This is an optimization exercise on Yosys and OpenROAD, whose aim is small area, a short achievable clock period and few clock cycles per item, not a production implementation.
At most, simulation tests tie the RTL to the original design; equivalence was not proved.
Some runs may be left out. An edit can pass the tests and still lose a function that they never use.
No functional check of the RTL was part of runs 2 to 8.

==> design.v <==
`timescale 1ns/1ps
module average #(
    parameter NOF_BITS = 32,
    parameter WIDTH = 32
) (
    input  wire                     clk,
    input  wire                     rst_n,
    input  wire                     start,
    input  wire                     data_first,
    input  wire                     data_last,
    input  wire [NOF_BITS-1:0]      data_in,
    output wire [NOF_BITS:0]        data_out,
    output reg                      busy,
    output reg                      TO,
    output reg                      done
);
    reg        wt, dv, lst;
    reg [5:0]  c;           
    reg [31:0] din;         
    reg [16:0] cnt;         
    reg [7:0]  n3;          
    reg [32:0] q;           
    reg [15:0] r;           
    wire fast = (cnt[16:6] == 11'd0);
    wire [7:0] t  = {r[5:0], q[31:30]};
    wire [8:0] d1 = {1'b0, t} - {3'b0, cnt[5:0]};
    wire [8:0] d2 = {1'b0, t} - {2'b0, cnt[5:0], 1'b0};
    wire [8:0] d3 = {1'b0, t} - {1'b0, n3};
    wire ge1 = !d1[8];
    wire ge2 = !d2[8];
    wire ge3 = !d3[8];
    wire [5:0] fr = ge3 ? d3[5:0] : ge2 ? d2[5:0] : ge1 ? d1[5:0] : t[5:0];
    wire [1:0] fd = {ge2, ge3 | (ge1 & !ge2)};
    wire [16:0] st = {r, q[31]};
    wire [17:0] sd = {1'b0, st} - {1'b0, cnt};
    wire        sge = !sd[17];
    wire [15:0] sr = sge ? sd[15:0] : st[15:0];
    wire [32:0] acc = q + {1'b0, din};
    wire [5:0] load = (fast && cnt[5:0] != 6'd63) ? 6'd48 : 6'd32;
    wire       one  = fast && cnt[5:0] == 6'd0;    
    always @(posedge clk) begin
        din <= data_in;
        if (dv) begin
            q <= fast ? {1'b0, q[29:0], fd} : {1'b0, q[30:0], sge};
            r <= fast ? {sr[15:6], fr} : sr;
        end else if (busy) begin
            q <= acc;
            r <= {15'd0, acc[32]};
        end else begin
            q <= 33'd0;    
            r <= 16'd0;
        end
        if (!busy) begin
            cnt <= 17'd0;
            n3  <= 8'd0;
        end else if (!dv) begin
            cnt <= cnt + 17'd1;
            n3  <= n3 + 8'd3;
        end
        if (wt || dv) c <= c + 6'd1;
        else if (busy) c <= load;
        else c <= 6'd0;
    end
    always @(posedge clk or negedge rst_n) begin
        if (!rst_n) begin
            wt   <= 1'b0;
            busy <= 1'b0;
            dv   <= 1'b0;
            lst  <= 1'b0;
            TO   <= 1'b0;
            done <= 1'b0;
        end else begin
            TO   <= 1'b0;
            done <= 1'b0;
            lst  <= data_last;
            if (wt) begin
                if (c == 6'd11) begin
                    wt <= 1'b0;
                    TO <= 1'b1;
                end else if (data_first && c < 6'd10) begin
                    wt   <= 1'b0;
                    busy <= 1'b1;
                end
            end else if (busy) begin
                if (dv) begin
                    if (c == 6'd63) begin
                        busy <= 1'b0;
                        dv   <= 1'b0;
                        done <= 1'b1;
                    end
                end else if (lst) begin
                    if (one) begin
                        busy <= 1'b0;
                        done <= 1'b1;
                    end else begin
                        dv <= 1'b1;
                    end
                end
            end else if (start) begin
                wt <= 1'b1;
            end
        end
    end
    assign data_out = q[32:0];
endmodule
==> run.sh <==
#!/bin/bash
# synth_recipe.tcl (not shown) runs the flow's synth.tcl, then flattens the netlist and writes it again
# the make line also repeats each setting of config.mk as NAME=value (left out here)
make -C /OpenROAD-flow-scripts/flow DESIGN_CONFIG=/design/flow/config.mk WORK_HOME=/design/flow/orfs CLKGATE_MAP_FILE= SYNTH_SCRIPT=/design/flow/synth_recipe.tcl finish
==> config.mk <==
export PLATFORM = sky130hd
export DESIGN_NAME = average
export DESIGN_NICKNAME = average
export VERILOG_FILES = /design/flow/design.v
export SDC_FILE = /design/flow/constraint.sdc
export NUM_CORES = 4
export LEC_CHECK = 0
export CAP_MARGIN = 20
export CORE_MARGIN = 2
export CORE_UTILIZATION = 60
export SETUP_SLACK_MARGIN = 5
export SLEW_MARGIN = 20
==> constraint.sdc <==
create_clock -name core_clock -period 8.0 [get_ports {clk}]
set_input_delay 1.6000 -clock core_clock [delete_from_list [all_inputs] [get_ports {clk}]]
set_output_delay 1.6000 -clock core_clock [all_outputs]
set_load 0.01 [all_outputs]
run_1/chip.png
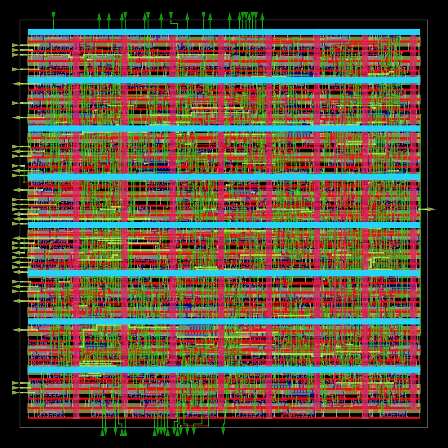
die area: 13200 sq um
FP Rows: 40

run_1/clocks.png
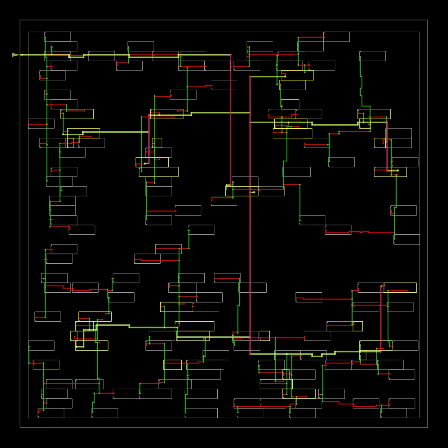
Skew-Pair Late Insertion Delay: 430 ps
FFs & Latches: 118
total CTS buffers: 17
Final Skew: 4.36 ps

run_1/io_fan.png
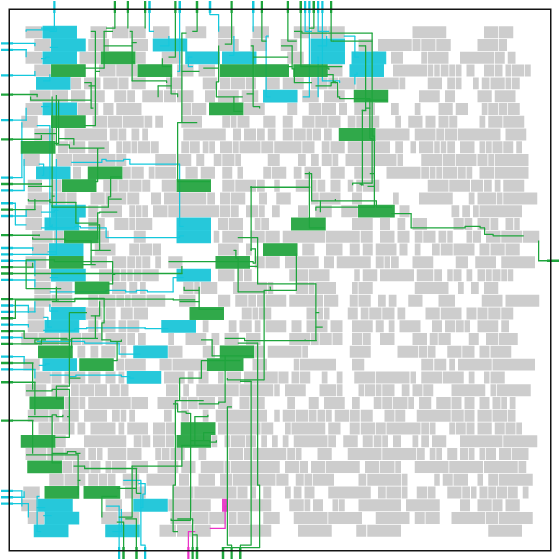
legend:
  cyan:
    port: `data_in`
    bits: 32
    direction: input
    end_cells: 32
    buffers: 32
    wire: 581 um
  green:
    port: `data_out`
    bits: 33
    direction: output
    end_cells: 33
    buffers: 33
    wire: 1630 um
  magenta:
    port: `start`
    bits: 1
    direction: input
    end_cells: 1
    buffers: 1
    wire: 13.4 um
I/O pin cnt: 73
# port buffers: 72

run_1/io_placement.png
Pins as bars across the die edge, other pins in gray.
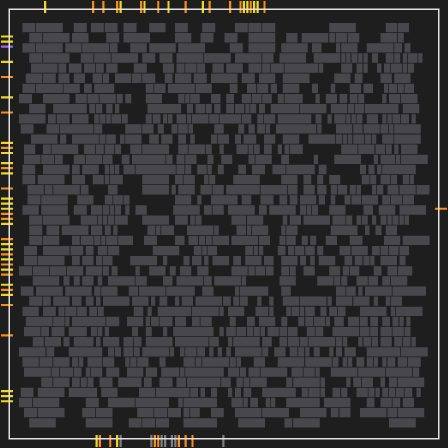
legend:
  orange:
    port: `data_out`
    pins: 33
    direction: output
    edge: 14 left, 11 top, 7 bottom, 1 right
  purple:
    port: `clk`
    pins: 1
    direction: input
    edge: left
  yellow:
    port: `data_in`
    pins: 32
    direction: input
    edge: 21 left, 9 top, 2 bottom
Chip Height: 115 um
die width: 115 um

==> impl_results.md, run 1 <==
- Tightest Pin Transition: 957 ps
- Post-synth EDFFs: 0
- Post-DRT Antenna Nets: 0
- Vias in the first global route: 6508
- CP top delay family: buffers and inverters
- DR vias: 6501
- Period minus WS final: 2960 ps
- Fmax: 338 MHz
- First-pass GRT wire length: 31200 um
- RSZ-0062 raised after global routing: true
- Fin worst setup slack: 5040 ps
- Fin. max-slew vios: 0
- GPL Wtd Cong: 0.914
- Critical path's slowest cell: clkdlybuf4s50_1
- Antenna diodes: 0
- Post-Syn Area per Cell: 8.77 sq um
- Drt initial violations: 606
- Register area share after synthesis: 0.324
- Critical Path, Cell by Cell: clkdlybuf4s50_1
- First drt pass iteration count: 5
- Routed wire per std cell: 17.6 um
- Critical Path RT: 6400 ps
- Final #Nets: 1018
- Status: timing/DRC/antenna clean
- Largest net degree at the start of global routing: 44
- Hold buffer count at cts: 0
- Worst slew margin: 0.362
- Detailed-placement wirelength estimate: 13100 um
- CP Launch Type: flip-flop
- CP max FO: 4
- Max H-tree Level: 4
- Commonest cells after routing, fill and taps aside: dfxtp_1, ha_1, nand2_1, a21oi_1, clkdlybuf4s50_1
- Sink Count: 118
- Initial Utilization: 0.614
- Complex-gate fraction of the synthesized area: 0.222
- GR Overflow Total: 0
- HP Class: flip-flop to flip-flop
- Synth Register Bits: 118
Testbench counts for the RTL of run 1, summed over its fixed seeds: cycles 27,663, items 800.
## run 1: cells in the mapped netlist, drive strengths merged, types with 6 or more instances
cell    instances  area, sq um
clkbuf         19         91.3
dfxtp         112         2240
or3             8         55.1
ha             67          838
o22ai          31          200
a21o           23          173
nand2          63          239
xor2           22          193
nor3           19          100
a211oi         10         80.1
inv            44          165
and3            9         57.6
o21ai          40          208
a21oi          63          323
o211ai          6         50.1
o21a           13         97.6
nor2b          15         93.8
nor2           43          161
nand4           7         43.8
a31oi           8         62.6
mux2i          32          320
and2           24          151
xnor2          42          368
dfrtp           6          150
nand2b         10         62.6
nand3          27          135
o31ai           9         77.6
buf            11         70.1
## run 1: logic make-up after synthesis
group | after synthesis
DFF | 118
muxes | 33
buffers and inverters | 74
AOI/OAI and AO/OA | 241
and+or+nand+nor | 240
xor gates and xnor gates | 64
adders and majority gates | 71
## run 1: area by class of cell
| class | count | area, sq um |
|---|---|---|
| inverters | 44 | 169 |
| fillers | 956 | 3150 |
| well taps | 147 | 184 |
| repair buffers | 79 | 807 |
| repair inverters | 1 | 5.00 |
| multi-input cells | 649 | 4680 |
| clock buffers | 20 | 467 |
| clock inverters | 12 | 150 |
| flip-flops and latches | 118 | 2400 |
## run 1: through the flow
| step | instance area [sq um] | util |
|---|---|---|
| floorplan | 7380 | - |
| global placement | 8160 | 0.680 |
| detailed placement | 8160 | 0.680 |
| CTS | 8800 | 0.733 |
| global route | 8860 | 0.738 |
| finish | 8860 | 0.738 |
## run 1: final timing paths
path,cells past startpoint,endpoint,slack [ps],startpoint
worst max register to register,11,r[0],5150,q[30]
max in group asynchronous,1,busy,6350,rst_n
min in group asynchronous,1,lst,1410,rst_n
worst min-delay path,1,c[0],450,c[0]
worst min register to register,1,c[0],450,c[0]
worst max-delay path,1,data_out[17],5040,q[17]
## run 1: routing by layer
layer  wire [um]  track usage
met4         485        0.126
met3         888       0.0669
met5           0            0
met1        8000        0.353
met2        9410        0.519
## run 1: timing repair
item | in CTS | in global routing
setup buffers | 2 | 0
gates resized for setup | 13 | 23
endpoints found under the setup margin | 13 | 33
cloned | 0 | 1
## run 1: sequential cells by signal, indices dropped and copies added (netlist names)
signal and flops:
n3 8, lst 1, din 32, done 1, wt 1, c 6
dv 1, cnt 17, busy 1, TO 1, q 33, r 16
==> run 1 -> run 2 <==
--- a/design.v
+++ b/design.v
@@ -20,8 +20,8 @@
     reg [16:0] cnt;         
     reg [7:0]  n3;          
-    reg [32:0] q;           
+    reg [33:0] q;           
     reg [15:0] r;           
     wire fast = (cnt[16:6] == 11'd0);
-    wire [7:0] t  = {r[5:0], q[31:30]};
+    wire [7:0] t  = {r[5:0], q[33:32]};
     wire [8:0] d1 = {1'b0, t} - {3'b0, cnt[5:0]};
     wire [8:0] d2 = {1'b0, t} - {2'b0, cnt[5:0], 1'b0};
@@ -32,21 +32,20 @@
     wire [5:0] fr = ge3 ? d3[5:0] : ge2 ? d2[5:0] : ge1 ? d1[5:0] : t[5:0];
     wire [1:0] fd = {ge2, ge3 | (ge1 & !ge2)};
-    wire [16:0] st = {r, q[31]};
+    wire [16:0] st = {r, q[33]};
     wire [17:0] sd = {1'b0, st} - {1'b0, cnt};
     wire        sge = !sd[17];
     wire [15:0] sr = sge ? sd[15:0] : st[15:0];
-    wire [32:0] acc = q + {1'b0, din};
-    wire [5:0] load = (fast && cnt[5:0] != 6'd63) ? 6'd48 : 6'd32;
-    wire       one  = fast && cnt[5:0] == 6'd0;    
+    wire [32:0] acc = q[32:0] + {1'b0, din};
+    wire [5:0] load = (fast && cnt[5:0] != 6'd63) ? 6'd47 : 6'd30;
     always @(posedge clk) begin
         din <= data_in;
         if (dv) begin
-            q <= fast ? {1'b0, q[29:0], fd} : {1'b0, q[30:0], sge};
+            q <= fast ? {q[31:0], fd} : {q[32:0], sge};
             r <= fast ? {sr[15:6], fr} : sr;
         end else if (busy) begin
-            q <= acc;
-            r <= {15'd0, acc[32]};
+            q <= {1'b0, acc};
+            r <= 16'd0;
         end else begin
-            q <= 33'd0;    
+            q <= 34'd0;    
             r <= 16'd0;
         end
@@ -90,10 +89,5 @@
                     end
                 end else if (lst) begin
-                    if (one) begin
-                        busy <= 1'b0;
-                        done <= 1'b1;
-                    end else begin
-                        dv <= 1'b1;
-                    end
+                    dv <= 1'b1;
                 end
             end else if (start) begin
==> run 2 against run 1 <==
Net effect:
- still clean on timing, DRC and antenna
- clock skew increased by 3.2 ps
- register-to-register slack got worse by 90 ps
- flip-flop and latch count increased by 1
- cell area increased by 2.9%
- global-route usage decreased by 1.0 points
- utilization decreased by 2.1 points
- worst hold slack improved by 58 ps
- sequential share of layout area decreased by 0.50 points
- die area increased by 6.4%
- largest cell class unchanged
- highest routed layer unchanged
==> impl_results.md, run 2 <==
- Detailed-placement wirelength estimate: 14100 um
- Critical Path, Cell by Cell: clkdlybuf4s50_1
- Post-synth EDFFs: 0
- Most common cell in the netlist: dfxtp_1
- Synth top area cells: dfxtp_1, ha_1, mux2i_1
- Critical path's slowest cell: clkdlybuf4s50_1
- First drt pass iteration count: 5
- FILL cells: 1008
- Biggest register: q
- Critical Path RT: 6400 ps
- Area taken by flip-flops and latches: 2430 sq um
- I/O pin cnt: 73
- First-pass GRT wire length: 32800 um
- Skew-Pair Late Insertion Delay: 420 ps
- Final Skew: 7.55 ps
- DR vias: 7103
- HP Class: flip-flop to flip-flop
- Drt initial violations: 683
- CP top delay family: buffers and inverters
- Max FFs per register: 34
- Status: timing/DRC/antenna clean
- CP Launch Type: flip-flop
- Commonest cells after routing, fill and taps aside: dfxtp_1, nand2_1, nor2_1, ha_1, clkdlybuf4s50_1
- GPL Wtd Cong: 1.02
- Worst slew margin: 0.347
- Max H-tree Level: 4
- Synth Flop Type: dfxtp_1
- Final #Nets: 1076
- RSZ-0062 raised after global routing: true
- Tightest Pin Transition: 979 ps
- Sink Count: 119
- Multi-input logic area: 4900 sq um
- Total CTS buffers: 17
- GR Overflow Total: 0
- Antenna diodes: 0
- Synth Register Bits: 119
- Vias in the first global route: 6911
- Largest registers: q: 34 flops, din: 32 flops, cnt: 17 flops
- Routed wire per std cell: 17.5 um
- Crit. path cell count: 1
- Top cells by count, synth: dfxtp_1, nand2_1, nor2_1
- Period minus WS final: 2970 ps
- Post-Syn Area per Cell: 8.37 sq um
- Top cell type's share of synthesized area: 0.288
- # port buffers: 72
- Critical path origin: q[8]
- Largest net degree at the start of global routing: 46
- Fin. max-slew vios: 0
- R2R depth: 10
- Fmax: 337 MHz
- Worst R2R End: q[30]
- Register area share after synthesis: 0.307
- Initial Utilization: 0.618
- Post-DRT Antenna Nets: 0
[run 2: cell types whose count changed after synthesis, moves of 8 or more]
| cell | previous run | this run |
|---|---|---|
| buf_4 | 2 | 34 |
| o22ai_1 | 30 | 13 |
| nand2_1 | 62 | 75 |
| o21ai_1 | 12 | 1 |
| a21o_1 | 23 | 31 |
| nor2_1 | 43 | 73 |
| and2_1 | 23 | 5 |
| clkbuf_1 | 17 | 28 |
| o21ai_0 | 26 | 52 |
[run 2: per-layer routing]
metal  part of all wire  routed length, um  GRT usage  vias up
met5                  0                  0          0        -
met4              0.021                429     0.0945        0
met3              0.060               1220     0.0594       49
met2               0.48               9620      0.484      266
met1               0.44               8860      0.368     3340
li1                   -                  -          -     3448
[run 2: worst min path at each step]
| stage | cells after the start | slack, ps | startpoint | end |
|---|---|---|---|---|
| global placement | 2 | 490 | r[7] | r[8] |
| floorplan | 1 | 450 | c[0] | c[0] |
| finish | 2 | 510 | cnt[16] | cnt[16] |
| global route | 2 | 550 | n3[6] | n3[6] |
| CTS | 2 | 510 | cnt[16] | cnt[16] |
| detailed placement | 1 | 490 | c[0] | c[0] |
[run 2: cell type report]
class	count	area share
multi-input cells	702	0.537
flip-flops and latches	119	0.266
repair buffers	81	0.0881
clock buffers	18	0.0481
well taps	172	0.0236
inverters	48	0.0198
clock inverters	13	0.0171
[run 2: kinds of logic (layout without fill, tap and decap cells)]
kind of cell / Yosys count / after routing / share of synthesized area
adder cells (fa/ha/maj): 70 / 70 / 0.115
multiplexers: 39 / 39 / 0.0500
AND/OR/NAND/NOR: 272 / 272 / 0.164
XOR/XNOR: 51 / 51 / 0.0568
buffers and inverters: 119 / 160 / 0.0738
AO/OA/AOI/OAI: 270 / 270 / 0.233
flip-flops: 119 / 119 / 0.307
[run 2: timing repair]
action | CTS | global route
gates resized for setup | 13 | 20
setup buffers | 4 | 1
pin swaps | 1 | 1
endpoints found under the setup margin | 21 | 18
hold buffers | 0 | 0
[run 2: metrics by stage]
step	hold slack, ps	worst slack (ps)	area [sq um]	util	instances
3_5_place_dp	487	4760	8430	0.663	1117
4_1_cts	510	5000	9060	0.712	1152
2_1_floorplan	455	5330	7870	-	940
5_1_grt	548	4950	9120	0.717	1153
3_3_place_gp	486	4820	8430	0.663	1117
6_report	512	5030	9120	0.717	1153
run_2/io_placement.png
Pins as bars across the die edge, other pins in gray.
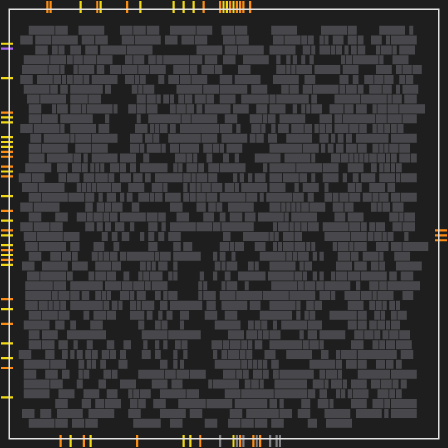
legend:
  yellow:
    port: `data_in`
    pins: 32
    direction: input
    edge: 18 left, 9 top, 5 bottom
  orange:
    port: `data_out`
    pins: 33
    direction: output
    edge: 12 left, 11 top, 7 bottom, 3 right
  purple:
    port: `clk`
    pins: 1
    direction: input
    edge: left
die width: 118 um
Chip Height: 118 um

run_2/chip.png
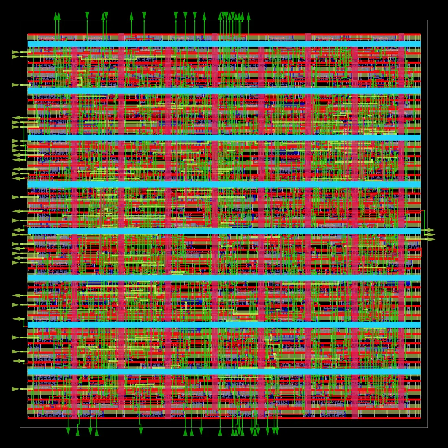
die area: 14000 sq um
FP Rows: 41
Routed WL: 20100 um
design area: 9120 sq um

run_2/detail.png
Region (74, 15) to (104, 45) um. Cells in gray, sequential cells in the stronger gray; small squares are vias.
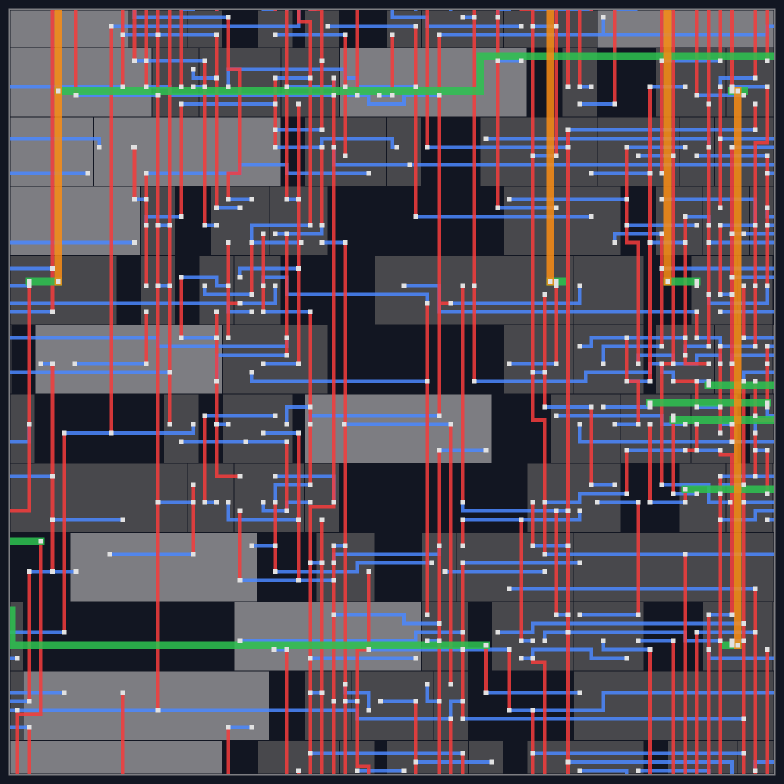
legend:
  red:
    layer: metal 2
  green:
    layer: metal 3
  blue:
    layer: metal 1
  orange:
    layer: metal 4
most frequent: dfxtp_1 (10), nor2_1 (7), nand2_1 (6)
sequential cells in the window: 11
cells with their middle in the window: 74
netlist names of flops here include: `cnt` (7), `r` (2)

run_2/io_fan.png
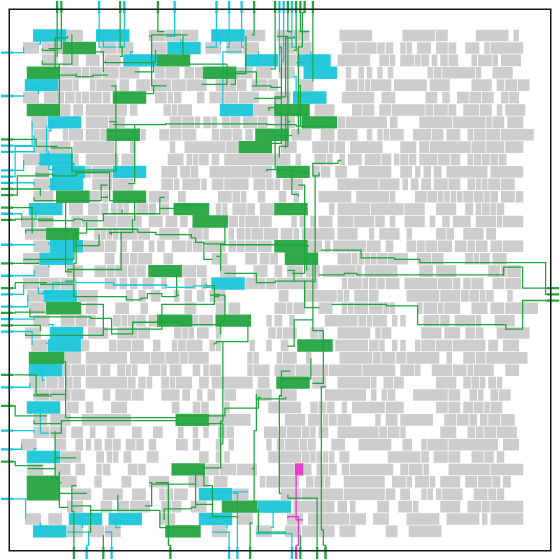
legend:
  magenta:
    port: `start`
    bits: 1
    direction: input
    end_cells: 1
    buffers: 1
    wire: 22.7 um
  cyan:
    port: `data_in`
    bits: 32
    direction: input
    end_cells: 32
    buffers: 32
    wire: 427 um
  green:
    port: `data_out`
    bits: 33
    direction: output
    end_cells: 33
    buffers: 33
    wire: 1890 um

==> run 2 -> run 3 <==
--- a/design.v
+++ b/design.v
@@ -15,5 +15,5 @@
     output reg                      done
 );
-    reg        wt, dv, lst;
+    reg        wt, dv, fst, lst;
     reg [5:0]  c;           
     reg [31:0] din;         
@@ -36,6 +36,6 @@
     wire        sge = !sd[17];
     wire [15:0] sr = sge ? sd[15:0] : st[15:0];
-    wire [32:0] acc = q[32:0] + {1'b0, din};
-    wire [5:0] load = (fast && cnt[5:0] != 6'd63) ? 6'd47 : 6'd30;
+    wire [32:0] acc = (q[32:0] & {33{!fst}}) + {1'b0, din};
+    wire [5:0] load = (fst || (fast && cnt[5:0] != 6'd63)) ? 6'd47 : 6'd30;
     always @(posedge clk) begin
         din <= data_in;
@@ -43,14 +43,11 @@
             q <= fast ? {q[31:0], fd} : {q[32:0], sge};
             r <= fast ? {sr[15:6], fr} : sr;
-        end else if (busy) begin
+        end else begin
             q <= {1'b0, acc};
             r <= 16'd0;
-        end else begin
-            q <= 34'd0;    
-            r <= 16'd0;
         end
-        if (!busy) begin
-            cnt <= 17'd0;
-            n3  <= 8'd0;
+        if (fst) begin
+            cnt <= 17'd1;
+            n3  <= 8'd3;
         end else if (!dv) begin
             cnt <= cnt + 17'd1;
@@ -66,4 +63,5 @@
             busy <= 1'b0;
             dv   <= 1'b0;
+            fst  <= 1'b0;
             lst  <= 1'b0;
             TO   <= 1'b0;
@@ -72,4 +70,5 @@
             TO   <= 1'b0;
             done <= 1'b0;
+            fst  <= 1'b0;
             lst  <= data_last;
             if (wt) begin
@@ -80,4 +79,5 @@
                     wt   <= 1'b0;
                     busy <= 1'b1;
+                    fst  <= 1'b1;
                 end
             end else if (busy) begin
==> run 3 against run 2 <==
Net effect:
- still clean
- routed wire length is 1.6% lower
- flip-flop and latch count is 1 higher
- synthesized area is 4.3% higher
- maximum frequency is 0.20% lower
==> impl_results.md, run 3 <==
- Largest registers: q: 34 flops, din: 32 flops, cnt: 17 flops
- Tightest Pin Transition: 833 ps
- Initial Utilization: 0.617
- Max H-tree Level: 4
- Final Util: 0.720
- Max FFs per register: 34
- Post-Syn Area per Cell: 8.07 sq um
- FP Rows: 42
- Worst slew margin: 0.440
- Largest net degree at the start of global routing: 67
- Total CTS buffers: 17
- Antenna diodes: 0
- Sink Count: 120
- First-pass GRT wire length: 32700 um
- Synth Register Bits: 120
- RSZ-0062 raised after global routing: true
- Status: timing/DRC/antenna clean
- Fin. max-slew vios: 0
- Drt initial violations: 453
- CP top delay family: buffers and inverters
- DR vias: 7294
- I/O pin cnt: 73
- # port buffers: 72
- Most common cell in the netlist: nand2_1
[run 3: cell types whose count changed in the layout (fill, tap and decap cells not counted), moves of 9 or more]
cell / change
o21a_1: -12
o22ai_1: -9
a21oi_1: +11
nand2b_1: +9
nand2_1: +50
mux2i_1: -25
a21o_1: -9
nor2b_1: +32
[run 3: final timing paths]
| path | cells past startpoint | to | slack, ps | from |
|---|---|---|---|---|
| min in group asynchronous | 1 | done | 1440 | rst_n |
| max | 1 | data_out[0] | 5030 | q[0] |
| min reg2reg | 2 | r[7] | 460 | r[6] |
| max in group asynchronous | 1 | dv | 6300 | rst_n |
| max reg2reg | 11 | q[32] | 5080 | fst |
| min | 2 | r[7] | 460 | r[6] |
[run 3: stage by stage]
step	area, sq um	setup WS [ps]	instances
global route	9570	4980	1236
global placement	8750	4670	1201
floorplan	8210	5100	1017
CTS	9420	5000	1232
detailed placement	8750	4610	1201
finish	9570	5030	1236
[run 3: timing repair]
action / 4_1_cts / 5_1_grt
resized for setup: 16 / 34
endpoints found under the hold margin: 0 / 0
gates cloned: 1 / 1
setup endpoints to repair: 30 / 32
pin swaps: 0 / 6
buffers inserted: 0 / 3
[run 3: logic make-up after synthesis]
logic type	Yosys count	synth area share
AND/OR/NAND/NOR	381	0.225
AO/OA/AOI/OAI	263	0.215
flip-flops	120	0.297
buffers and inverters	113	0.0736
adder cells (fa/ha/maj)	70	0.110
XOR/XNOR	54	0.0576
multiplexers	16	0.0206
[run 3: final cells by class]
class | instances | area, sq um | area share
clock inverters | 8 | 120 | 0.0126
repair buffers | 81 | 867 | 0.0906
inverters | 45 | 169 | 0.0177
clock buffers | 22 | 484 | 0.0506
well taps | 176 | 220 | 0.0230
multi-input cells | 784 | 5260 | 0.550
flip-flops and latches | 120 | 2450 | 0.256
[run 3: metal layers]
layer / global-route usage / up-vias / wire length [um] / share of wire
li1: - / 3653 / - / -
met1: 0.380 / 3415 / 9420 / 0.48
met2: 0.442 / 194 / 9040 / 0.46
met3: 0.0503 / 32 / 944 / 0.048
met4: 0.0901 / 0 / 412 / 0.021
met5: 0 / - / 0 / 0
run_3/chip.png
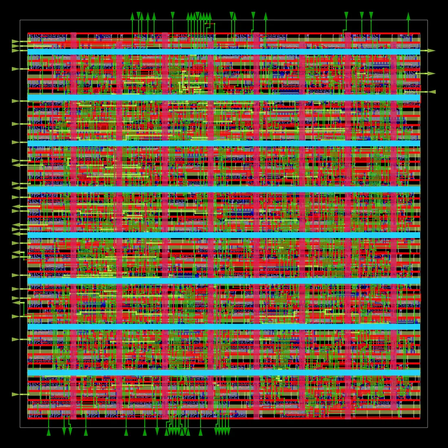
die area: 14600 sq um
Chip Height: 121 um
Routed WL: 19800 um
final cell count without fillers: 1236
die width: 121 um

run_3/detail.png
Region (76, 15) to (106, 45) um. Cells in gray, sequential cells in the stronger gray; small squares are vias.
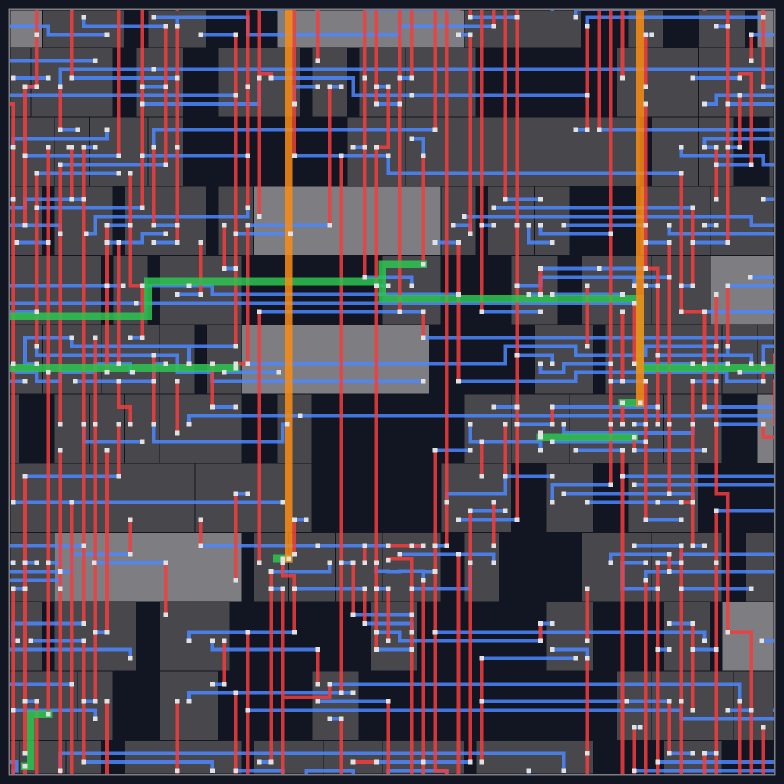
legend:
  red:
    layer: metal 2
  green:
    layer: metal 3
  orange:
    layer: metal 4
  blue:
    layer: metal 1
netlist names of flops here include: `cnt` (3), `r` (1)
sequential cells in the window: 4
most frequent: nand2_1 (11), inv_1 (7), xnor2_1 (7)
cells with their middle in the window: 83

run_3/clk_routes.png
The bar under the picture is 20 um long.
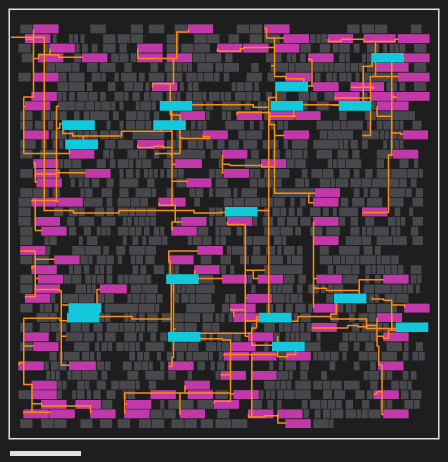
legend:
  orange:
    item: clock wires
    length: 1610 um
  cyan:
    item: clock drivers
    count: 17
  magenta:
    item: flip-flops
    count: 120
routed clock nets: 18
flops lie: all over the die
Final Skew: 5.36 ps
Skew-Pair Late Insertion Delay: 420 ps

run_3/io_placement.png
Pins as bars across the die edge, other pins in gray.
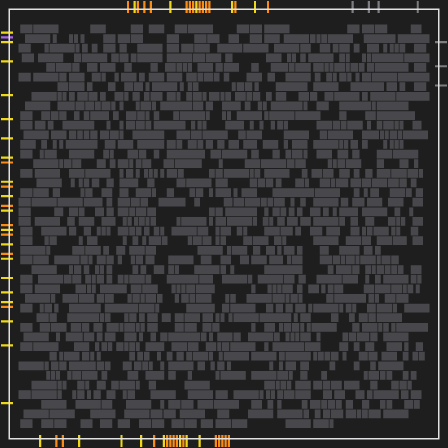
legend:
  purple:
    port: `clk`
    pins: 1
    direction: input
    edge: left
  yellow:
    port: `data_in`
    pins: 32
    direction: input
    edge: 19 left, 8 bottom, 5 top
  orange:
    port: `data_out`
    pins: 33
    direction: output
    edge: 13 bottom, 13 top, 7 left

==> run 3 -> run 4 <==
--- a/design.v
+++ b/design.v
@@ -15,7 +15,6 @@
     output reg                      done
 );
-    reg        wt, dv, fst, lst;
+    reg        wt, dv;
     reg [5:0]  c;           
-    reg [31:0] din;         
     reg [16:0] cnt;         
     reg [7:0]  n3;          
@@ -36,8 +35,7 @@
     wire        sge = !sd[17];
     wire [15:0] sr = sge ? sd[15:0] : st[15:0];
-    wire [32:0] acc = (q[32:0] & {33{!fst}}) + {1'b0, din};
-    wire [5:0] load = (fst || (fast && cnt[5:0] != 6'd63)) ? 6'd47 : 6'd30;
+    wire [32:0] acc = (q[32:0] & {33{busy}}) + {1'b0, data_in};
+    wire [5:0] load = (!busy || (fast && cnt[5:0] != 6'd63)) ? 6'd16 : 6'd33;
     always @(posedge clk) begin
-        din <= data_in;
         if (dv) begin
             q <= fast ? {q[31:0], fd} : {q[32:0], sge};
@@ -47,5 +45,5 @@
             r <= 16'd0;
         end
-        if (fst) begin
+        if (!busy) begin
             cnt <= 17'd1;
             n3  <= 8'd3;
@@ -54,7 +52,13 @@
             n3  <= n3 + 8'd3;
         end
-        if (wt || dv) c <= c + 6'd1;
-        else if (busy) c <= load;
-        else c <= 6'd0;
+        if (wt) begin
+            if (data_first) c <= load;
+            else            c <= c + 6'd1;
+        end else if (busy) begin
+            if (dv) c <= c - 6'd1;
+            else    c <= load;
+        end else begin
+            c <= 6'd0;
+        end
     end
     always @(posedge clk or negedge rst_n) begin
@@ -63,6 +67,4 @@
             busy <= 1'b0;
             dv   <= 1'b0;
-            fst  <= 1'b0;
-            lst  <= 1'b0;
             TO   <= 1'b0;
             done <= 1'b0;
@@ -70,6 +72,4 @@
             TO   <= 1'b0;
             done <= 1'b0;
-            fst  <= 1'b0;
-            lst  <= data_last;
             if (wt) begin
                 if (c == 6'd11) begin
@@ -79,14 +79,14 @@
                     wt   <= 1'b0;
                     busy <= 1'b1;
-                    fst  <= 1'b1;
+                    dv   <= data_last;
                 end
             end else if (busy) begin
                 if (dv) begin
-                    if (c == 6'd63) begin
+                    if (c == 6'd0) begin
                         busy <= 1'b0;
                         dv   <= 1'b0;
                         done <= 1'b1;
                     end
-                end else if (lst) begin
+                end else if (data_last) begin
                     dv <= 1'b1;
                 end
==> run 4 against run 3 <==
Net effect:
- non-clock buffer count increased by 44
- sequential share of layout area shrank 6.4 points
- synthesized cell count down 9.4%
- routed wire length grew 3.2%
- via count decreased by 5.0%
- synthesized area decreased by 12%
- largest cell class unchanged
- first-iteration DRC count increased by 7.5%
- maximum frequency down 20%
- still clean on timing, DRC and antenna
==> impl_results.md, run 4 <==
- Antenna diodes: 0
- Post-Syn Area per Cell: 7.80 sq um
- Commonest cells after routing, fill and taps aside: nand2_1, dfxtp_1, nor2_1, and2_1, a21oi_1
- Largest registers: q: 34 flops, cnt: 17 flops, r: 16 flops
- GR Overflow Total: 0
- CP Launch Type: primary input
- Tightest Pin Transition: 798 ps
- Most common cell in the netlist: nand2_1
- Place WS: 3340 ps
- Top cells by count, synth: nand2_1, dfxtp_1, ha_1
- HP Start: q[14]
- # port buffers: 72
- Hold Path Sink: q[15]
- Vias in the first global route: 6717
- Status: timing/DRC/antenna clean
- Biggest register: q
- R2R depth: 13
- Worst R2R End: q[16]
- R2R Setup Slk: 4760 ps
- Critical Path RT: 8190 ps
- Top cell type's share of synthesized area: 0.226
- Drt initial violations: 487
- Sink Count: 86
- HP Class: flip-flop to flip-flop
- DR vias: 6931
- Largest net degree at the start of global routing: 72
- Worst r2r src: busy
[run 4: cell types whose count changed in the layout (fill, tap and decap cells not counted), sizes merged, moves of 12 or more]
cell,delta
buf,+53
nor2,-16
nor2b,-30
and2,+53
clkbuf,-12
dfxtp,-32
nand2,-16
[run 4: final cells by class]
| type | instances | area (sq um) |
|---|---|---|
| Multi-Input combinational cell | 728 | 5530 |
| Fill cell | 787 | 2420 |
| Sequential cell | 86 | 1750 |
| Timing Repair Buffer | 125 | 1210 |
| Clock buffer | 10 | 250 |
| Tap cell | 143 | 179 |
| Inverter | 41 | 154 |
| Clock inverter | 6 | 72.6 |
[run 4: critical path, stage by stage]
cell      delay (ps)
buf_6            100
ha_4             150
fa_2             360
a21oi_2          180
nor2_2            60
o31a_1           330
o211ai_2         280
a31oi_4          160
a21o_1           220
a211o_1          270
a21oi_2          130
a31oi_1           70
[run 4: what timing repair did]
action,CTS,global route
buffers inserted,39,8
hold buffers,0,0
gates resized for setup,116,39
cloned,3,0
setup endpoints to repair,48,43
pin swaps,59,36
[run 4: layer usage]
metal | vias up | global-route usage | routed length (um)
met2 | 213 | 0.511 | 9980
li1 | 3368 | - | -
met3 | 42 | 0.0643 | 1050
met1 | 3308 | 0.392 | 8920
met5 | - | 0 | 0
met4 | 0 | 0.111 | 486
[run 4: metrics by stage]
step	utilization	hold slack, ps	instance area [sq um]	std cells
after floorplan	-	454	7390	921
after global placement	0.685	463	7930	1073
after detailed placement	0.685	493	7930	1073
after CTS	0.771	507	8910	1131
after global routing	0.791	533	9150	1139
final	0.791	501	9150	1139
[run 4: logic make-up after synthesis]
| kind of cell | synth area share |
|---|---|
| buffers and inverters | 0.0775 |
| AO/OA/AOI/OAI | 0.207 |
| flip-flops | 0.243 |
| multiplexers | 0.0273 |
| adder cells (fa/ha/maj) | 0.130 |
| XOR/XNOR | 0.0756 |
| AND/OR/NAND/NOR | 0.240 |
[run 4: how the worst max path moves through the flow]
stage                     depth (start not counted)  slack [ps]       start    end
after floorplan                                  11        4160  data_in[0]  q[32]
after global placement                           12        3360  data_in[0]  q[32]
after detailed placement                         12        3340  data_in[0]  q[32]
after CTS                                        12        4320  data_in[0]  q[32]
after global routing                             12        4200  data_in[0]  q[16]
final                                            12        4280  data_in[0]  q[16]
run_4/io_fan.png
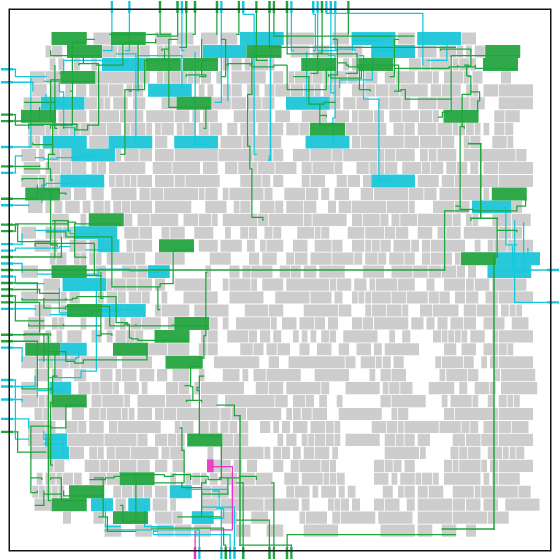
legend:
  cyan:
    port: `data_in`
    bits: 32
    direction: input
    end_cells: 33
    buffers: 32
    wire: 874 um
  green:
    port: `data_out`
    bits: 33
    direction: output
    end_cells: 33
    buffers: 33
    wire: 1900 um
  magenta:
    port: `start`
    bits: 1
    direction: input
    end_cells: 1
    buffers: 1
    wire: 25.9 um

run_4/chip.png
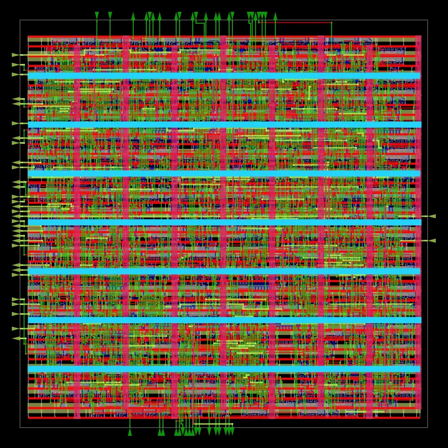
design area: 9150 sq um
FP Rows: 39
die area: 12900 sq um
die width: 113 um

run_4/io_placement.png
Pins as bars across the die edge, other pins in gray.
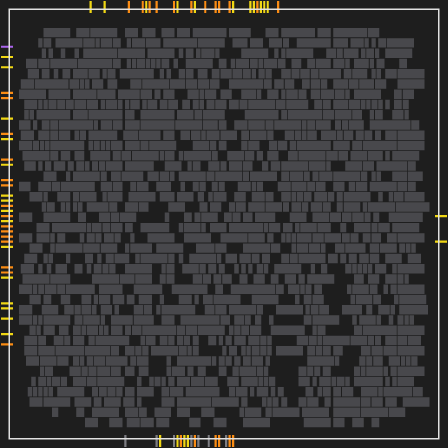
legend:
  purple:
    port: `clk`
    pins: 1
    direction: input
    edge: left
  orange:
    port: `data_out`
    pins: 33
    direction: output
    edge: 15 left, 12 top, 6 bottom
  yellow:
    port: `data_in`
    pins: 32
    direction: input
    edge: 15 left, 11 top, 4 bottom, 2 right
all pins by edge: 31 left, 23 top, 17 bottom, 2 right
Chip Height: 113 um

run_4/clocks.png
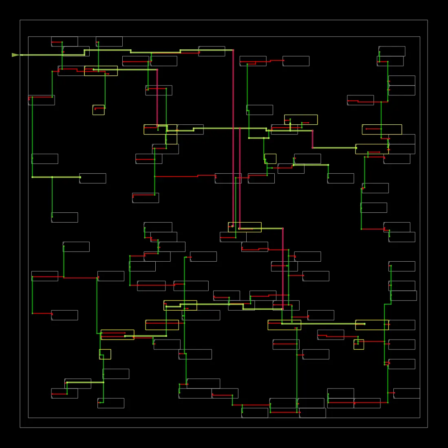
FFs & Latches: 86
Final Skew: 7.40 ps
total CTS buffers: 9
Skew-Pair Late Insertion Delay: 360 ps

==> run 4 -> run 5 <==
--- a/design.v
+++ b/design.v
@@ -15,41 +15,50 @@
     output reg                      done
 );
+    localparam K  = 5;                     
+    localparam QW = ((33 + K - 1) / K) * K;  
+    localparam [5:0] LOAD_FAST = QW / K - 1;
+    localparam [5:0] LOAD_SLOW = QW - 1;
     reg        wt, dv;
     reg [5:0]  c;           
     reg [16:0] cnt;         
-    reg [7:0]  n3;          
-    reg [33:0] q;           
+    reg [QW-1:0] q;         
     reg [15:0] r;           
     wire fast = (cnt[16:6] == 11'd0);
-    wire [7:0] t  = {r[5:0], q[33:32]};
-    wire [8:0] d1 = {1'b0, t} - {3'b0, cnt[5:0]};
-    wire [8:0] d2 = {1'b0, t} - {2'b0, cnt[5:0], 1'b0};
-    wire [8:0] d3 = {1'b0, t} - {1'b0, n3};
-    wire ge1 = !d1[8];
-    wire ge2 = !d2[8];
-    wire ge3 = !d3[8];
-    wire [5:0] fr = ge3 ? d3[5:0] : ge2 ? d2[5:0] : ge1 ? d1[5:0] : t[5:0];
-    wire [1:0] fd = {ge2, ge3 | (ge1 & !ge2)};
-    wire [16:0] st = {r, q[33]};
-    wire [17:0] sd = {1'b0, st} - {1'b0, cnt};
-    wire        sge = !sd[17];
+    reg [5:0]    fr;
+    reg [QW-1:0] fq;
+    reg [6:0]    ft;
+    integer j;
+    always @(*) begin
+        fr = r[5:0];
+        fq = q;
+        for (j = 0; j < K; j = j + 1) begin
+            ft = {fr, fq[QW-1]};
+            if (ft >= {1'b0, cnt[5:0]}) begin
+                ft = ft - {1'b0, cnt[5:0]};
+                fq = {fq[QW-2:0], 1'b1};
+            end else begin
+                fq = {fq[QW-2:0], 1'b0};
+            end
+            fr = ft[5:0];
+        end
+    end
+    wire [16:0] st = {r, q[QW-1]};
+    wire        sge = (st >= cnt);
+    wire [16:0] sd = st - cnt;
     wire [15:0] sr = sge ? sd[15:0] : st[15:0];
+    wire [QW-1:0] sq = {q[QW-2:0], sge};
     wire [32:0] acc = (q[32:0] & {33{busy}}) + {1'b0, data_in};
-    wire [5:0] load = (!busy || (fast && cnt[5:0] != 6'd63)) ? 6'd16 : 6'd33;
+    wire cnt_lt63 = fast && (cnt[5:0] != 6'd63);
+    wire [5:0] load = (!busy || cnt_lt63) ? LOAD_FAST : LOAD_SLOW;
     always @(posedge clk) begin
         if (dv) begin
-            q <= fast ? {q[31:0], fd} : {q[32:0], sge};
+            q <= fast ? fq : sq;
             r <= fast ? {sr[15:6], fr} : sr;
         end else begin
-            q <= {1'b0, acc};
+            q <= {{(QW-33){1'b0}}, acc};
             r <= 16'd0;
         end
-        if (!busy) begin
-            cnt <= 17'd1;
-            n3  <= 8'd3;
-        end else if (!dv) begin
-            cnt <= cnt + 17'd1;
-            n3  <= n3 + 8'd3;
-        end
+        if (!busy)    cnt <= 17'd1;
+        else if (!dv) cnt <= cnt + 17'd1;
         if (wt) begin
             if (data_first) c <= load;
--- a/config.mk
+++ b/config.mk
@@ -8,5 +8,4 @@
 export CAP_MARGIN = 20
 export CORE_MARGIN = 2
-export CORE_UTILIZATION = 60
-export SETUP_SLACK_MARGIN = 5
+export CORE_UTILIZATION = 40
 export SLEW_MARGIN = 20
==> run 5 against run 4 <==
Net effect:
- the layout now fails its checks (negative setup slack)
- critical endpoint is now r[0]
- worst setup slack got worse by 4700 ps
- sequential share of layout area down 2.8 points
- cell area increased by 7.7%
- register-to-register slack lost 5200 ps
- global-route usage is 8.9 points lower
- non-clock buffer count increased by 74
- cell count grew 21%
- count of clock-buffer cells in the layout unchanged
==> impl_results.md, run 5 <==
- Synth Flop Type: dfxtp_1
- First drt pass iteration count: 5
- Status: failed layout checks
- SO Faults: negative setup slack
- CP Launch Type: flip-flop
- FILL cells: 1845
- Routed wire per std cell: 15.6 um
- Final setup viols: 7
- Vias in the first global route: 7009
- Total CTS buffers: 9
- Largest registers: q: 35 flops, cnt: 17 flops, r: 16 flops
- Biggest register: q
- Worst slew margin: 0.301
- Detailed-placement wirelength estimate: 16000 um
- Post-DRT Antenna Nets: 0
- Fmax: 119 MHz
- Top cells by count, synth: nand2_1, nor2_1, ha_1
- # DRC: 0
- Period minus WS final: 8420 ps
- Critical Path RT: 8270 ps
- Inst Count DP: 1339
- Critical path's slowest cell: or3_4
- Design area: 9860 sq um
- Place WS: -736 ps
- Crit-path most repeated cell: ha_4
- Top cell type's share of synthesized area: 0.196
- GR Overflow Total: 0
- CP bufs+invs: 5
- GPL Wtd Cong: 0.858
- CP top delay family: compound AO/OA/AOI/OAI gates
- Antenna diodes: 0
- Fin worst setup slack: -419 ps
- Fin. max-slew vios: 0
- First-pass GRT wire length: 35200 um
- Tightest Pin Transition: 1050 ps
- Initial Utilization: 0.405
- Register area share after synthesis: 0.213
- Synth Register Bits: 79
- DP Area: 9200 sq um
- Most common cell in the netlist: nand2_1
- Commonest cells after routing, fill and taps aside: nand2_1, buf_4, nor2_1, clkdlybuf4s50_1, dfxtp_1
- Max H-tree Level: 3
- Area taken by flip-flops and latches: 1620 sq um
- I/O pin cnt: 73
- CP max FO: 7
- CP Capture Type: flip-flop
- # port buffers: 72
- Final Skew: 9.02 ps
- RSZ-0062 raised after global routing: true
run 5: path summary, 6_finish.rpt:
path / slack [ps] / to / from / cells after the start
min in group asynchronous: 1470 / done / rst_n / 1
worst max register to register: -420 / r[0] / cnt[3] / 42
worst min-delay path: 470 / r[12] / r[11] / 2
worst min register to register: 470 / r[12] / r[11] / 2
max in group asynchronous: 6320 / dv / rst_n / 1
worst max-delay path: -420 / r[0] / cnt[3] / 42
run 5: cell families (layout without fill, tap and decap cells):
| group | count (synthesis) | count (layout) | synth area share |
|---|---|---|---|
| buffers and inverters | 115 | 262 | 0.0747 |
| flip-flops | 79 | 79 | 0.213 |
| AO/OA/AOI/OAI | 262 | 262 | 0.226 |
| XOR/XNOR | 68 | 68 | 0.0788 |
| AND/OR/NAND/NOR | 364 | 364 | 0.231 |
| adder cells (fa/ha/maj) | 83 | 83 | 0.143 |
| multiplexers | 24 | 24 | 0.0336 |
run 5: final cells by class:
type                       count  area share
timing repair buffer         199       0.174
tap                          234      0.0297
sequential                    79       0.164
inverter                      47      0.0187
clock buffer                  10      0.0242
clock inverter                 6     0.00673
multi-input combinational    801       0.582
run 5: metrics by stage:
stage | hold slack [ps] | TNS (ps)
final | 472 | -2620
after global routing | 527 | -5180
after CTS | 470 | -2470
after detailed placement | 458 | -4700
after global placement | 461 | -3520
after floorplan | 436 | -7450
run 5: worst register-to-register path: cells and delay by family, from the launching register on:
kind	cells	cell delay, ps
AND/OR/NAND/NOR	7	1450
flip-flops	1	330
multiplexers	3	810
AO/OA/AOI/OAI	22	3980
adder cells (fa/ha/maj)	5	1170
buffers and inverters	5	620
run 5: routing by layer:
metal / vias up / track usage / wire length, um
met1: 3446 / 0.306 / 10700
met4: 0 / 0.0500 / 279
li1: 3779 / - / -
met5: - / 0 / 0
met3: 22 / 0.0263 / 584
met2: 106 / 0.354 / 9970
run 5: repair_timing:
item | in CTS | in global routing
setup buffers | 16 | 4
resized for setup | 23 | 7
gates cloned | 1 | 0
endpoints found under the setup margin | 7 | 7
pin swaps | 32 | 12
hold buffers | 0 | 0
run_5/clocks.png
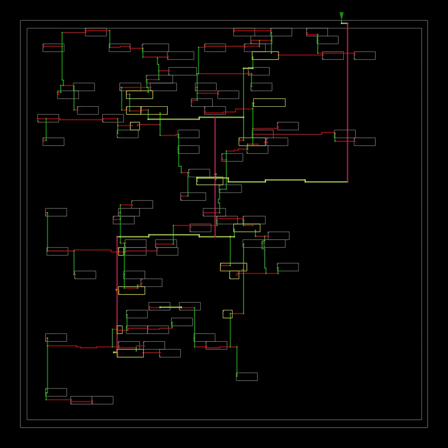
Sink Count: 79
clock buffer count: 10
Skew-Pair Late Insertion Delay: 350 ps

run_5/io_placement.png
Pins as bars across the die edge, other pins in gray.
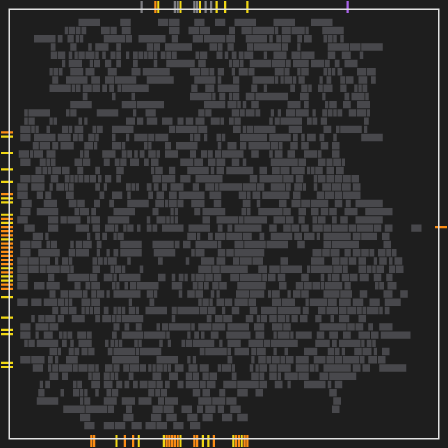
legend:
  orange:
    port: `data_out`
    pins: 33
    direction: output
    edge: 16 bottom, 15 left, 1 right, 1 top
  purple:
    port: `clk`
    pins: 1
    direction: input
    edge: top
  yellow:
    port: `data_in`
    pins: 32
    direction: input
    edge: 18 left, 8 bottom, 6 top
all pins by edge: 33 left, 24 bottom, 15 top, 1 right
Chip Height: 141 um
die width: 141 um

run_5/io_fan.png
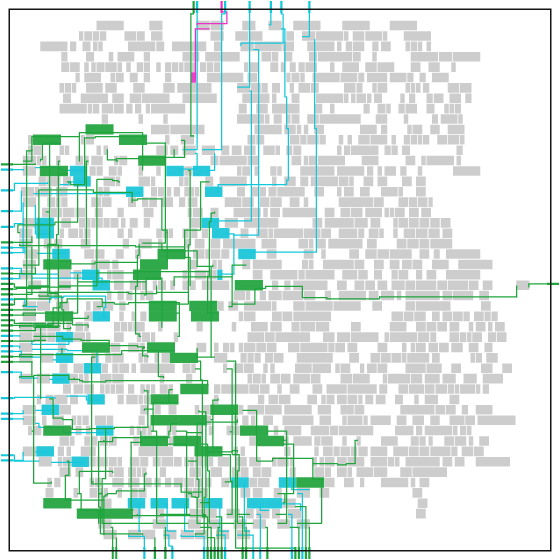
legend:
  cyan:
    port: `data_in`
    bits: 32
    direction: input
    end_cells: 33
    buffers: 32
    wire: 893 um
  green:
    port: `data_out`
    bits: 33
    direction: output
    end_cells: 33
    buffers: 33
    wire: 2480 um
  magenta:
    port: `start`
    bits: 1
    direction: input
    end_cells: 1
    buffers: 1
    wire: 29.4 um

run_5/chip.png
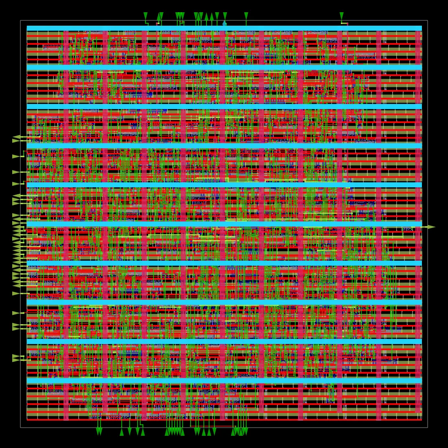
Final Util: 0.529
die area: 20000 sq um
final cell count without fillers: 1376
Routed WL: 21500 um
FP Rows: 50

==> run 5 -> run 6 <==
--- a/design.v
+++ b/design.v
@@ -15,5 +15,5 @@
     output reg                      done
 );
-    localparam K  = 5;                     
+    localparam K  = 1;                     
     localparam QW = ((33 + K - 1) / K) * K;  
     localparam [5:0] LOAD_FAST = QW / K - 1;
@@ -24,5 +24,5 @@
     reg [QW-1:0] q;         
     reg [15:0] r;           
-    wire fast = (cnt[16:6] == 11'd0);
+    wire fast = (K > 1) && (cnt[16:6] == 11'd0);
     reg [5:0]    fr;
     reg [QW-1:0] fq;
--- a/config.mk
+++ b/config.mk
@@ -9,3 +9,4 @@
 export CORE_MARGIN = 2
 export CORE_UTILIZATION = 40
+export SETUP_SLACK_MARGIN = 5
 export SLEW_MARGIN = 20
==> run 6 against run 5 <==
Net effect:
- the run now finishes clean
- maximum frequency rose to 2.6 times the previous value
- flip-flop and latch count down 2
- cell area down 13%
- critical path type is now primary input to flip-flop
- largest cell class unchanged
==> impl_results.md, run 6 <==
- Synth top area cells: dfxtp_1, ha_1, a21oi_1
- Drt initial violations: 415
- First drt pass iteration count: 5
- Initial Utilization: 0.411
- Vias in the first global route: 5952
- I/O pin cnt: 73
- Place WS: 3920 ps
- Synth Register Bits: 77
- Status: timing/DRC/antenna clean
- First-pass GRT wire length: 29100 um
- Sink Count: 77
- Hold depth: 2
- GR Overflow Total: 0
- Post-Syn Area per Cell: 7.85 sq um
- Final setup viols: 0
- Worst r2r src: busy
- Post-synth EDFFs: 0
- CP Launch Type: primary input
- Largest net degree at the start of global routing: 73
- Antenna diodes: 0
- Detailed-placement wirelength estimate: 11700 um
- Final #Nets: 977
- Synth Flop Type: dfxtp_1
- HP Class: flip-flop to flip-flop
- Worst R2R End: q[21]
- Critical path origin: data_in[0]
==> run 6: timing repair <==
item | CTS | global route
hold buffers | 0 | 0
endpoints found under the setup margin | 29 | 25
resized for setup | 146 | 60
setup buffers | 42 | 32
hold endpoints to repair | 0 | 0
pin swaps | 75 | 58
==> run 6: final cells by class <==
cell class	count	area, sq um	area share
multi-input combinational	616	5040	0.588
sequential	77	1570	0.183
tap	184	230	0.0269
clock inverter	2	35.0	0.00409
inverter	32	120	0.0140
timing repair buffer	149	1320	0.153
clock buffer	13	260	0.0304
==> run 6: kinds of logic after synthesis <==
| group | after synthesis | share of synthesized area |
|---|---|---|
| DFF | 77 | 0.263 |
| adders and majority gates | 55 | 0.118 |
| xor gates and xnor gates | 45 | 0.0661 |
| and+or+nand+nor | 276 | 0.237 |
| buffers and inverters | 67 | 0.0445 |
| AOI/OAI and AO/OA | 234 | 0.262 |
| muxes | 6 | 0.0103 |
==> run 6: how the worst min path moves through the flow <==
stage / from / to / slack, ps
after floorplan: r[1] / r[2] / 450
after CTS: r[14] / r[15] / 480
after global routing: q[8] / q[9] / 500
after detailed placement: q[8] / q[9] / 470
after global placement: r[2] / r[3] / 470
final: q[8] / q[9] / 480
==> run 6: metrics by stage <==
| stage | utilization | cell area [sq um] | cells | hold WS [ps] |
|---|---|---|---|---|
| after floorplan | - | 6150 | 760 | 453 |
| after global placement | 0.479 | 6970 | 984 | 467 |
| after detailed placement | 0.479 | 6970 | 984 | 472 |
| after CTS | 0.556 | 8080 | 1041 | 482 |
| after global routing | 0.590 | 8570 | 1073 | 496 |
| final | 0.590 | 8570 | 1073 | 476 |
==> run 6: layer usage <==
metal / vias to the layer above / global-route usage / wire length, um
li1: 2987 / - / -
met1: 2909 / 0.283 / 8250
met2: 165 / 0.361 / 8520
met3: 35 / 0.0484 / 812
met4: 0 / 0.0899 / 411
met5: - / 0 / 0
==> run 6: worst max-delay path, cell delays in order <==
cell	delay, ps
buf_6	100
ha_4	150
fa_2	370
a21oi_4	160
o21ai_2	100
a41oi_4	180
a21oi_4	120
buf_4	160
o2111ai_4	220
and3b_1	220
o31ai_2	60
run_6/detail.png
Region (80, 17) to (110, 47) um. Cells in gray, sequential cells in the stronger gray; small squares are vias.
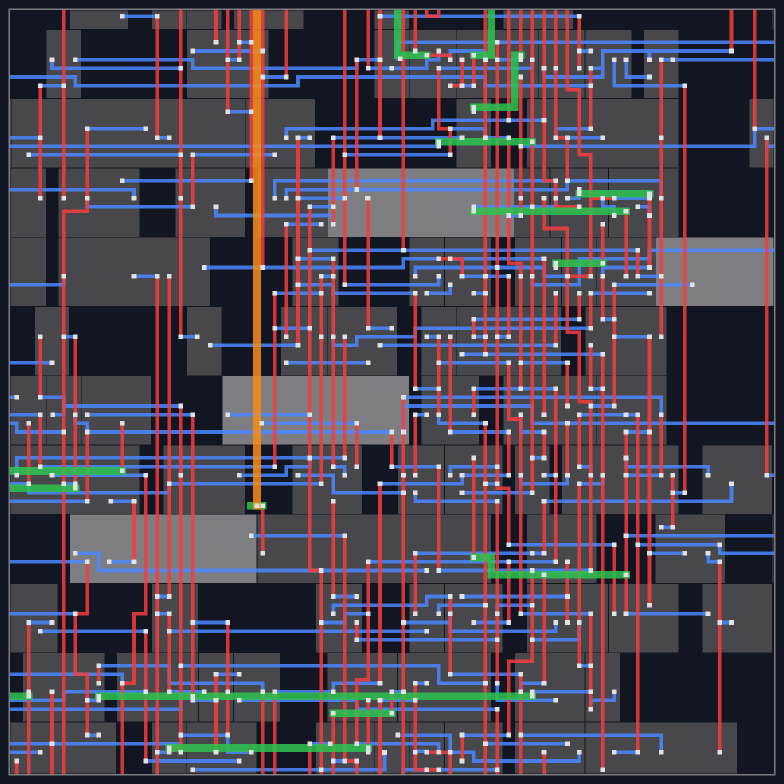
legend:
  blue:
    layer: metal 1
  orange:
    layer: metal 4
  green:
    layer: metal 3
  red:
    layer: metal 2
most frequent: nand2_1 (9), buf_4 (8), nor2_1 (7)
cells with their middle in the window: 77
sequential cells in the window: 4
netlist names of flops here include: `q` (4)

run_6/chip.png
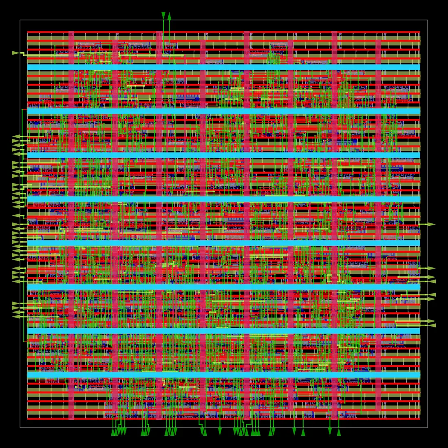
design area: 8570 sq um
final cell count without fillers: 1073
FP Rows: 44
Chip Height: 126 um

run_6/clk_routes.png
The bar under the picture is 50 um long.
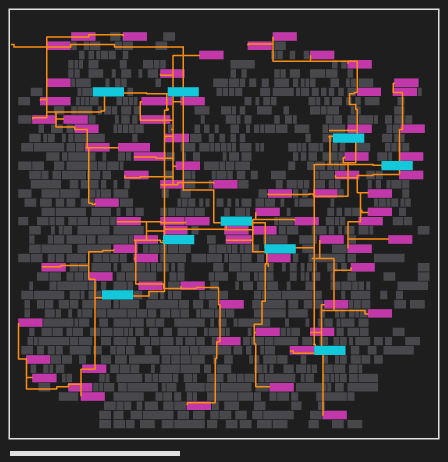
Final Skew: 7.82 ps

run_6/io_placement.png
Pins as bars across the die edge, other pins in gray.
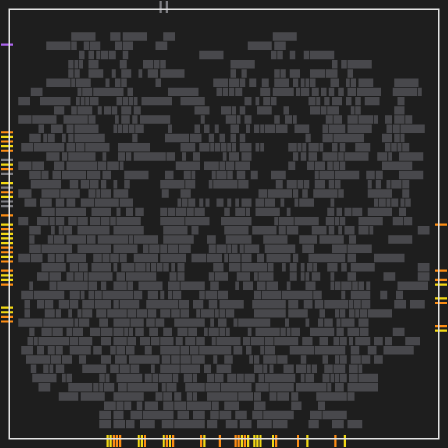
die width: 126 um

==> run 6 -> run 7 <==
--- a/design.v
+++ b/design.v
@@ -15,5 +15,5 @@
     output reg                      done
 );
-    localparam K  = 1;                     
+    localparam K  = 3;                     
     localparam QW = ((33 + K - 1) / K) * K;  
     localparam [5:0] LOAD_FAST = QW / K - 1;
==> run 7 against run 6 <==
Net effect:
- maximum frequency shrank 39%
- clock skew grew 2.8 ps
- first-iteration DRC count shrank 23%
- largest cell class unchanged
- highest routed layer unchanged
==> impl_results.md, run 7 <==
- Largest registers: q: 33 flops, cnt: 17 flops, r: 16 flops
- Period minus WS final: 5270 ps
- Worst slew margin: 0.436
- CP Launch Type: flip-flop
- Critical Path RT: 8240 ps
- # port buffers: 72
- Post-DRT Antenna Nets: 0
- Routed wire per std cell: 16.7 um
- Antenna diodes: 0
- Die area: 18100 sq um
- Hold buffer count at cts: 0
- Mux contribution to synthesized area: 0.0537
- Status: timing/DRC/antenna clean
- GR Overflow Total: 0
- Synth Register Bits: 77
- Final setup viols: 0
- DP Area: 8130 sq um
- Most common cell in the netlist: nand2_1
- Synth Flop Type: dfxtp_1
- I/O pin cnt: 73
- Design area: 9900 sq um
- Register area share after synthesis: 0.230
- Vias in the first global route: 6658
- Max H-tree Level: 3
- Final Util: 0.595
- DR vias: 6916
- Post-Synth XOR/XNOR Area: 0.0783
- Final #Nets: 1133
- Biggest register: q
- Total CTS buffers: 9
[run 7: cells by family (layout without fill, tap and decap cells)]
logic type	count (synthesis)	count (layout)
adder cells (fa/ha/maj)	69	69
multiplexers	35	35
flip-flops	77	77
buffers and inverters	81	216
AO/OA/AOI/OAI	233	233
AND/OR/NAND/NOR	341	341
XOR/XNOR	61	61
[run 7: critical path, stage by stage, from the launching register on]
cell and delay (ps):
dfxtp_4 370, inv_6 40, ha_4 220, o21ai_4 160
a21oi_2 70, o31a_1 300, nor2_4 190, mux2_4 350
ha_4 240, o21a_1 160, o31a_1 110, o21a_1 210
o31a_1 270, nor3_4 130, buf_6 180, mux2_4 330
ha_4 250, and3_4 140, a311o_1 270, o32ai_2 300
o311ai_2 170, mux2i_4 190, buf_12 150, mux2i_1 60
mux2_2 270
[run 7: per-layer routing]
layer	wire length, um	vias to the layer above	part of all wire	global-route usage
li1	-	3456	-	-
met1	9990	3282	0.48	0.313
met2	9760	145	0.47	0.378
met3	722	33	0.035	0.0285
met4	454	0	0.022	0.0848
met5	0	-	0	0
[run 7: what timing repair did]
action,4_1_cts,5_1_grt
gates cloned,0,0
endpoints found under the setup margin,48,42
setup buffers,53,26
gates resized for setup,199,47
pin swaps,76,46
[run 7: final cells by class]
type | instances | area [sq um] | share of cell area
clock inverter | 7 | 97.6 | 0.00985
inverter | 43 | 174 | 0.0176
multi-input combinational | 739 | 6110 | 0.617
timing repair buffer | 157 | 1440 | 0.145
sequential | 77 | 1580 | 0.160
clock buffer | 9 | 225 | 0.0227
tap | 220 | 275 | 0.0278
[run 7: final timing paths]
path	startpoint	end	slack, ps	cells past startpoint
hold reg to reg	r[13]	r[14]	490	2
setup / recovery	cnt[2]	q[0]	2730	24
setup reg to reg	cnt[2]	q[0]	2730	24
hold / removal	r[13]	r[14]	490	2
max in group asynchronous	rst_n	dv	6270	1
min in group asynchronous	rst_n	TO	1490	1
[run 7: per-stage QoR]
step	hold WS (ps)	std cells	worst slack [ps]
CTS	489	1226	2790
floorplan	453	897	2590
finish	488	1252	2730
global route	526	1252	2600
global placement	476	1157	1950
detailed placement	477	1157	1830
run_7/clk_routes.png
The bar under the picture is 50 um long.
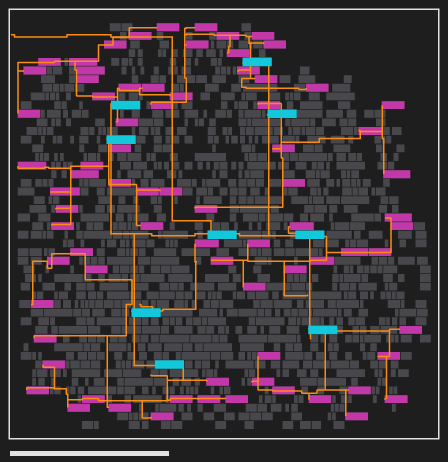
legend:
  orange:
    item: clock wires
    length: 1430 um
  cyan:
    item: clock drivers
    count: 9
  magenta:
    item: flip-flops
    count: 77
flops lie: all over the die
routed clock nets: 10
Skew-Pair Late Insertion Delay: 360 ps
Final Skew: 10.7 ps

run_7/io_placement.png
Pins as bars across the die edge, other pins in gray.
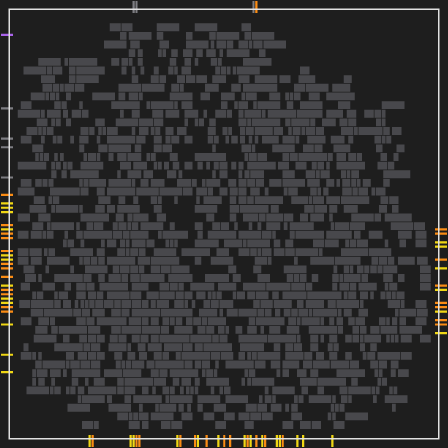
legend:
  yellow:
    port: `data_in`
    pins: 32
    direction: input
    edge: 14 bottom, 12 left, 6 right
  orange:
    port: `data_out`
    pins: 33
    direction: output
    edge: 12 left, 12 bottom, 8 right, 1 top
  purple:
    port: `clk`
    pins: 1
    direction: input
    edge: left
all pins by edge: 29 left, 26 bottom, 14 right, 4 top
Chip Height: 135 um
die width: 135 um

run_7/clocks.png
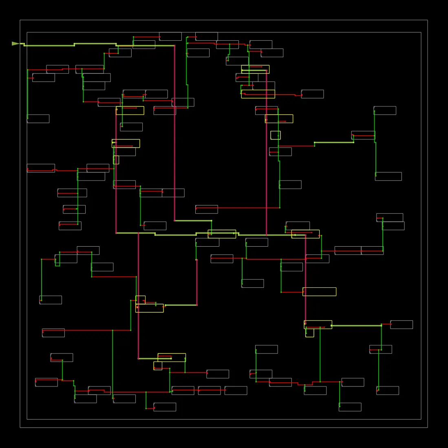
Sink Count: 77
FFs & Latches: 77
clock buffer count: 9

run_7/detail.png
Region (86, 19) to (116, 49) um. Cells in gray, sequential cells in the stronger gray; small squares are vias.
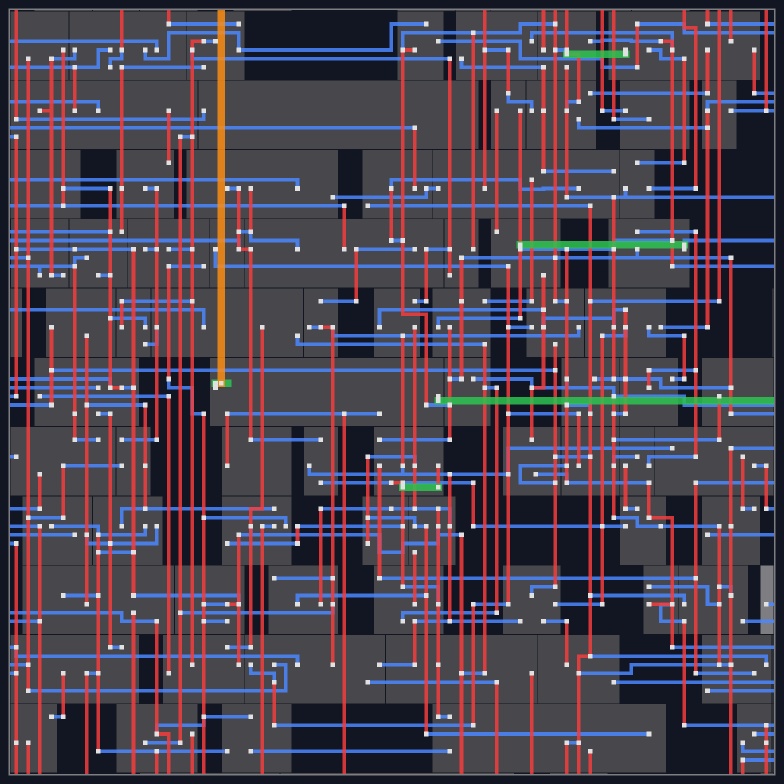
legend:
  red:
    layer: metal 2
  orange:
    layer: metal 4
  green:
    layer: metal 3
  blue:
    layer: metal 1
most frequent: nor2_1 (6), a21o_1 (5), nand2_1 (5)
sequential cells in the window: 0
cells with their middle in the window: 72

==> run 7 -> run 8 <==
==> design.v (replaced) <==
`timescale 1ns/1ps
module average #(
    parameter NOF_BITS = 32,
    parameter WIDTH = 32
) (
    input  wire                     clk,
    input  wire                     rst_n,
    input  wire                     start,
    input  wire                     data_first,
    input  wire                     data_last,
    input  wire [NOF_BITS-1:0]      data_in,
    output wire [NOF_BITS:0]        data_out,
    output reg                      busy,
    output reg                      TO,
    output reg                      done
);
    reg        wt, dv, lst;
    reg [5:0]  c;           
    reg [31:0] din;         
    reg [16:0] cnt;         
    reg [7:0]  n3;          
    reg [32:0] q;           
    reg [15:0] r;           
    wire fast = (cnt[16:6] == 11'd0);
    wire [7:0] t  = {r[5:0], q[31:30]};
    wire [7:0] d1, d2, d3;
    wire ge1, ge2, ge3;
    pfx_add #(8) u_d1 (.a(t), .b(~{2'b0, cnt[5:0]}),       .ci(1'b1), .s(d1), .co(ge1));
    pfx_add #(8) u_d2 (.a(t), .b(~{1'b0, cnt[5:0], 1'b0}), .ci(1'b1), .s(d2), .co(ge2));
    pfx_add #(8) u_d3 (.a(t), .b(~n3),                     .ci(1'b1), .s(d3), .co(ge3));
    wire [5:0] fr = ge3 ? d3[5:0] : ge2 ? d2[5:0] : ge1 ? d1[5:0] : t[5:0];
    wire [1:0] fd = {ge2, ge3 | (ge1 & !ge2)};
    wire [16:0] st = {r, q[31]};
    wire [16:0] sd;
    wire        sge;
    pfx_add #(17) u_sd (.a(st), .b(~cnt), .ci(1'b1), .s(sd), .co(sge));
    wire [15:0] sr = sge ? sd[15:0] : st[15:0];
    wire [32:0] acc;
    pfx_add #(33) u_acc (.a(q), .b({1'b0, din}), .ci(1'b0), .s(acc), .co());
    wire [5:0] load = (fast && cnt[5:0] != 6'd63) ? 6'd48 : 6'd32;
    wire       one  = fast && cnt[5:0] == 6'd0;    
    always @(posedge clk) begin
        din <= data_in;
        if (dv) begin
            q <= fast ? {1'b0, q[29:0], fd} : {1'b0, q[30:0], sge};
            r <= fast ? {sr[15:6], fr} : sr;
        end else if (busy) begin
            q <= acc;
            r <= {15'd0, acc[32]};
        end else begin
            q <= 33'd0;    
            r <= 16'd0;
        end
        if (!busy) begin
            cnt <= 17'd0;
            n3  <= 8'd0;
        end else if (!dv) begin
            cnt <= cnt + 17'd1;
            n3  <= n3 + 8'd3;
        end
        if (wt || dv) c <= c + 6'd1;
        else if (busy) c <= load;
        else c <= 6'd0;
    end
    always @(posedge clk or negedge rst_n) begin
        if (!rst_n) begin
            wt   <= 1'b0;
            busy <= 1'b0;
            dv   <= 1'b0;
            lst  <= 1'b0;
            TO   <= 1'b0;
            done <= 1'b0;
        end else begin
            TO   <= 1'b0;
            done <= 1'b0;
            lst  <= data_last;
            if (wt) begin
                if (c == 6'd11) begin
                    wt <= 1'b0;
                    TO <= 1'b1;
                end else if (data_first && c < 6'd10) begin
                    wt   <= 1'b0;
                    busy <= 1'b1;
                end
            end else if (busy) begin
                if (dv) begin
                    if (c == 6'd63) begin
                        busy <= 1'b0;
                        dv   <= 1'b0;
                        done <= 1'b1;
                    end
                end else if (lst) begin
                    if (one) begin
                        busy <= 1'b0;
                        done <= 1'b1;
                    end else begin
                        dv <= 1'b1;
                    end
                end
            end else if (start) begin
                wt <= 1'b1;
            end
        end
    end
    assign data_out = q[32:0];
endmodule
module pfx_add #(
    parameter W = 8
) (
    input  wire [W-1:0] a,
    input  wire [W-1:0] b,
    input  wire         ci,
    output wire [W-1:0] s,
    output wire         co
);
    localparam L = $clog2(W + 1);
    reg [W:0] g, p, gn, pn;
    integer i, k;
    always @(*) begin
        g = {a & b, ci};
        p = {a ^ b, 1'b0};
        for (k = 0; k < L; k = k + 1) begin
            gn = g;
            pn = p;
            for (i = 0; i <= W; i = i + 1)
                if ((i >> k) & 1) begin
                    gn[i] = g[i] | (p[i] & g[((i >> k) << k) - 1]);
                    pn[i] = p[i] & p[((i >> k) << k) - 1];
                end
            g = gn;
            p = pn;
        end
    end
    assign s  = a ^ b ^ g[W-1:0];
    assign co = g[W];
endmodule
--- a/config.mk
+++ b/config.mk
@@ -8,5 +8,5 @@
 export CAP_MARGIN = 20
 export CORE_MARGIN = 2
-export CORE_UTILIZATION = 40
+export CORE_UTILIZATION = 60
 export SETUP_SLACK_MARGIN = 5
 export SLEW_MARGIN = 20
==> run 8 against run 7 <==
Net effect:
- still clean
- routed wire length fell by 22%
- clock skew fell by 1.2 ps
- register-to-register slack improved by 2200 ps
- cell count fell by 22%
- cell area fell by 14%
- global-route usage rose by 4.3 points
- utilization rose by 18 points
- largest cell class unchanged
==> impl_results.md, run 8 <==
- FILL cells: 760
- Post-synth EDFFs: 0
- Synth Flop Type: dfxtp_1
- GPL Wtd Cong: 0.915
- CP max stage delay: 360 ps
- Routed wire per std cell: 16.7 um
- Fin. max-slew vios: 0
- Detailed-placement wirelength estimate: 11100 um
- Register area share after synthesis: 0.350
- Period minus WS final: 3080 ps
- Post-Syn Area per Cell: 9.18 sq um
- CP max FO: 4
- Drt initial violations: 425
- Max FFs per register: 33
- CP Capture Type: flip-flop
- Tightest Pin Transition: 1010 ps
- Setup TNS: 0 ps
- First drt pass iteration count: 7
- Post-DRT Antenna Nets: 0
- Commonest cells after routing, fill and taps aside: dfxtp_1, nor2_1, ha_1, inv_1, clkdlybuf4s50_1
- Area taken by flip-flops and latches: 2420 sq um
- Critical Path RT: 8290 ps
- DR vias: 5764
- Initial Utilization: 0.622
- Critical Path, Cell by Cell: ha_4 -> o211ai_1 -> o211a_1 -> o21a_2 -> a211oi_4 -> o211ai_1 -> a21boi_1 -> o21a_1 -> nor2_1 -> fa_2 -> xor2_1 -> nor2_1 -> a311oi_2 -> nand3_1
- CP Launch Type: flip-flop
- RSZ-0062 raised after global routing: true
- Biggest register: q
- Post-synthesis cell type count: 60
- Top cell type's share of synthesized area: 0.328
- Top cells by count, synth: dfxtp_1, ha_1, nor2_1
- GR Overflow Total: 0
- Fin worst setup slack: 4920 ps
- Critical path's slowest cell: dfxtp_4
- Fmax: 324 MHz
- Vias in the first global route: 5874
- Largest net degree at the start of global routing: 49
- R2R Setup Slk: 4920 ps
- Worst slew margin: 0.327
- Final #Nets: 946
- Total CTS buffers: 17
- Synth top area cells: dfxtp_1, ha_1, mux2i_1
- Largest registers: q: 33 flops, din: 32 flops, cnt: 17 flops
- First-pass GRT wire length: 27600 um
- Multi-input logic area: 4270 sq um
- Status: timing/DRC/antenna clean
- Place WS: 4720 ps
- # port buffers: 72
- Most common cell in the netlist: dfxtp_1
- Final setup viols: 0
- HP Class: flip-flop to flip-flop
run 8: cell count changes after synthesis, sizes merged, moves of 20 or more:
cell / delta
nand2: -74
and2: -43
dfxtp: +40
o21ai: -27
clkbuf: -23
a31oi: -20
run 8: timing repair:
action	CTS	global route
hold buffers	0	0
pin swaps	13	14
endpoints found under the setup margin	21	30
resized for setup	28	25
setup buffers	4	7
run 8: layout make-up:
type / instances / area share
sequential: 118 / 0.284
multi-input combinational: 551 / 0.502
inverter: 56 / 0.0247
clock inverter: 6 / 0.00750
clock buffer: 25 / 0.0619
timing repair buffer: 85 / 0.0993
tap: 140 / 0.0206
run 8: worst paths after layout:
kind	from	to	cells past startpoint
hold reg to reg	r[11]	r[12]	2
hold / removal	r[11]	r[12]	2
max in group asynchronous	rst_n	busy	1
setup reg to reg	q[4]	r[0]	14
min in group asynchronous	rst_n	done	1
setup / recovery	q[4]	r[0]	14
run 8: metrics by stage:
step	utilization	std cells	hold slack, ps	area (sq um)
floorplan	-	744	430	6830
global route	0.775	981	487	8510
finish	0.775	981	458	8510
CTS	0.764	974	460	8390
detailed placement	0.697	939	452	7650
global placement	0.697	939	444	7650
run 8: routing by layer:
metal  track usage  vias up  routed length [um]
met3        0.0755       45                1140
li1              -     2819                   -
met2         0.435      193                7570
met1         0.355     2707                7210
met4         0.114        0                 467
met5             0        -                   0
run 8: kinds of logic after synthesis:
logic type | Yosys count | synth area share
xor gates and xnor gates | 56 | 0.0718
and+or+nand+nor | 194 | 0.131
muxes | 42 | 0.0619
buffers and inverters | 75 | 0.0434
adders and majority gates | 80 | 0.161
AOI/OAI and AO/OA | 179 | 0.181
DFF | 118 | 0.350
run 8: critical path, delay by kind of cell (launching register included):
kind,cells,cell delay [ps]
flip-flops,1,360
adder cells (fa/ha/maj),2,600
AO/OA/AOI/OAI,8,1620
AND/OR/NAND/NOR,3,240
XOR/XNOR,1,130
run_8/clk_routes.png
The bar under the picture is 20 um long.
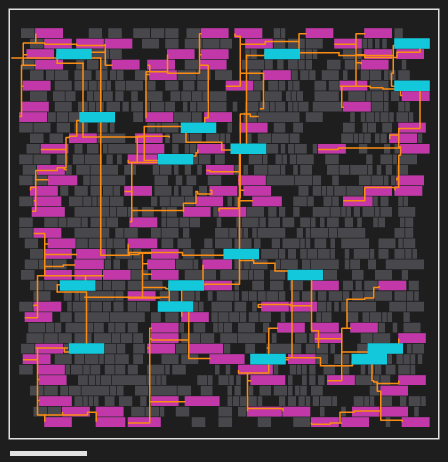
legend:
  cyan:
    item: clock drivers
    count: 17
  magenta:
    item: flip-flops
    count: 118
  orange:
    item: clock wires
    length: 1450 um
flops lie: all over the die
routed clock nets: 18
Skew-Pair Late Insertion Delay: 420 ps
Final Skew: 9.42 ps

run_8/detail.png
Region (68, 13) to (98, 43) um. Cells in gray, sequential cells in the stronger gray; small squares are vias.
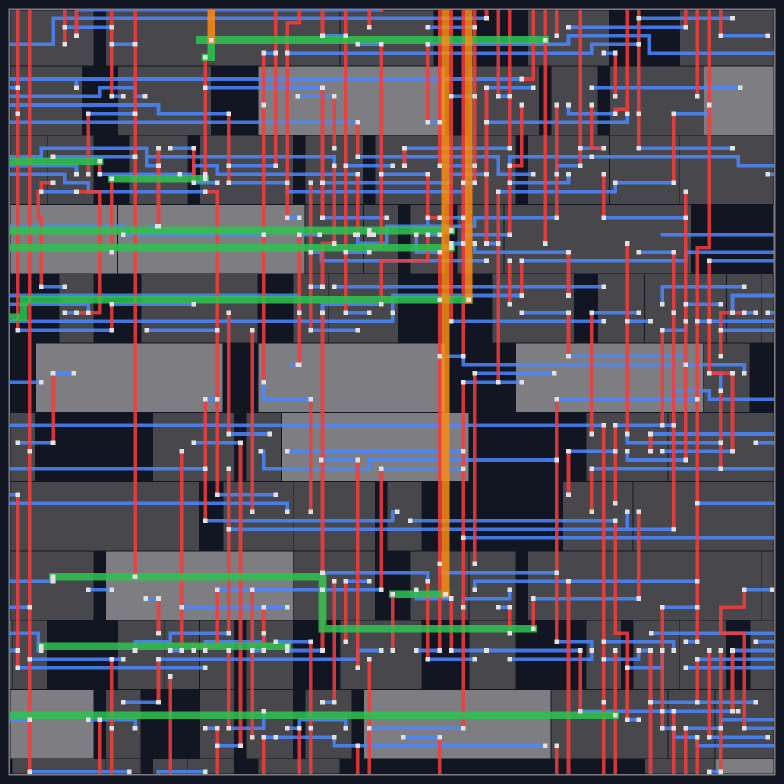

run_8/io_placement.png
Pins as bars across the die edge, other pins in gray.
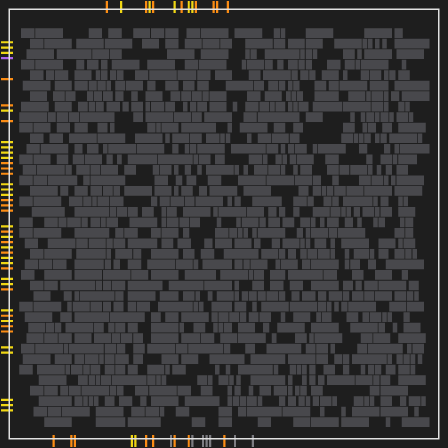
legend:
  yellow:
    port: `data_in`
    pins: 32
    direction: input
    edge: 25 left, 5 top, 2 bottom
  purple:
    port: `clk`
    pins: 1
    direction: input
    edge: left
  orange:
    port: `data_out`
    pins: 33
    direction: output
    edge: 17 left, 8 bottom, 8 top
all pins by edge: 43 left, 17 bottom, 13 top
Chip Height: 111 um
die width: 111 um

run_8/chip.png
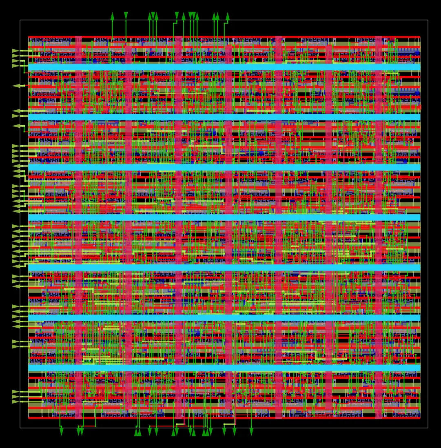
final cell count without fillers: 981
die area: 12300 sq um
FP Rows: 38
design area: 8510 sq um
Routed WL: 16400 um

==> run 8 -> run 9 <==
--- a/design.v
+++ b/design.v
@@ -23,5 +23,6 @@
     reg [15:0] r;           
     wire fast = (cnt[16:6] == 11'd0);
-    wire [7:0] t  = {r[5:0], q[31:30]};
+    wire [5:0] r0 = {r[5:1], r[0] | q[32]};    
+    wire [7:0] t  = {r0, q[31:30]};
     wire [7:0] d1, d2, d3;
     wire ge1, ge2, ge3;
@@ -31,5 +32,5 @@
     wire [5:0] fr = ge3 ? d3[5:0] : ge2 ? d2[5:0] : ge1 ? d1[5:0] : t[5:0];
     wire [1:0] fd = {ge2, ge3 | (ge1 & !ge2)};
-    wire [16:0] st = {r, q[31]};
+    wire [16:0] st = {r[15:1], r0[0], q[31]};
     wire [16:0] sd;
     wire        sge;
@@ -47,5 +48,5 @@
         end else if (busy) begin
             q <= acc;
-            r <= {15'd0, acc[32]};
+            r <= 16'd0;
         end else begin
             q <= 33'd0;    
==> flow/run.sh (new file) <==
#!/bin/bash
set -euo pipefail
bash standard.sh SETUP_SLACK_MARGIN=5.3 finish > make_finish.log 2>&1
==> standard.sh (new file) <==
#!/bin/bash
# synth_recipe.tcl (not shown) runs the flow's synth.tcl, then flattens the netlist and writes it again
# the make line also repeats each setting of config.mk as NAME=value (left out here)
make -C /OpenROAD-flow-scripts/flow DESIGN_CONFIG=/design/flow/config.mk WORK_HOME=/design/flow/orfs CLKGATE_MAP_FILE= SYNTH_SCRIPT=/design/flow/synth_recipe.tcl "${@:-finish}"
removed: run.sh
==> run 9 against run 8 <==
Net effect:
- still clean
- register-to-register slack better by 350 ps
- worst setup slack better by 350 ps
- utilization is 0.48 points lower
- die area is 0.58% higher
- critical path depth is 3 lower
- flip-flop and latch count stayed put
- worst hold slack better by 20 ps
- via count is 2.0% higher
- first-iteration DRC count is 12% lower
- critical endpoint is now q[31]
==> impl_results.md, run 9 <==
- Post-synth EDFFs: 0
- Final setup viols: 0
- HP Start: c[0]
- Synth top area cells: dfxtp_1, ha_1, mux2i_1
- Largest net degree at the start of global routing: 51
- I/O pin cnt: 73
- Top cells by count, synth: dfxtp_1, ha_1, nor2_1
- Fin. max-slew vios: 0
- R2R depth: 11
- Routed WL: 17800 um
- First-pass GRT wire length: 29000 um
- Status: timing/DRC/antenna clean
- Tightest Pin Transition: 909 ps
- Hold buffer count at cts: 0
- Most common cell in the netlist: dfxtp_1
- Fmax: 366 MHz
- Synth Flop Type: dfxtp_1
- GPL Wtd Cong: 0.834
- DP Area: 7670 sq um
- Period minus WS final: 2730 ps
- Design area: 8680 sq um
- R2R Setup Slk: 5270 ps
- Hold Path Sink: c[0]
- HP Class: flip-flop to flip-flop
- DR vias: 5880
- Top cell type's share of synthesized area: 0.326
- # DRC: 0
- Hold depth: 1
- Largest area contributor in the synthesized netlist: dfxtp_1
- Vias in the first global route: 6002
- # port buffers: 72
- Max FFs per register: 33
- Post-synthesis cell type count: 68
- Post-DRT Antenna Nets: 0
- Hold WS: 478 ps
- Initial Utilization: 0.610
- Critical Path RT: 8290 ps
- Largest registers: q: 33 flops, din: 32 flops, cnt: 17 flops
- Commonest cells after routing, fill and taps aside: dfxtp_1, nor2_1, inv_1, ha_1, nand2_1
- Worst r2r src: q[4]
- CP max FO: 4
- Worst R2R End: q[31]
- Worst slew margin: 0.394
- Detailed-placement wirelength estimate: 11600 um
- First drt pass iteration count: 6
- Routed wire per std cell: 18.1 um
Testbench counts for the RTL of run 9, summed over its fixed seeds: cycles 27,663, items 800.
==> run 9: changes by cell type after synthesis, sizes merged, moves of 4 or more <==
| cell | before | now |
|---|---|---|
| a21o | 17 | 10 |
| mux2i | 40 | 46 |
| nand2 | 45 | 50 |
| nand3 | 22 | 18 |
| nor3 | 18 | 26 |
| xnor2 | 38 | 44 |
==> run 9: worst max-delay path, cell delays in order, from the launching register on <==
cell,delay (ps)
dfxtp_4,360
ha_4,290
nand2_4,60
o311a_4,370
o211ai_4,230
nand3_4,130
a211oi_4,270
o41ai_2,110
o21bai_1,200
fa_1,440
nand2_1,80
o21ai_1,70
==> run 9: kinds of logic after synthesis <==
group,Yosys count,share of synthesized area
simple gates,203,0.141
compound gates,155,0.158
flops,118,0.348
buf+inv,81,0.0481
fa+ha+maj,80,0.160
xor+xnor,60,0.0765
mux,47,0.0687
==> run 9: how the worst max path moves through the flow <==
| stage | from | endpoint |
|---|---|---|
| after CTS | q[31] | data_out[31] |
| final | q[4] | q[31] |
| after global placement | q[4] | q[31] |
| after global routing | q[4] | q[31] |
| after detailed placement | q[4] | q[31] |
| after floorplan | q[4] | q[31] |
==> run 9: final cells by class <==
type,count,area [sq um]
multi-input cells,548,4470
inverters,58,218
well taps,143,179
repair buffers,86,792
clock inverters,12,101
flip-flops and latches,118,2450
clock buffers,20,467
fillers,798,2590
==> run 9: timing repair <==
action | in CTS | in global routing
cloned | 2 | 1
resized for setup | 88 | 91
buffers inserted | 4 | 8
pin swaps | 4 | 17
setup endpoints to repair | 54 | 52
==> run 9: routing by layer <==
metal  vias to the layer above  global-route usage  wire (um)
met3                        51              0.0842        999
met5                         -                   0          0
li1                       2819                   -          -
met4                         0               0.125        588
met2                       195               0.484       8650
met1                      2815               0.355       7570
==> run 9: stage by stage <==
step / utilization / cells / worst slack (ps)
6_report: 0.770 / 985 / 5270
5_1_grt: 0.770 / 985 / 5190
4_1_cts: 0.740 / 976 / 5230
3_5_place_dp: 0.681 / 938 / 5020
3_3_place_gp: 0.681 / 938 / 5090
2_1_floorplan: - / 744 / 5320
run_9/clk_routes.png
The bar under the picture is 20 um long.
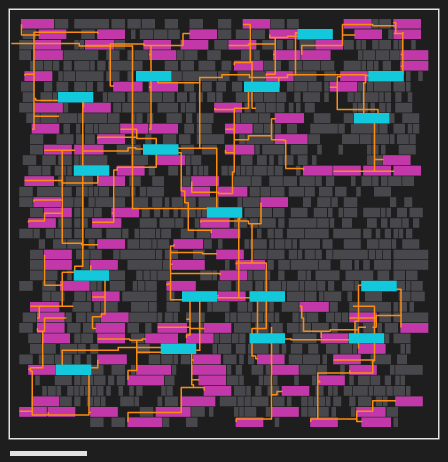
legend:
  cyan:
    item: clock drivers
    count: 17
  orange:
    item: clock wires
    length: 1640 um
  magenta:
    item: flip-flops
    count: 118
flops lie: all over the die
routed clock nets: 18
Skew-Pair Late Insertion Delay: 430 ps
Final Skew: 9.35 ps

run_9/chip.png
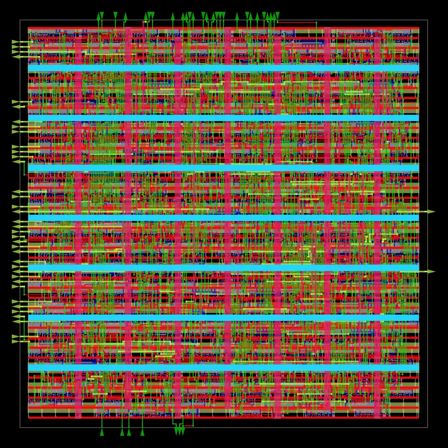
die width: 111 um
die area: 12300 sq um

run_9/clocks.png
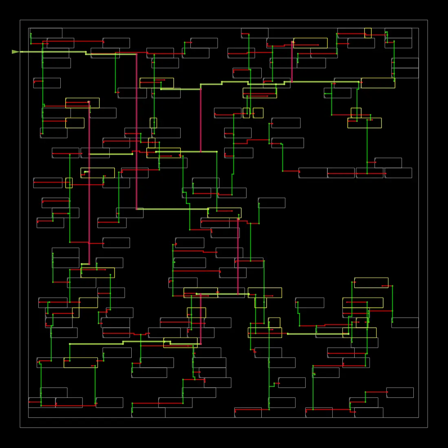
total CTS buffers: 17
FFs & Latches: 118
Sink Count: 118
clock buffer count: 20

run_9/detail.png
Region (68, 13) to (98, 43) um. Cells in gray, sequential cells in the stronger gray; small squares are vias.
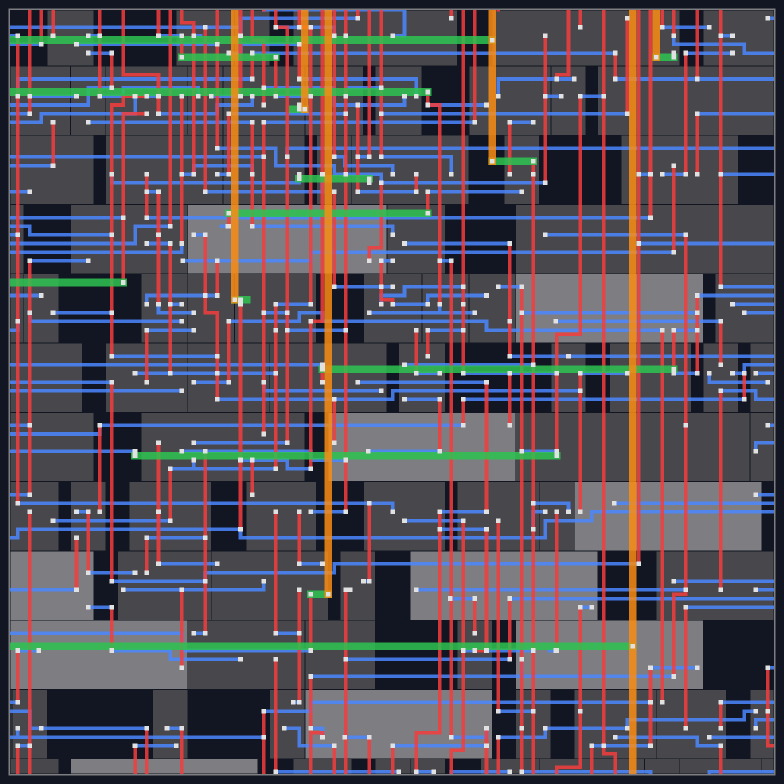
legend:
  red:
    layer: metal 2
  blue:
    layer: metal 1
  green:
    layer: metal 3
  orange:
    layer: metal 4
netlist names of flops here include: `cnt` (5), `r` (3)
sequential cells in the window: 8
cells with their middle in the window: 73
most frequent: dfxtp_1 (7), nand2_1 (6), xnor2_1 (6)

==> run 9 -> run 10 <==
==> flow/run.sh (replaced) <==
#!/bin/bash
set -euo pipefail
bash standard.sh SETUP_SLACK_MARGIN=5.5 finish > make_finish.log 2>&1
==> run 10 against run 9 <==
Net effect:
- synthesized cell count unchanged
- sequential share of layout area down 1.7 points
- synthesized area unchanged
- utilization up 6.8 points
- highest routed layer unchanged
- critical path depth unchanged
- worst setup slack better by 48 ps
- via count up 4.1%
- still clean on timing, DRC and antenna
- first-iteration DRC count up 10%
==> impl_results.md, run 10 <==
- Die width: 111 um
- Antenna diodes: 0
- Post-DRT Antenna Nets: 0
- Vias in the first global route: 5836
- CP max FO: 3
- Total CTS buffers: 17
- Synth Register Bits: 118
- Synth Flop Type: dfxtp_1
- CP Capture Type: flip-flop
- Post-Synth XOR/XNOR Area: 0.0765
- Setup TNS: 0 ps
- First-pass GRT wire length: 27800 um
- DR vias: 6119
- CP top delay family: compound AO/OA/AOI/OAI gates
- Synth Area in Adders: 0.160
- Post-synth EDFFs: 0
- CP Launch Type: flip-flop
- Worst slew margin: 0.299
- # port buffers: 72
- Max H-tree Level: 4
- Routed wire per std cell: 18.3 um
- Post-synthesis cell type count: 68
- Detailed-placement wirelength estimate: 11100 um
- Post-Syn Area per Cell: 9.23 sq um
- First drt pass iteration count: 7
- Complex-gate fraction of the synthesized area: 0.158
- Status: timing/DRC/antenna clean
- Final #Nets: 993
- Largest net degree at the start of global routing: 51
- GPL Wtd Cong: 0.924
- Biggest register: q
- Tightest Pin Transition: 1050 ps
- CP max stage delay: 460 ps
- CP bufs+invs: 0
- Critical Path RT: 8290 ps
- Commonest cells after routing, fill and taps aside: dfxtp_1, nor2_1, buf_4, inv_1, nand2_1
## run 10: cell counts after synthesis
No cell type changed its count.
## run 10: final cells by class
cell class                 count  area [sq um]  area share
clock buffer                  24           513      0.0543
tap                          143           179      0.0189
sequential                   118          2500       0.265
clock inverter                 6           114      0.0121
multi-input combinational    547          4690       0.496
timing repair buffer         134          1220       0.129
inverter                      58           221      0.0235
## run 10: routing by layer
| metal | track usage | share of wire |
|---|---|---|
| met1 | 0.342 | 0.40 |
| met2 | 0.476 | 0.51 |
| met3 | 0.0645 | 0.060 |
| met4 | 0.103 | 0.028 |
| met5 | 0 | 0 |
## run 10: worst register-to-register path, cell delays in order (launching register included)
cell and delay (ps):
dfxtp_4 360, ha_4 260, nor2_1 40, o311a_1 360, o211ai_2 230, nand3_2 170, a211oi_4 260, o41ai_2 100
o21bai_1 180, fa_2 460, nand2_1 70, o21ai_1 60
## run 10: worst paths after layout
| path | start | endpoint | slack (ps) | cells after the start |
|---|---|---|---|---|
| worst max-delay path | q[2] | q[31] | 5320 | 11 |
| min in group asynchronous | rst_n | TO | 1420 | 1 |
| worst min-delay path | c[0] | c[0] | 480 | 1 |
| max in group asynchronous | rst_n | busy | 6350 | 1 |
| worst max register to register | q[2] | q[31] | 5320 | 11 |
| worst min register to register | c[0] | c[0] | 480 | 1 |
## run 10: cells by family (layout without fill, tap and decap cells)
logic type	after synthesis	in the layout
AO/OA/AOI/OAI	155	157
adder cells (fa/ha/maj)	80	80
multiplexers	47	47
XOR/XNOR	60	60
flip-flops	118	118
buffers and inverters	81	222
AND/OR/NAND/NOR	203	203
## run 10: what timing repair did
action                     in CTS  in global routing
hold buffers                    0                  0
pin swaps                      11                 33
resized for setup             243                 88
cloned                          2                  0
setup endpoints to repair      55                 57
setup buffers                  34                 25
## run 10: metrics by stage
step                      hold WS (ps)  setup slack [ps]  instances  cell area, sq um
after floorplan                    430              5420        744              6910
after detailed placement           476              5190        939              7720
final                              485              5320       1030              9440
after global routing               498              5280       1030              9440
after global placement             443              5220        939              7720
after CTS                          488              5350       1005              8840
run_10/io_placement.png
Pins as bars across the die edge, other pins in gray.
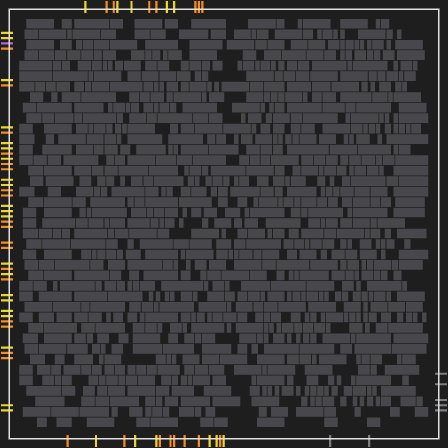
Chip Height: 111 um

run_10/clocks.png
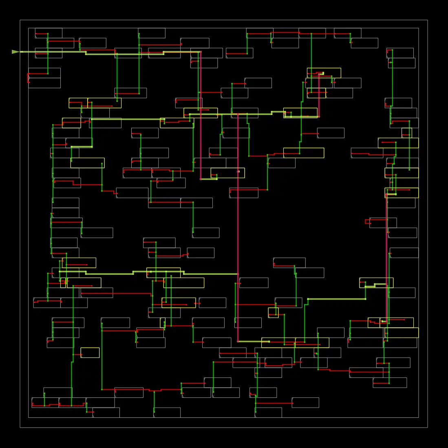
clock buffer count: 24
Skew-Pair Late Insertion Delay: 420 ps
Final Skew: 9.28 ps

run_10/clk_routes.png
The bar under the picture is 20 um long.
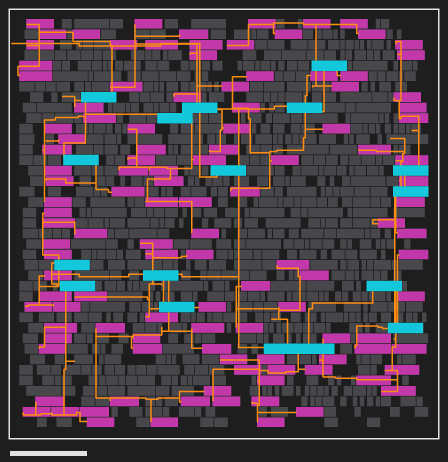

run_10/chip.png
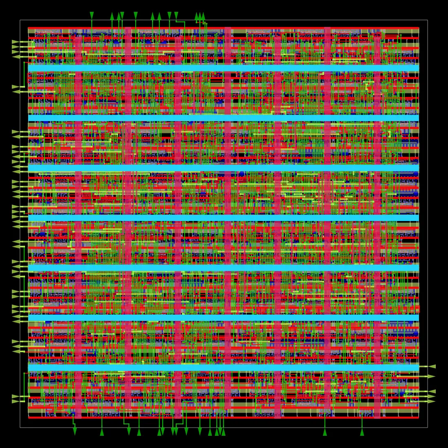
Final Util: 0.838
design area: 9440 sq um
final cell count without fillers: 1030
Routed WL: 18900 um
FP Rows: 39

==> run 10 -> run 11 <==
==> run.sh (new file) <==
#!/bin/bash
# synth_recipe.tcl (not shown) runs the flow's synth.tcl, then flattens the netlist and writes it again
# the make line also repeats each setting of config.mk as NAME=value (left out here)
make -C /OpenROAD-flow-scripts/flow DESIGN_CONFIG=/design/flow/config.mk WORK_HOME=/design/flow/orfs CLKGATE_MAP_FILE= SYNTH_SCRIPT=/design/flow/synth_recipe.tcl finish
removed: flow/run.sh
removed: standard.sh
==> run 11 against run 10 <==
Net effect:
- highest routed layer unchanged
- die area is the same
- via count shrank 9.0%
- count of clock-buffer cells in the layout shrank 4
- still clean
- maximum frequency shrank 9.7%
- critical path depth shrank 10
==> impl_results.md, run 11 <==
- Largest area contributor in the synthesized netlist: dfxtp_1
- Status: timing/DRC/antenna clean
- Largest net degree at the start of global routing: 51
- Critical Path RT: 6400 ps
- DR vias: 5566
- # DRC: 0
- Most common cell in the netlist: dfxtp_1
- CP Capture Type: primary output
- Final setup viols: 0
- GPL Wtd Cong: 0.897
- CP Launch Type: flip-flop
- Total CTS buffers: 17
- Synth top area cells: dfxtp_1, ha_1, mux2i_1
- Routed WL: 15800 um
- Max H-tree Level: 4
- Post-synth EDFFs: 0
- Register area share after synthesis: 0.348
- Max FFs per register: 33
- Critical Path, Cell by Cell: clkdlybuf4s50_1
- CP max stage delay: 570 ps
- Initial Utilization: 0.610
- Die width: 111 um
-- run 11: cell counts after synthesis --
Identical to the previous run, type by type.
-- run 11: metrics by stage --
stage          utilization  area, sq um  cells  setup slack [ps]
6_report             0.740         8340    976              5030
5_1_grt              0.740         8340    976              4960
4_1_cts              0.733         8270    972              4970
3_5_place_dp         0.681         7680    939              5020
3_3_place_gp         0.681         7680    939              5080
2_1_floorplan            -         6870    744              5280
-- run 11: path summary, 6_finish.rpt --
check                      cells past startpoint  startpoint  slack, ps            to
min in group asynchronous                      1       rst_n       1400            wt
setup reg to reg                              11        q[4]       5110         q[31]
max in group asynchronous                      1       rst_n       6370          busy
hold reg to reg                                1        c[0]        470          c[0]
setup / recovery                               1       q[29]       5030  data_out[29]
hold / removal                                 1        c[0]        470          c[0]
-- run 11: timing repair --
item | in CTS | in global routing
gates cloned | 0 | 1
setup endpoints to repair | 15 | 23
buffers inserted | 1 | 3
gates resized for setup | 17 | 19
pin swaps | 0 | 2
-- run 11: logic make-up after synthesis --
kind of cell / after synthesis / synth area share
flops: 118 / 0.348
fa+ha+maj: 80 / 0.160
xor+xnor: 60 / 0.0765
mux: 47 / 0.0687
simple gates: 203 / 0.141
buf+inv: 81 / 0.0481
compound gates: 155 / 0.158
-- run 11: metal layers --
| metal | part of all wire | GRT usage | wire [um] | up-vias |
|---|---|---|---|---|
| met3 | 0.045 | 0.0733 | 707 | 37 |
| met4 | 0.026 | 0.114 | 405 | 0 |
| li1 | - | - | - | 2798 |
| met2 | 0.48 | 0.446 | 7580 | 109 |
| met5 | 0 | 0 | 0 | - |
| met1 | 0.45 | 0.334 | 7120 | 2622 |
-- run 11: cell type report --
cell class | instances | area share
clock buffers | 20 | 0.0535
clock inverters | 12 | 0.0154
inverters | 58 | 0.0261
multi-input cells | 546 | 0.499
flip-flops and latches | 118 | 0.288
well taps | 143 | 0.0214
repair buffers | 79 | 0.0961
run_11/detail.png
Region (68, 13) to (98, 43) um. Cells in gray, sequential cells in the stronger gray; small squares are vias.
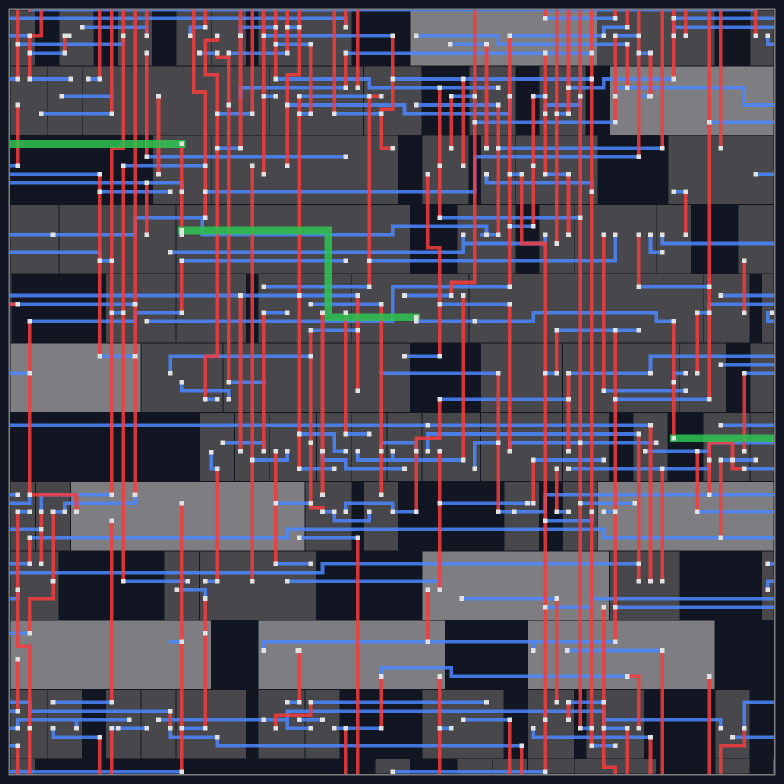
legend:
  green:
    layer: metal 3
  red:
    layer: metal 2
  blue:
    layer: metal 1
sequential cells in the window: 9
cells with their middle in the window: 77
most frequent: nor2_1 (10), inv_1 (8), dfxtp_1 (7)
netlist names of flops here include: `c` (3), `cnt` (2)

run_11/io_placement.png
Pins as bars across the die edge, other pins in gray.
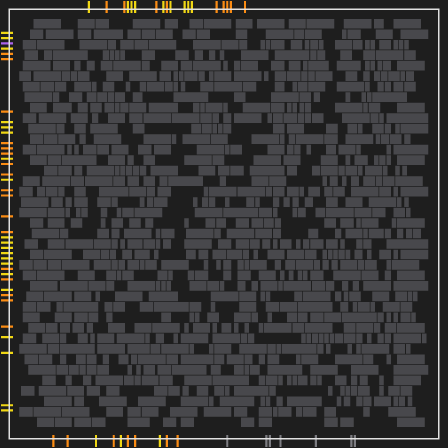
legend:
  orange:
    port: `data_out`
    pins: 33
    direction: output
    edge: 17 left, 9 top, 7 bottom
  yellow:
    port: `data_in`
    pins: 32
    direction: input
    edge: 20 left, 9 top, 3 bottom
  purple:
    port: `clk`
    pins: 1
    direction: input
    edge: left
all pins by edge: 38 left, 18 top, 17 bottom

run_11/clk_routes.png
The bar under the picture is 20 um long.
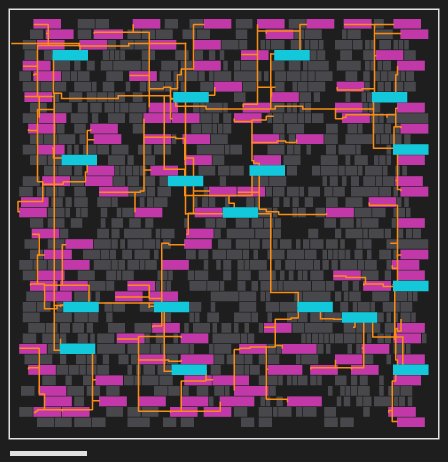
legend:
  cyan:
    item: clock drivers
    count: 17
  orange:
    item: clock wires
    length: 1580 um
  magenta:
    item: flip-flops
    count: 118
flops lie: all over the die
routed clock nets: 18
Skew-Pair Late Insertion Delay: 430 ps
Final Skew: 13.1 ps

run_11/io_fan.png
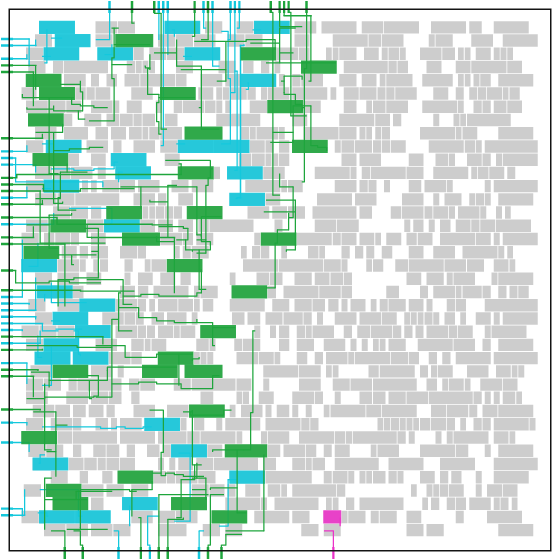

==> run 11 -> run 12 <==
--- a/design.v
+++ b/design.v
@@ -116,9 +116,11 @@
 );
     localparam L = $clog2(W + 1);
-    reg [W:0] g, p, gn, pn;
+    reg [W:0] g0, p0, g, p, gn, pn;
     integer i, k;
     always @(*) begin
-        g = {a & b, ci};
-        p = {a ^ b, 1'b0};
+        g0 = {a & b, ci};
+        p0 = {a ^ b, 1'b0};
+        g = g0;
+        p = p0;
         for (k = 0; k < L; k = k + 1) begin
             gn = g;
@@ -126,5 +128,8 @@
             for (i = 0; i <= W; i = i + 1)
                 if ((i >> k) & 1) begin
-                    gn[i] = g[i] | (p[i] & g[((i >> k) << k) - 1]);
+                    if (k > 0 && i == (1 << k))
+                        gn[i] = (g0[i] | (p0[i] & g0[i-1])) | (p0[i] & p0[i-1] & g[i-2]);
+                    else
+                        gn[i] = g[i] | (p[i] & g[((i >> k) << k) - 1]);
                     pn[i] = p[i] & p[((i >> k) << k) - 1];
                 end
==> run 12 against run 11 <==
Net effect:
- first-iteration DRC count fell by 8.9%
- largest cell class unchanged
- global-route usage fell by 0.25 points
- maximum frequency grew 0.17%
- clock skew shrank 5.8 ps
- critical path depth unchanged
- register-to-register slack improved by 60 ps
==> impl_results.md, run 12 <==
- Status: timing/DRC/antenna clean
- Inst Count DP: 966
- Largest area contributor in the synthesized netlist: dfxtp_1
- Final #Nets: 957
- Tightest Pin Transition: 982 ps
- CP max FO: 6
- Max H-tree Level: 4
- RSZ-0062 raised after global routing: false
- Detailed-placement wirelength estimate: 11300 um
- CP Launch Type: flip-flop
- FILL cells: 827
- FP Rows: 39
- Synth top area cells: dfxtp_1, ha_1, mux2i_1
- Antenna diodes: 0
- HP Class: flip-flop to flip-flop
- Initial Utilization: 0.610
- Largest registers: q: 33 flops, din: 32 flops, cnt: 17 flops
- Register area share after synthesis: 0.347
- Post-synth EDFFs: 0
- Biggest register: q
- Multi-input logic area: 4300 sq um
- Post-Syn Area per Cell: 9.00 sq um
- Hold depth: 1
- Synth Register Bits: 118
- Simple-Gate Fraction of Synth Area: 0.156
- Worst slew margin: 0.344
- DR vias: 5819
- Main combinational cell family by area after synthesis: compound AO/OA/AOI/OAI gates
- Vias in the first global route: 5806
- Sink Count: 118
- CP Capture Type: primary output
- Mux contribution to synthesized area: 0.0789
- Complex-gate fraction of the synthesized area: 0.171
- Final setup viols: 0
- Post-DRT Antenna Nets: 0
- Post-Synth XOR/XNOR Area: 0.0838
- Top cell type's share of synthesized area: 0.325
- Critical path's slowest cell: clkdlybuf4s50_1
Testbench counts for the RTL of run 12, summed over its fixed seeds: cycles 27,663, items 800.
run 12: area by class of cell:
type / count / area share
Clock buffer: 21 / 0.0554
Clock inverter: 11 / 0.0174
Inverter: 42 / 0.0186
Multi-Input combinational cell: 589 / 0.506
Sequential cell: 118 / 0.284
Tap cell: 143 / 0.0211
Timing Repair Buffer: 81 / 0.0976
run 12: stage by stage:
stage          worst slack (ps)  hold slack [ps]  cell area, sq um   util
2_1_floorplan              5420              426              6900      -
3_3_place_gp               5210              441              7740  0.683
3_5_place_dp               5110              452              7740  0.684
4_1_cts                    4960              465              8370  0.739
5_1_grt                    4990              506              8490  0.750
6_report                   5030              459              8490  0.750
run 12: final timing paths:
path / start / to / slack [ps]
max: q[30] / data_out[30] / 5030
min reg2reg: c[0] / c[0] / 460
max reg2reg: q[32] / r[0] / 5170
min in group asynchronous: rst_n / done / 1420
max in group asynchronous: rst_n / busy / 6330
min: c[0] / c[0] / 460
run 12: metal layers:
| metal | vias to the layer above | track usage | wire [um] | share of wire |
|---|---|---|---|---|
| li1 | 2940 | - | - | - |
| met3 | 27 | 0.0678 | 741 | 0.046 |
| met2 | 119 | 0.458 | 7940 | 0.49 |
| met5 | - | 0 | 0 | 0 |
| met4 | 0 | 0.0881 | 278 | 0.017 |
| met1 | 2733 | 0.330 | 7120 | 0.44 |
run 12: kinds of logic after synthesis:
group                    count (synthesis)
buffers and inverters                   60
XOR/XNOR                                66
AND/OR/NAND/NOR                        224
adder cells (fa/ha/maj)                 71
AO/OA/AOI/OAI                          174
flip-flops                             118
multiplexers                            54
run 12: repair_timing:
action	4_1_cts	5_1_grt
gates resized for setup	13	23
setup buffers	0	7
hold buffers	0	0
endpoints found under the setup margin	12	27
run_12/io_placement.png
Pins as bars across the die edge, other pins in gray.
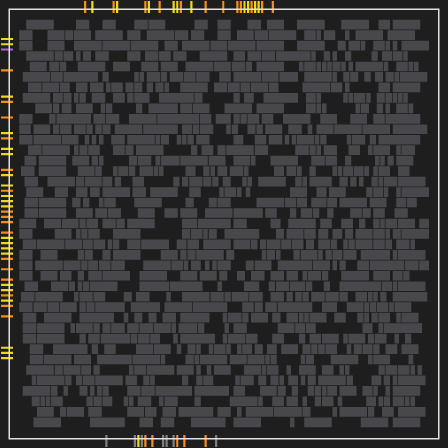
die width: 111 um
Chip Height: 111 um

run_12/chip.png
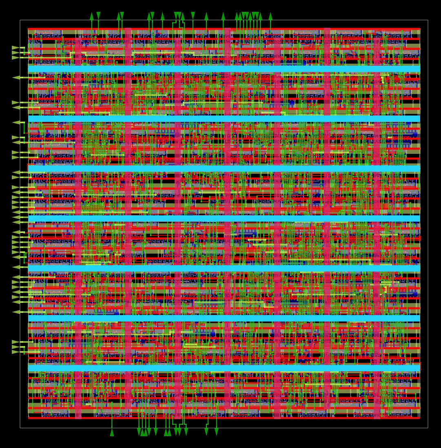
design area: 8490 sq um
Final Util: 0.750

run_12/clocks.png
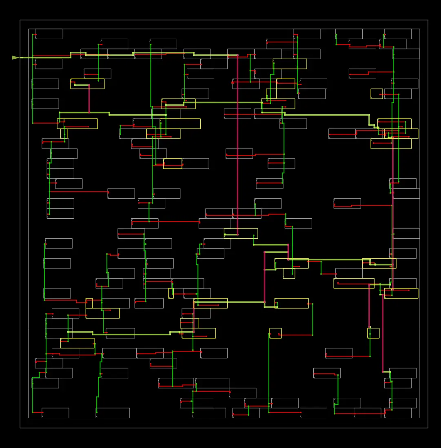
clock buffer count: 21

run_12/clk_routes.png
The bar under the picture is 20 um long.
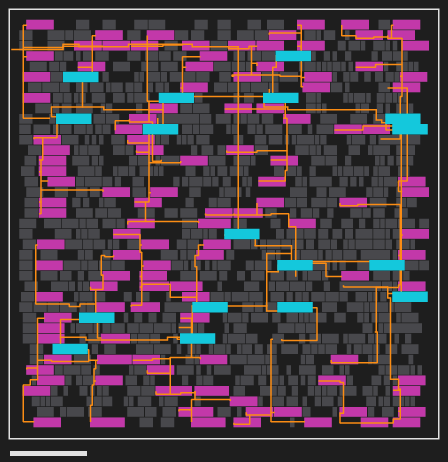
Skew-Pair Late Insertion Delay: 420 ps
Final Skew: 7.35 ps


==> notes/layouts.md <==
Pictures saved along the way, in no particular order.

Nets reached from selected ports.
picture 1
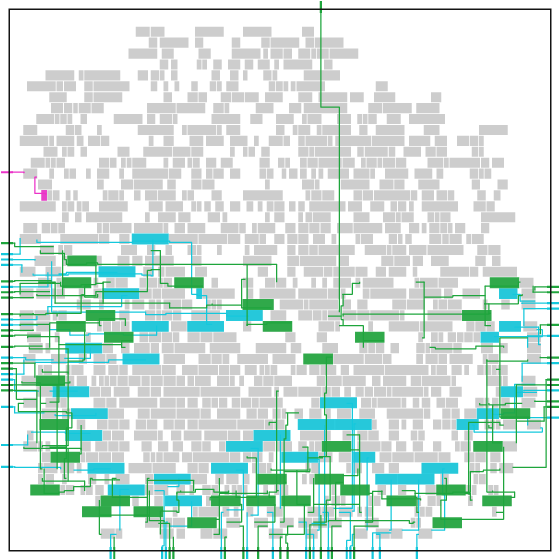
picture 2
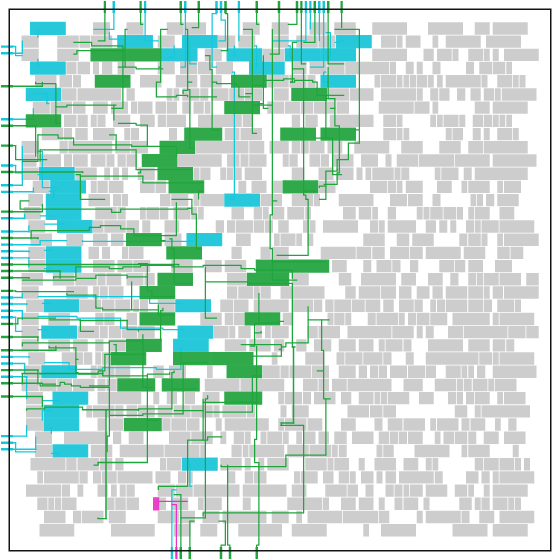
picture 3
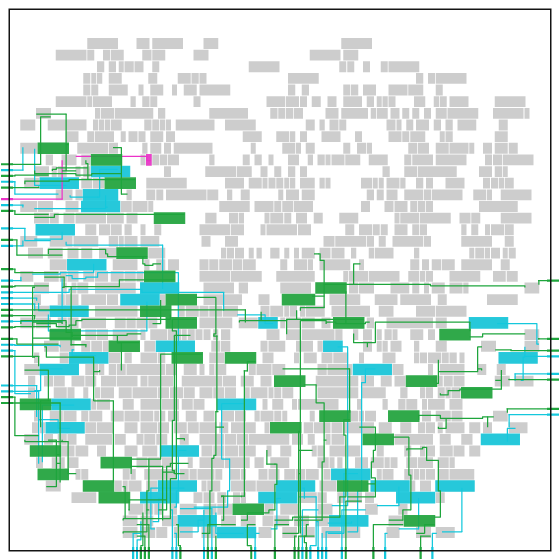
picture 4
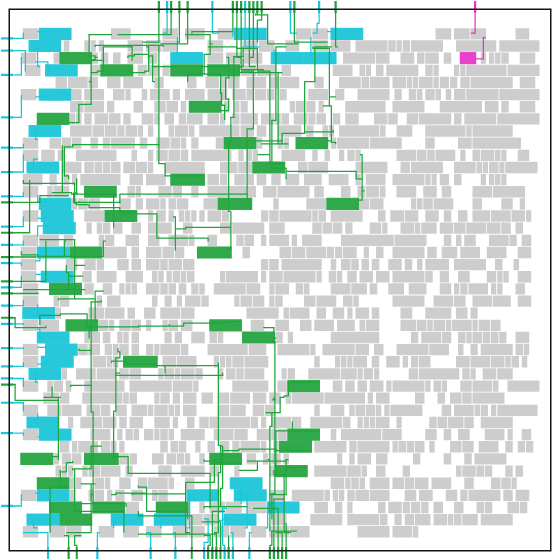
picture 5
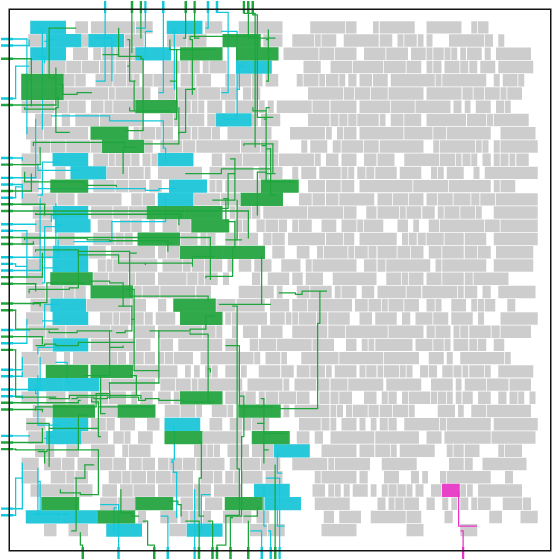
picture 6
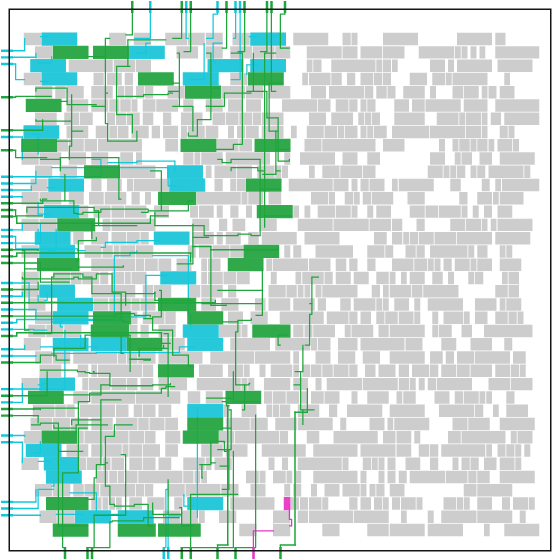
- run 8 = picture 6
- run 6 = picture 3
- run 3 = picture 4
- run 12 = picture 2
- run 7 = picture 1
- run 10 = picture 5

Key to picture 6:
legend:
  green:
    port: `data_out`
    bits: 33
    direction: output
    end_cells: 33
    buffers: 33
    wire: 1760 um
  cyan:
    port: `data_in`
    bits: 32
    direction: input
    end_cells: 32
    buffers: 32
    wire: 578 um
  magenta:
    port: `start`
    bits: 1
    direction: input
    end_cells: 1
    buffers: 1
    wire: 13.1 um

static timing again, ports no longer ideal:
The results above use ideal ports. As a check the final layouts listed here were re-extracted and re-timed, cells and wires unchanged. Step 1 assumes that a clkbuf_16 drives the clock port and a buf_2 every other input. Step 2 moves the port delays by t, midway between the first and last clock arrival at a register: inputs arrive t later, outputs are due t later. That takes back most of the time a late clock gives input paths. Three values: no drivers, after step 1, after step 2; two values: the first two.
run	t (ns)	setup WS [ns]	worst setup path at the end	clock arrival spread, ns	pins driven straight from the clock port
run 1	0.464	5.042 / 5.003 / 5.150	register to register	0.005 / 0.004	1
run 2	0.461	5.032 / 4.988 / 5.060	register to register	0.008 / 0.008	1
run 3	0.457	5.026 / 4.986 / 5.080	register to register	0.005 / 0.006	1
run 4	0.399	4.281 / 4.284 / 3.886	input to register	0.008 / 0.007	1
run 5	0.385	-0.419 / -0.419 / -0.419	register to register	0.009 / 0.009	1
run 6	0.382	4.771 / 4.780 / 4.398	input to register	0.008 / 0.008	1
run 7	0.397	2.733 / 2.733 / 2.733	register to register	0.011 / 0.011	1
run 8	0.458	4.916 / 4.916 / 4.916	register to register	0.009 / 0.010	1
run 9	0.462	5.271 / 5.271 / 5.271	register to register	0.010 / 0.009	1
run 10	0.460	5.319 / 5.319 / 5.319	register to register	0.009 / 0.009	1
run 11	0.468	5.030 / 4.990 / 5.113	register to register	0.013 / 0.013	1
run 12	0.462	5.035 / 4.992 / 5.165	register to register	0.008 / 0.008	1
For run 4, which loses most, drivers alone change the setup slack by +0.003 ns; drivers and shift together by -0.395 ns.
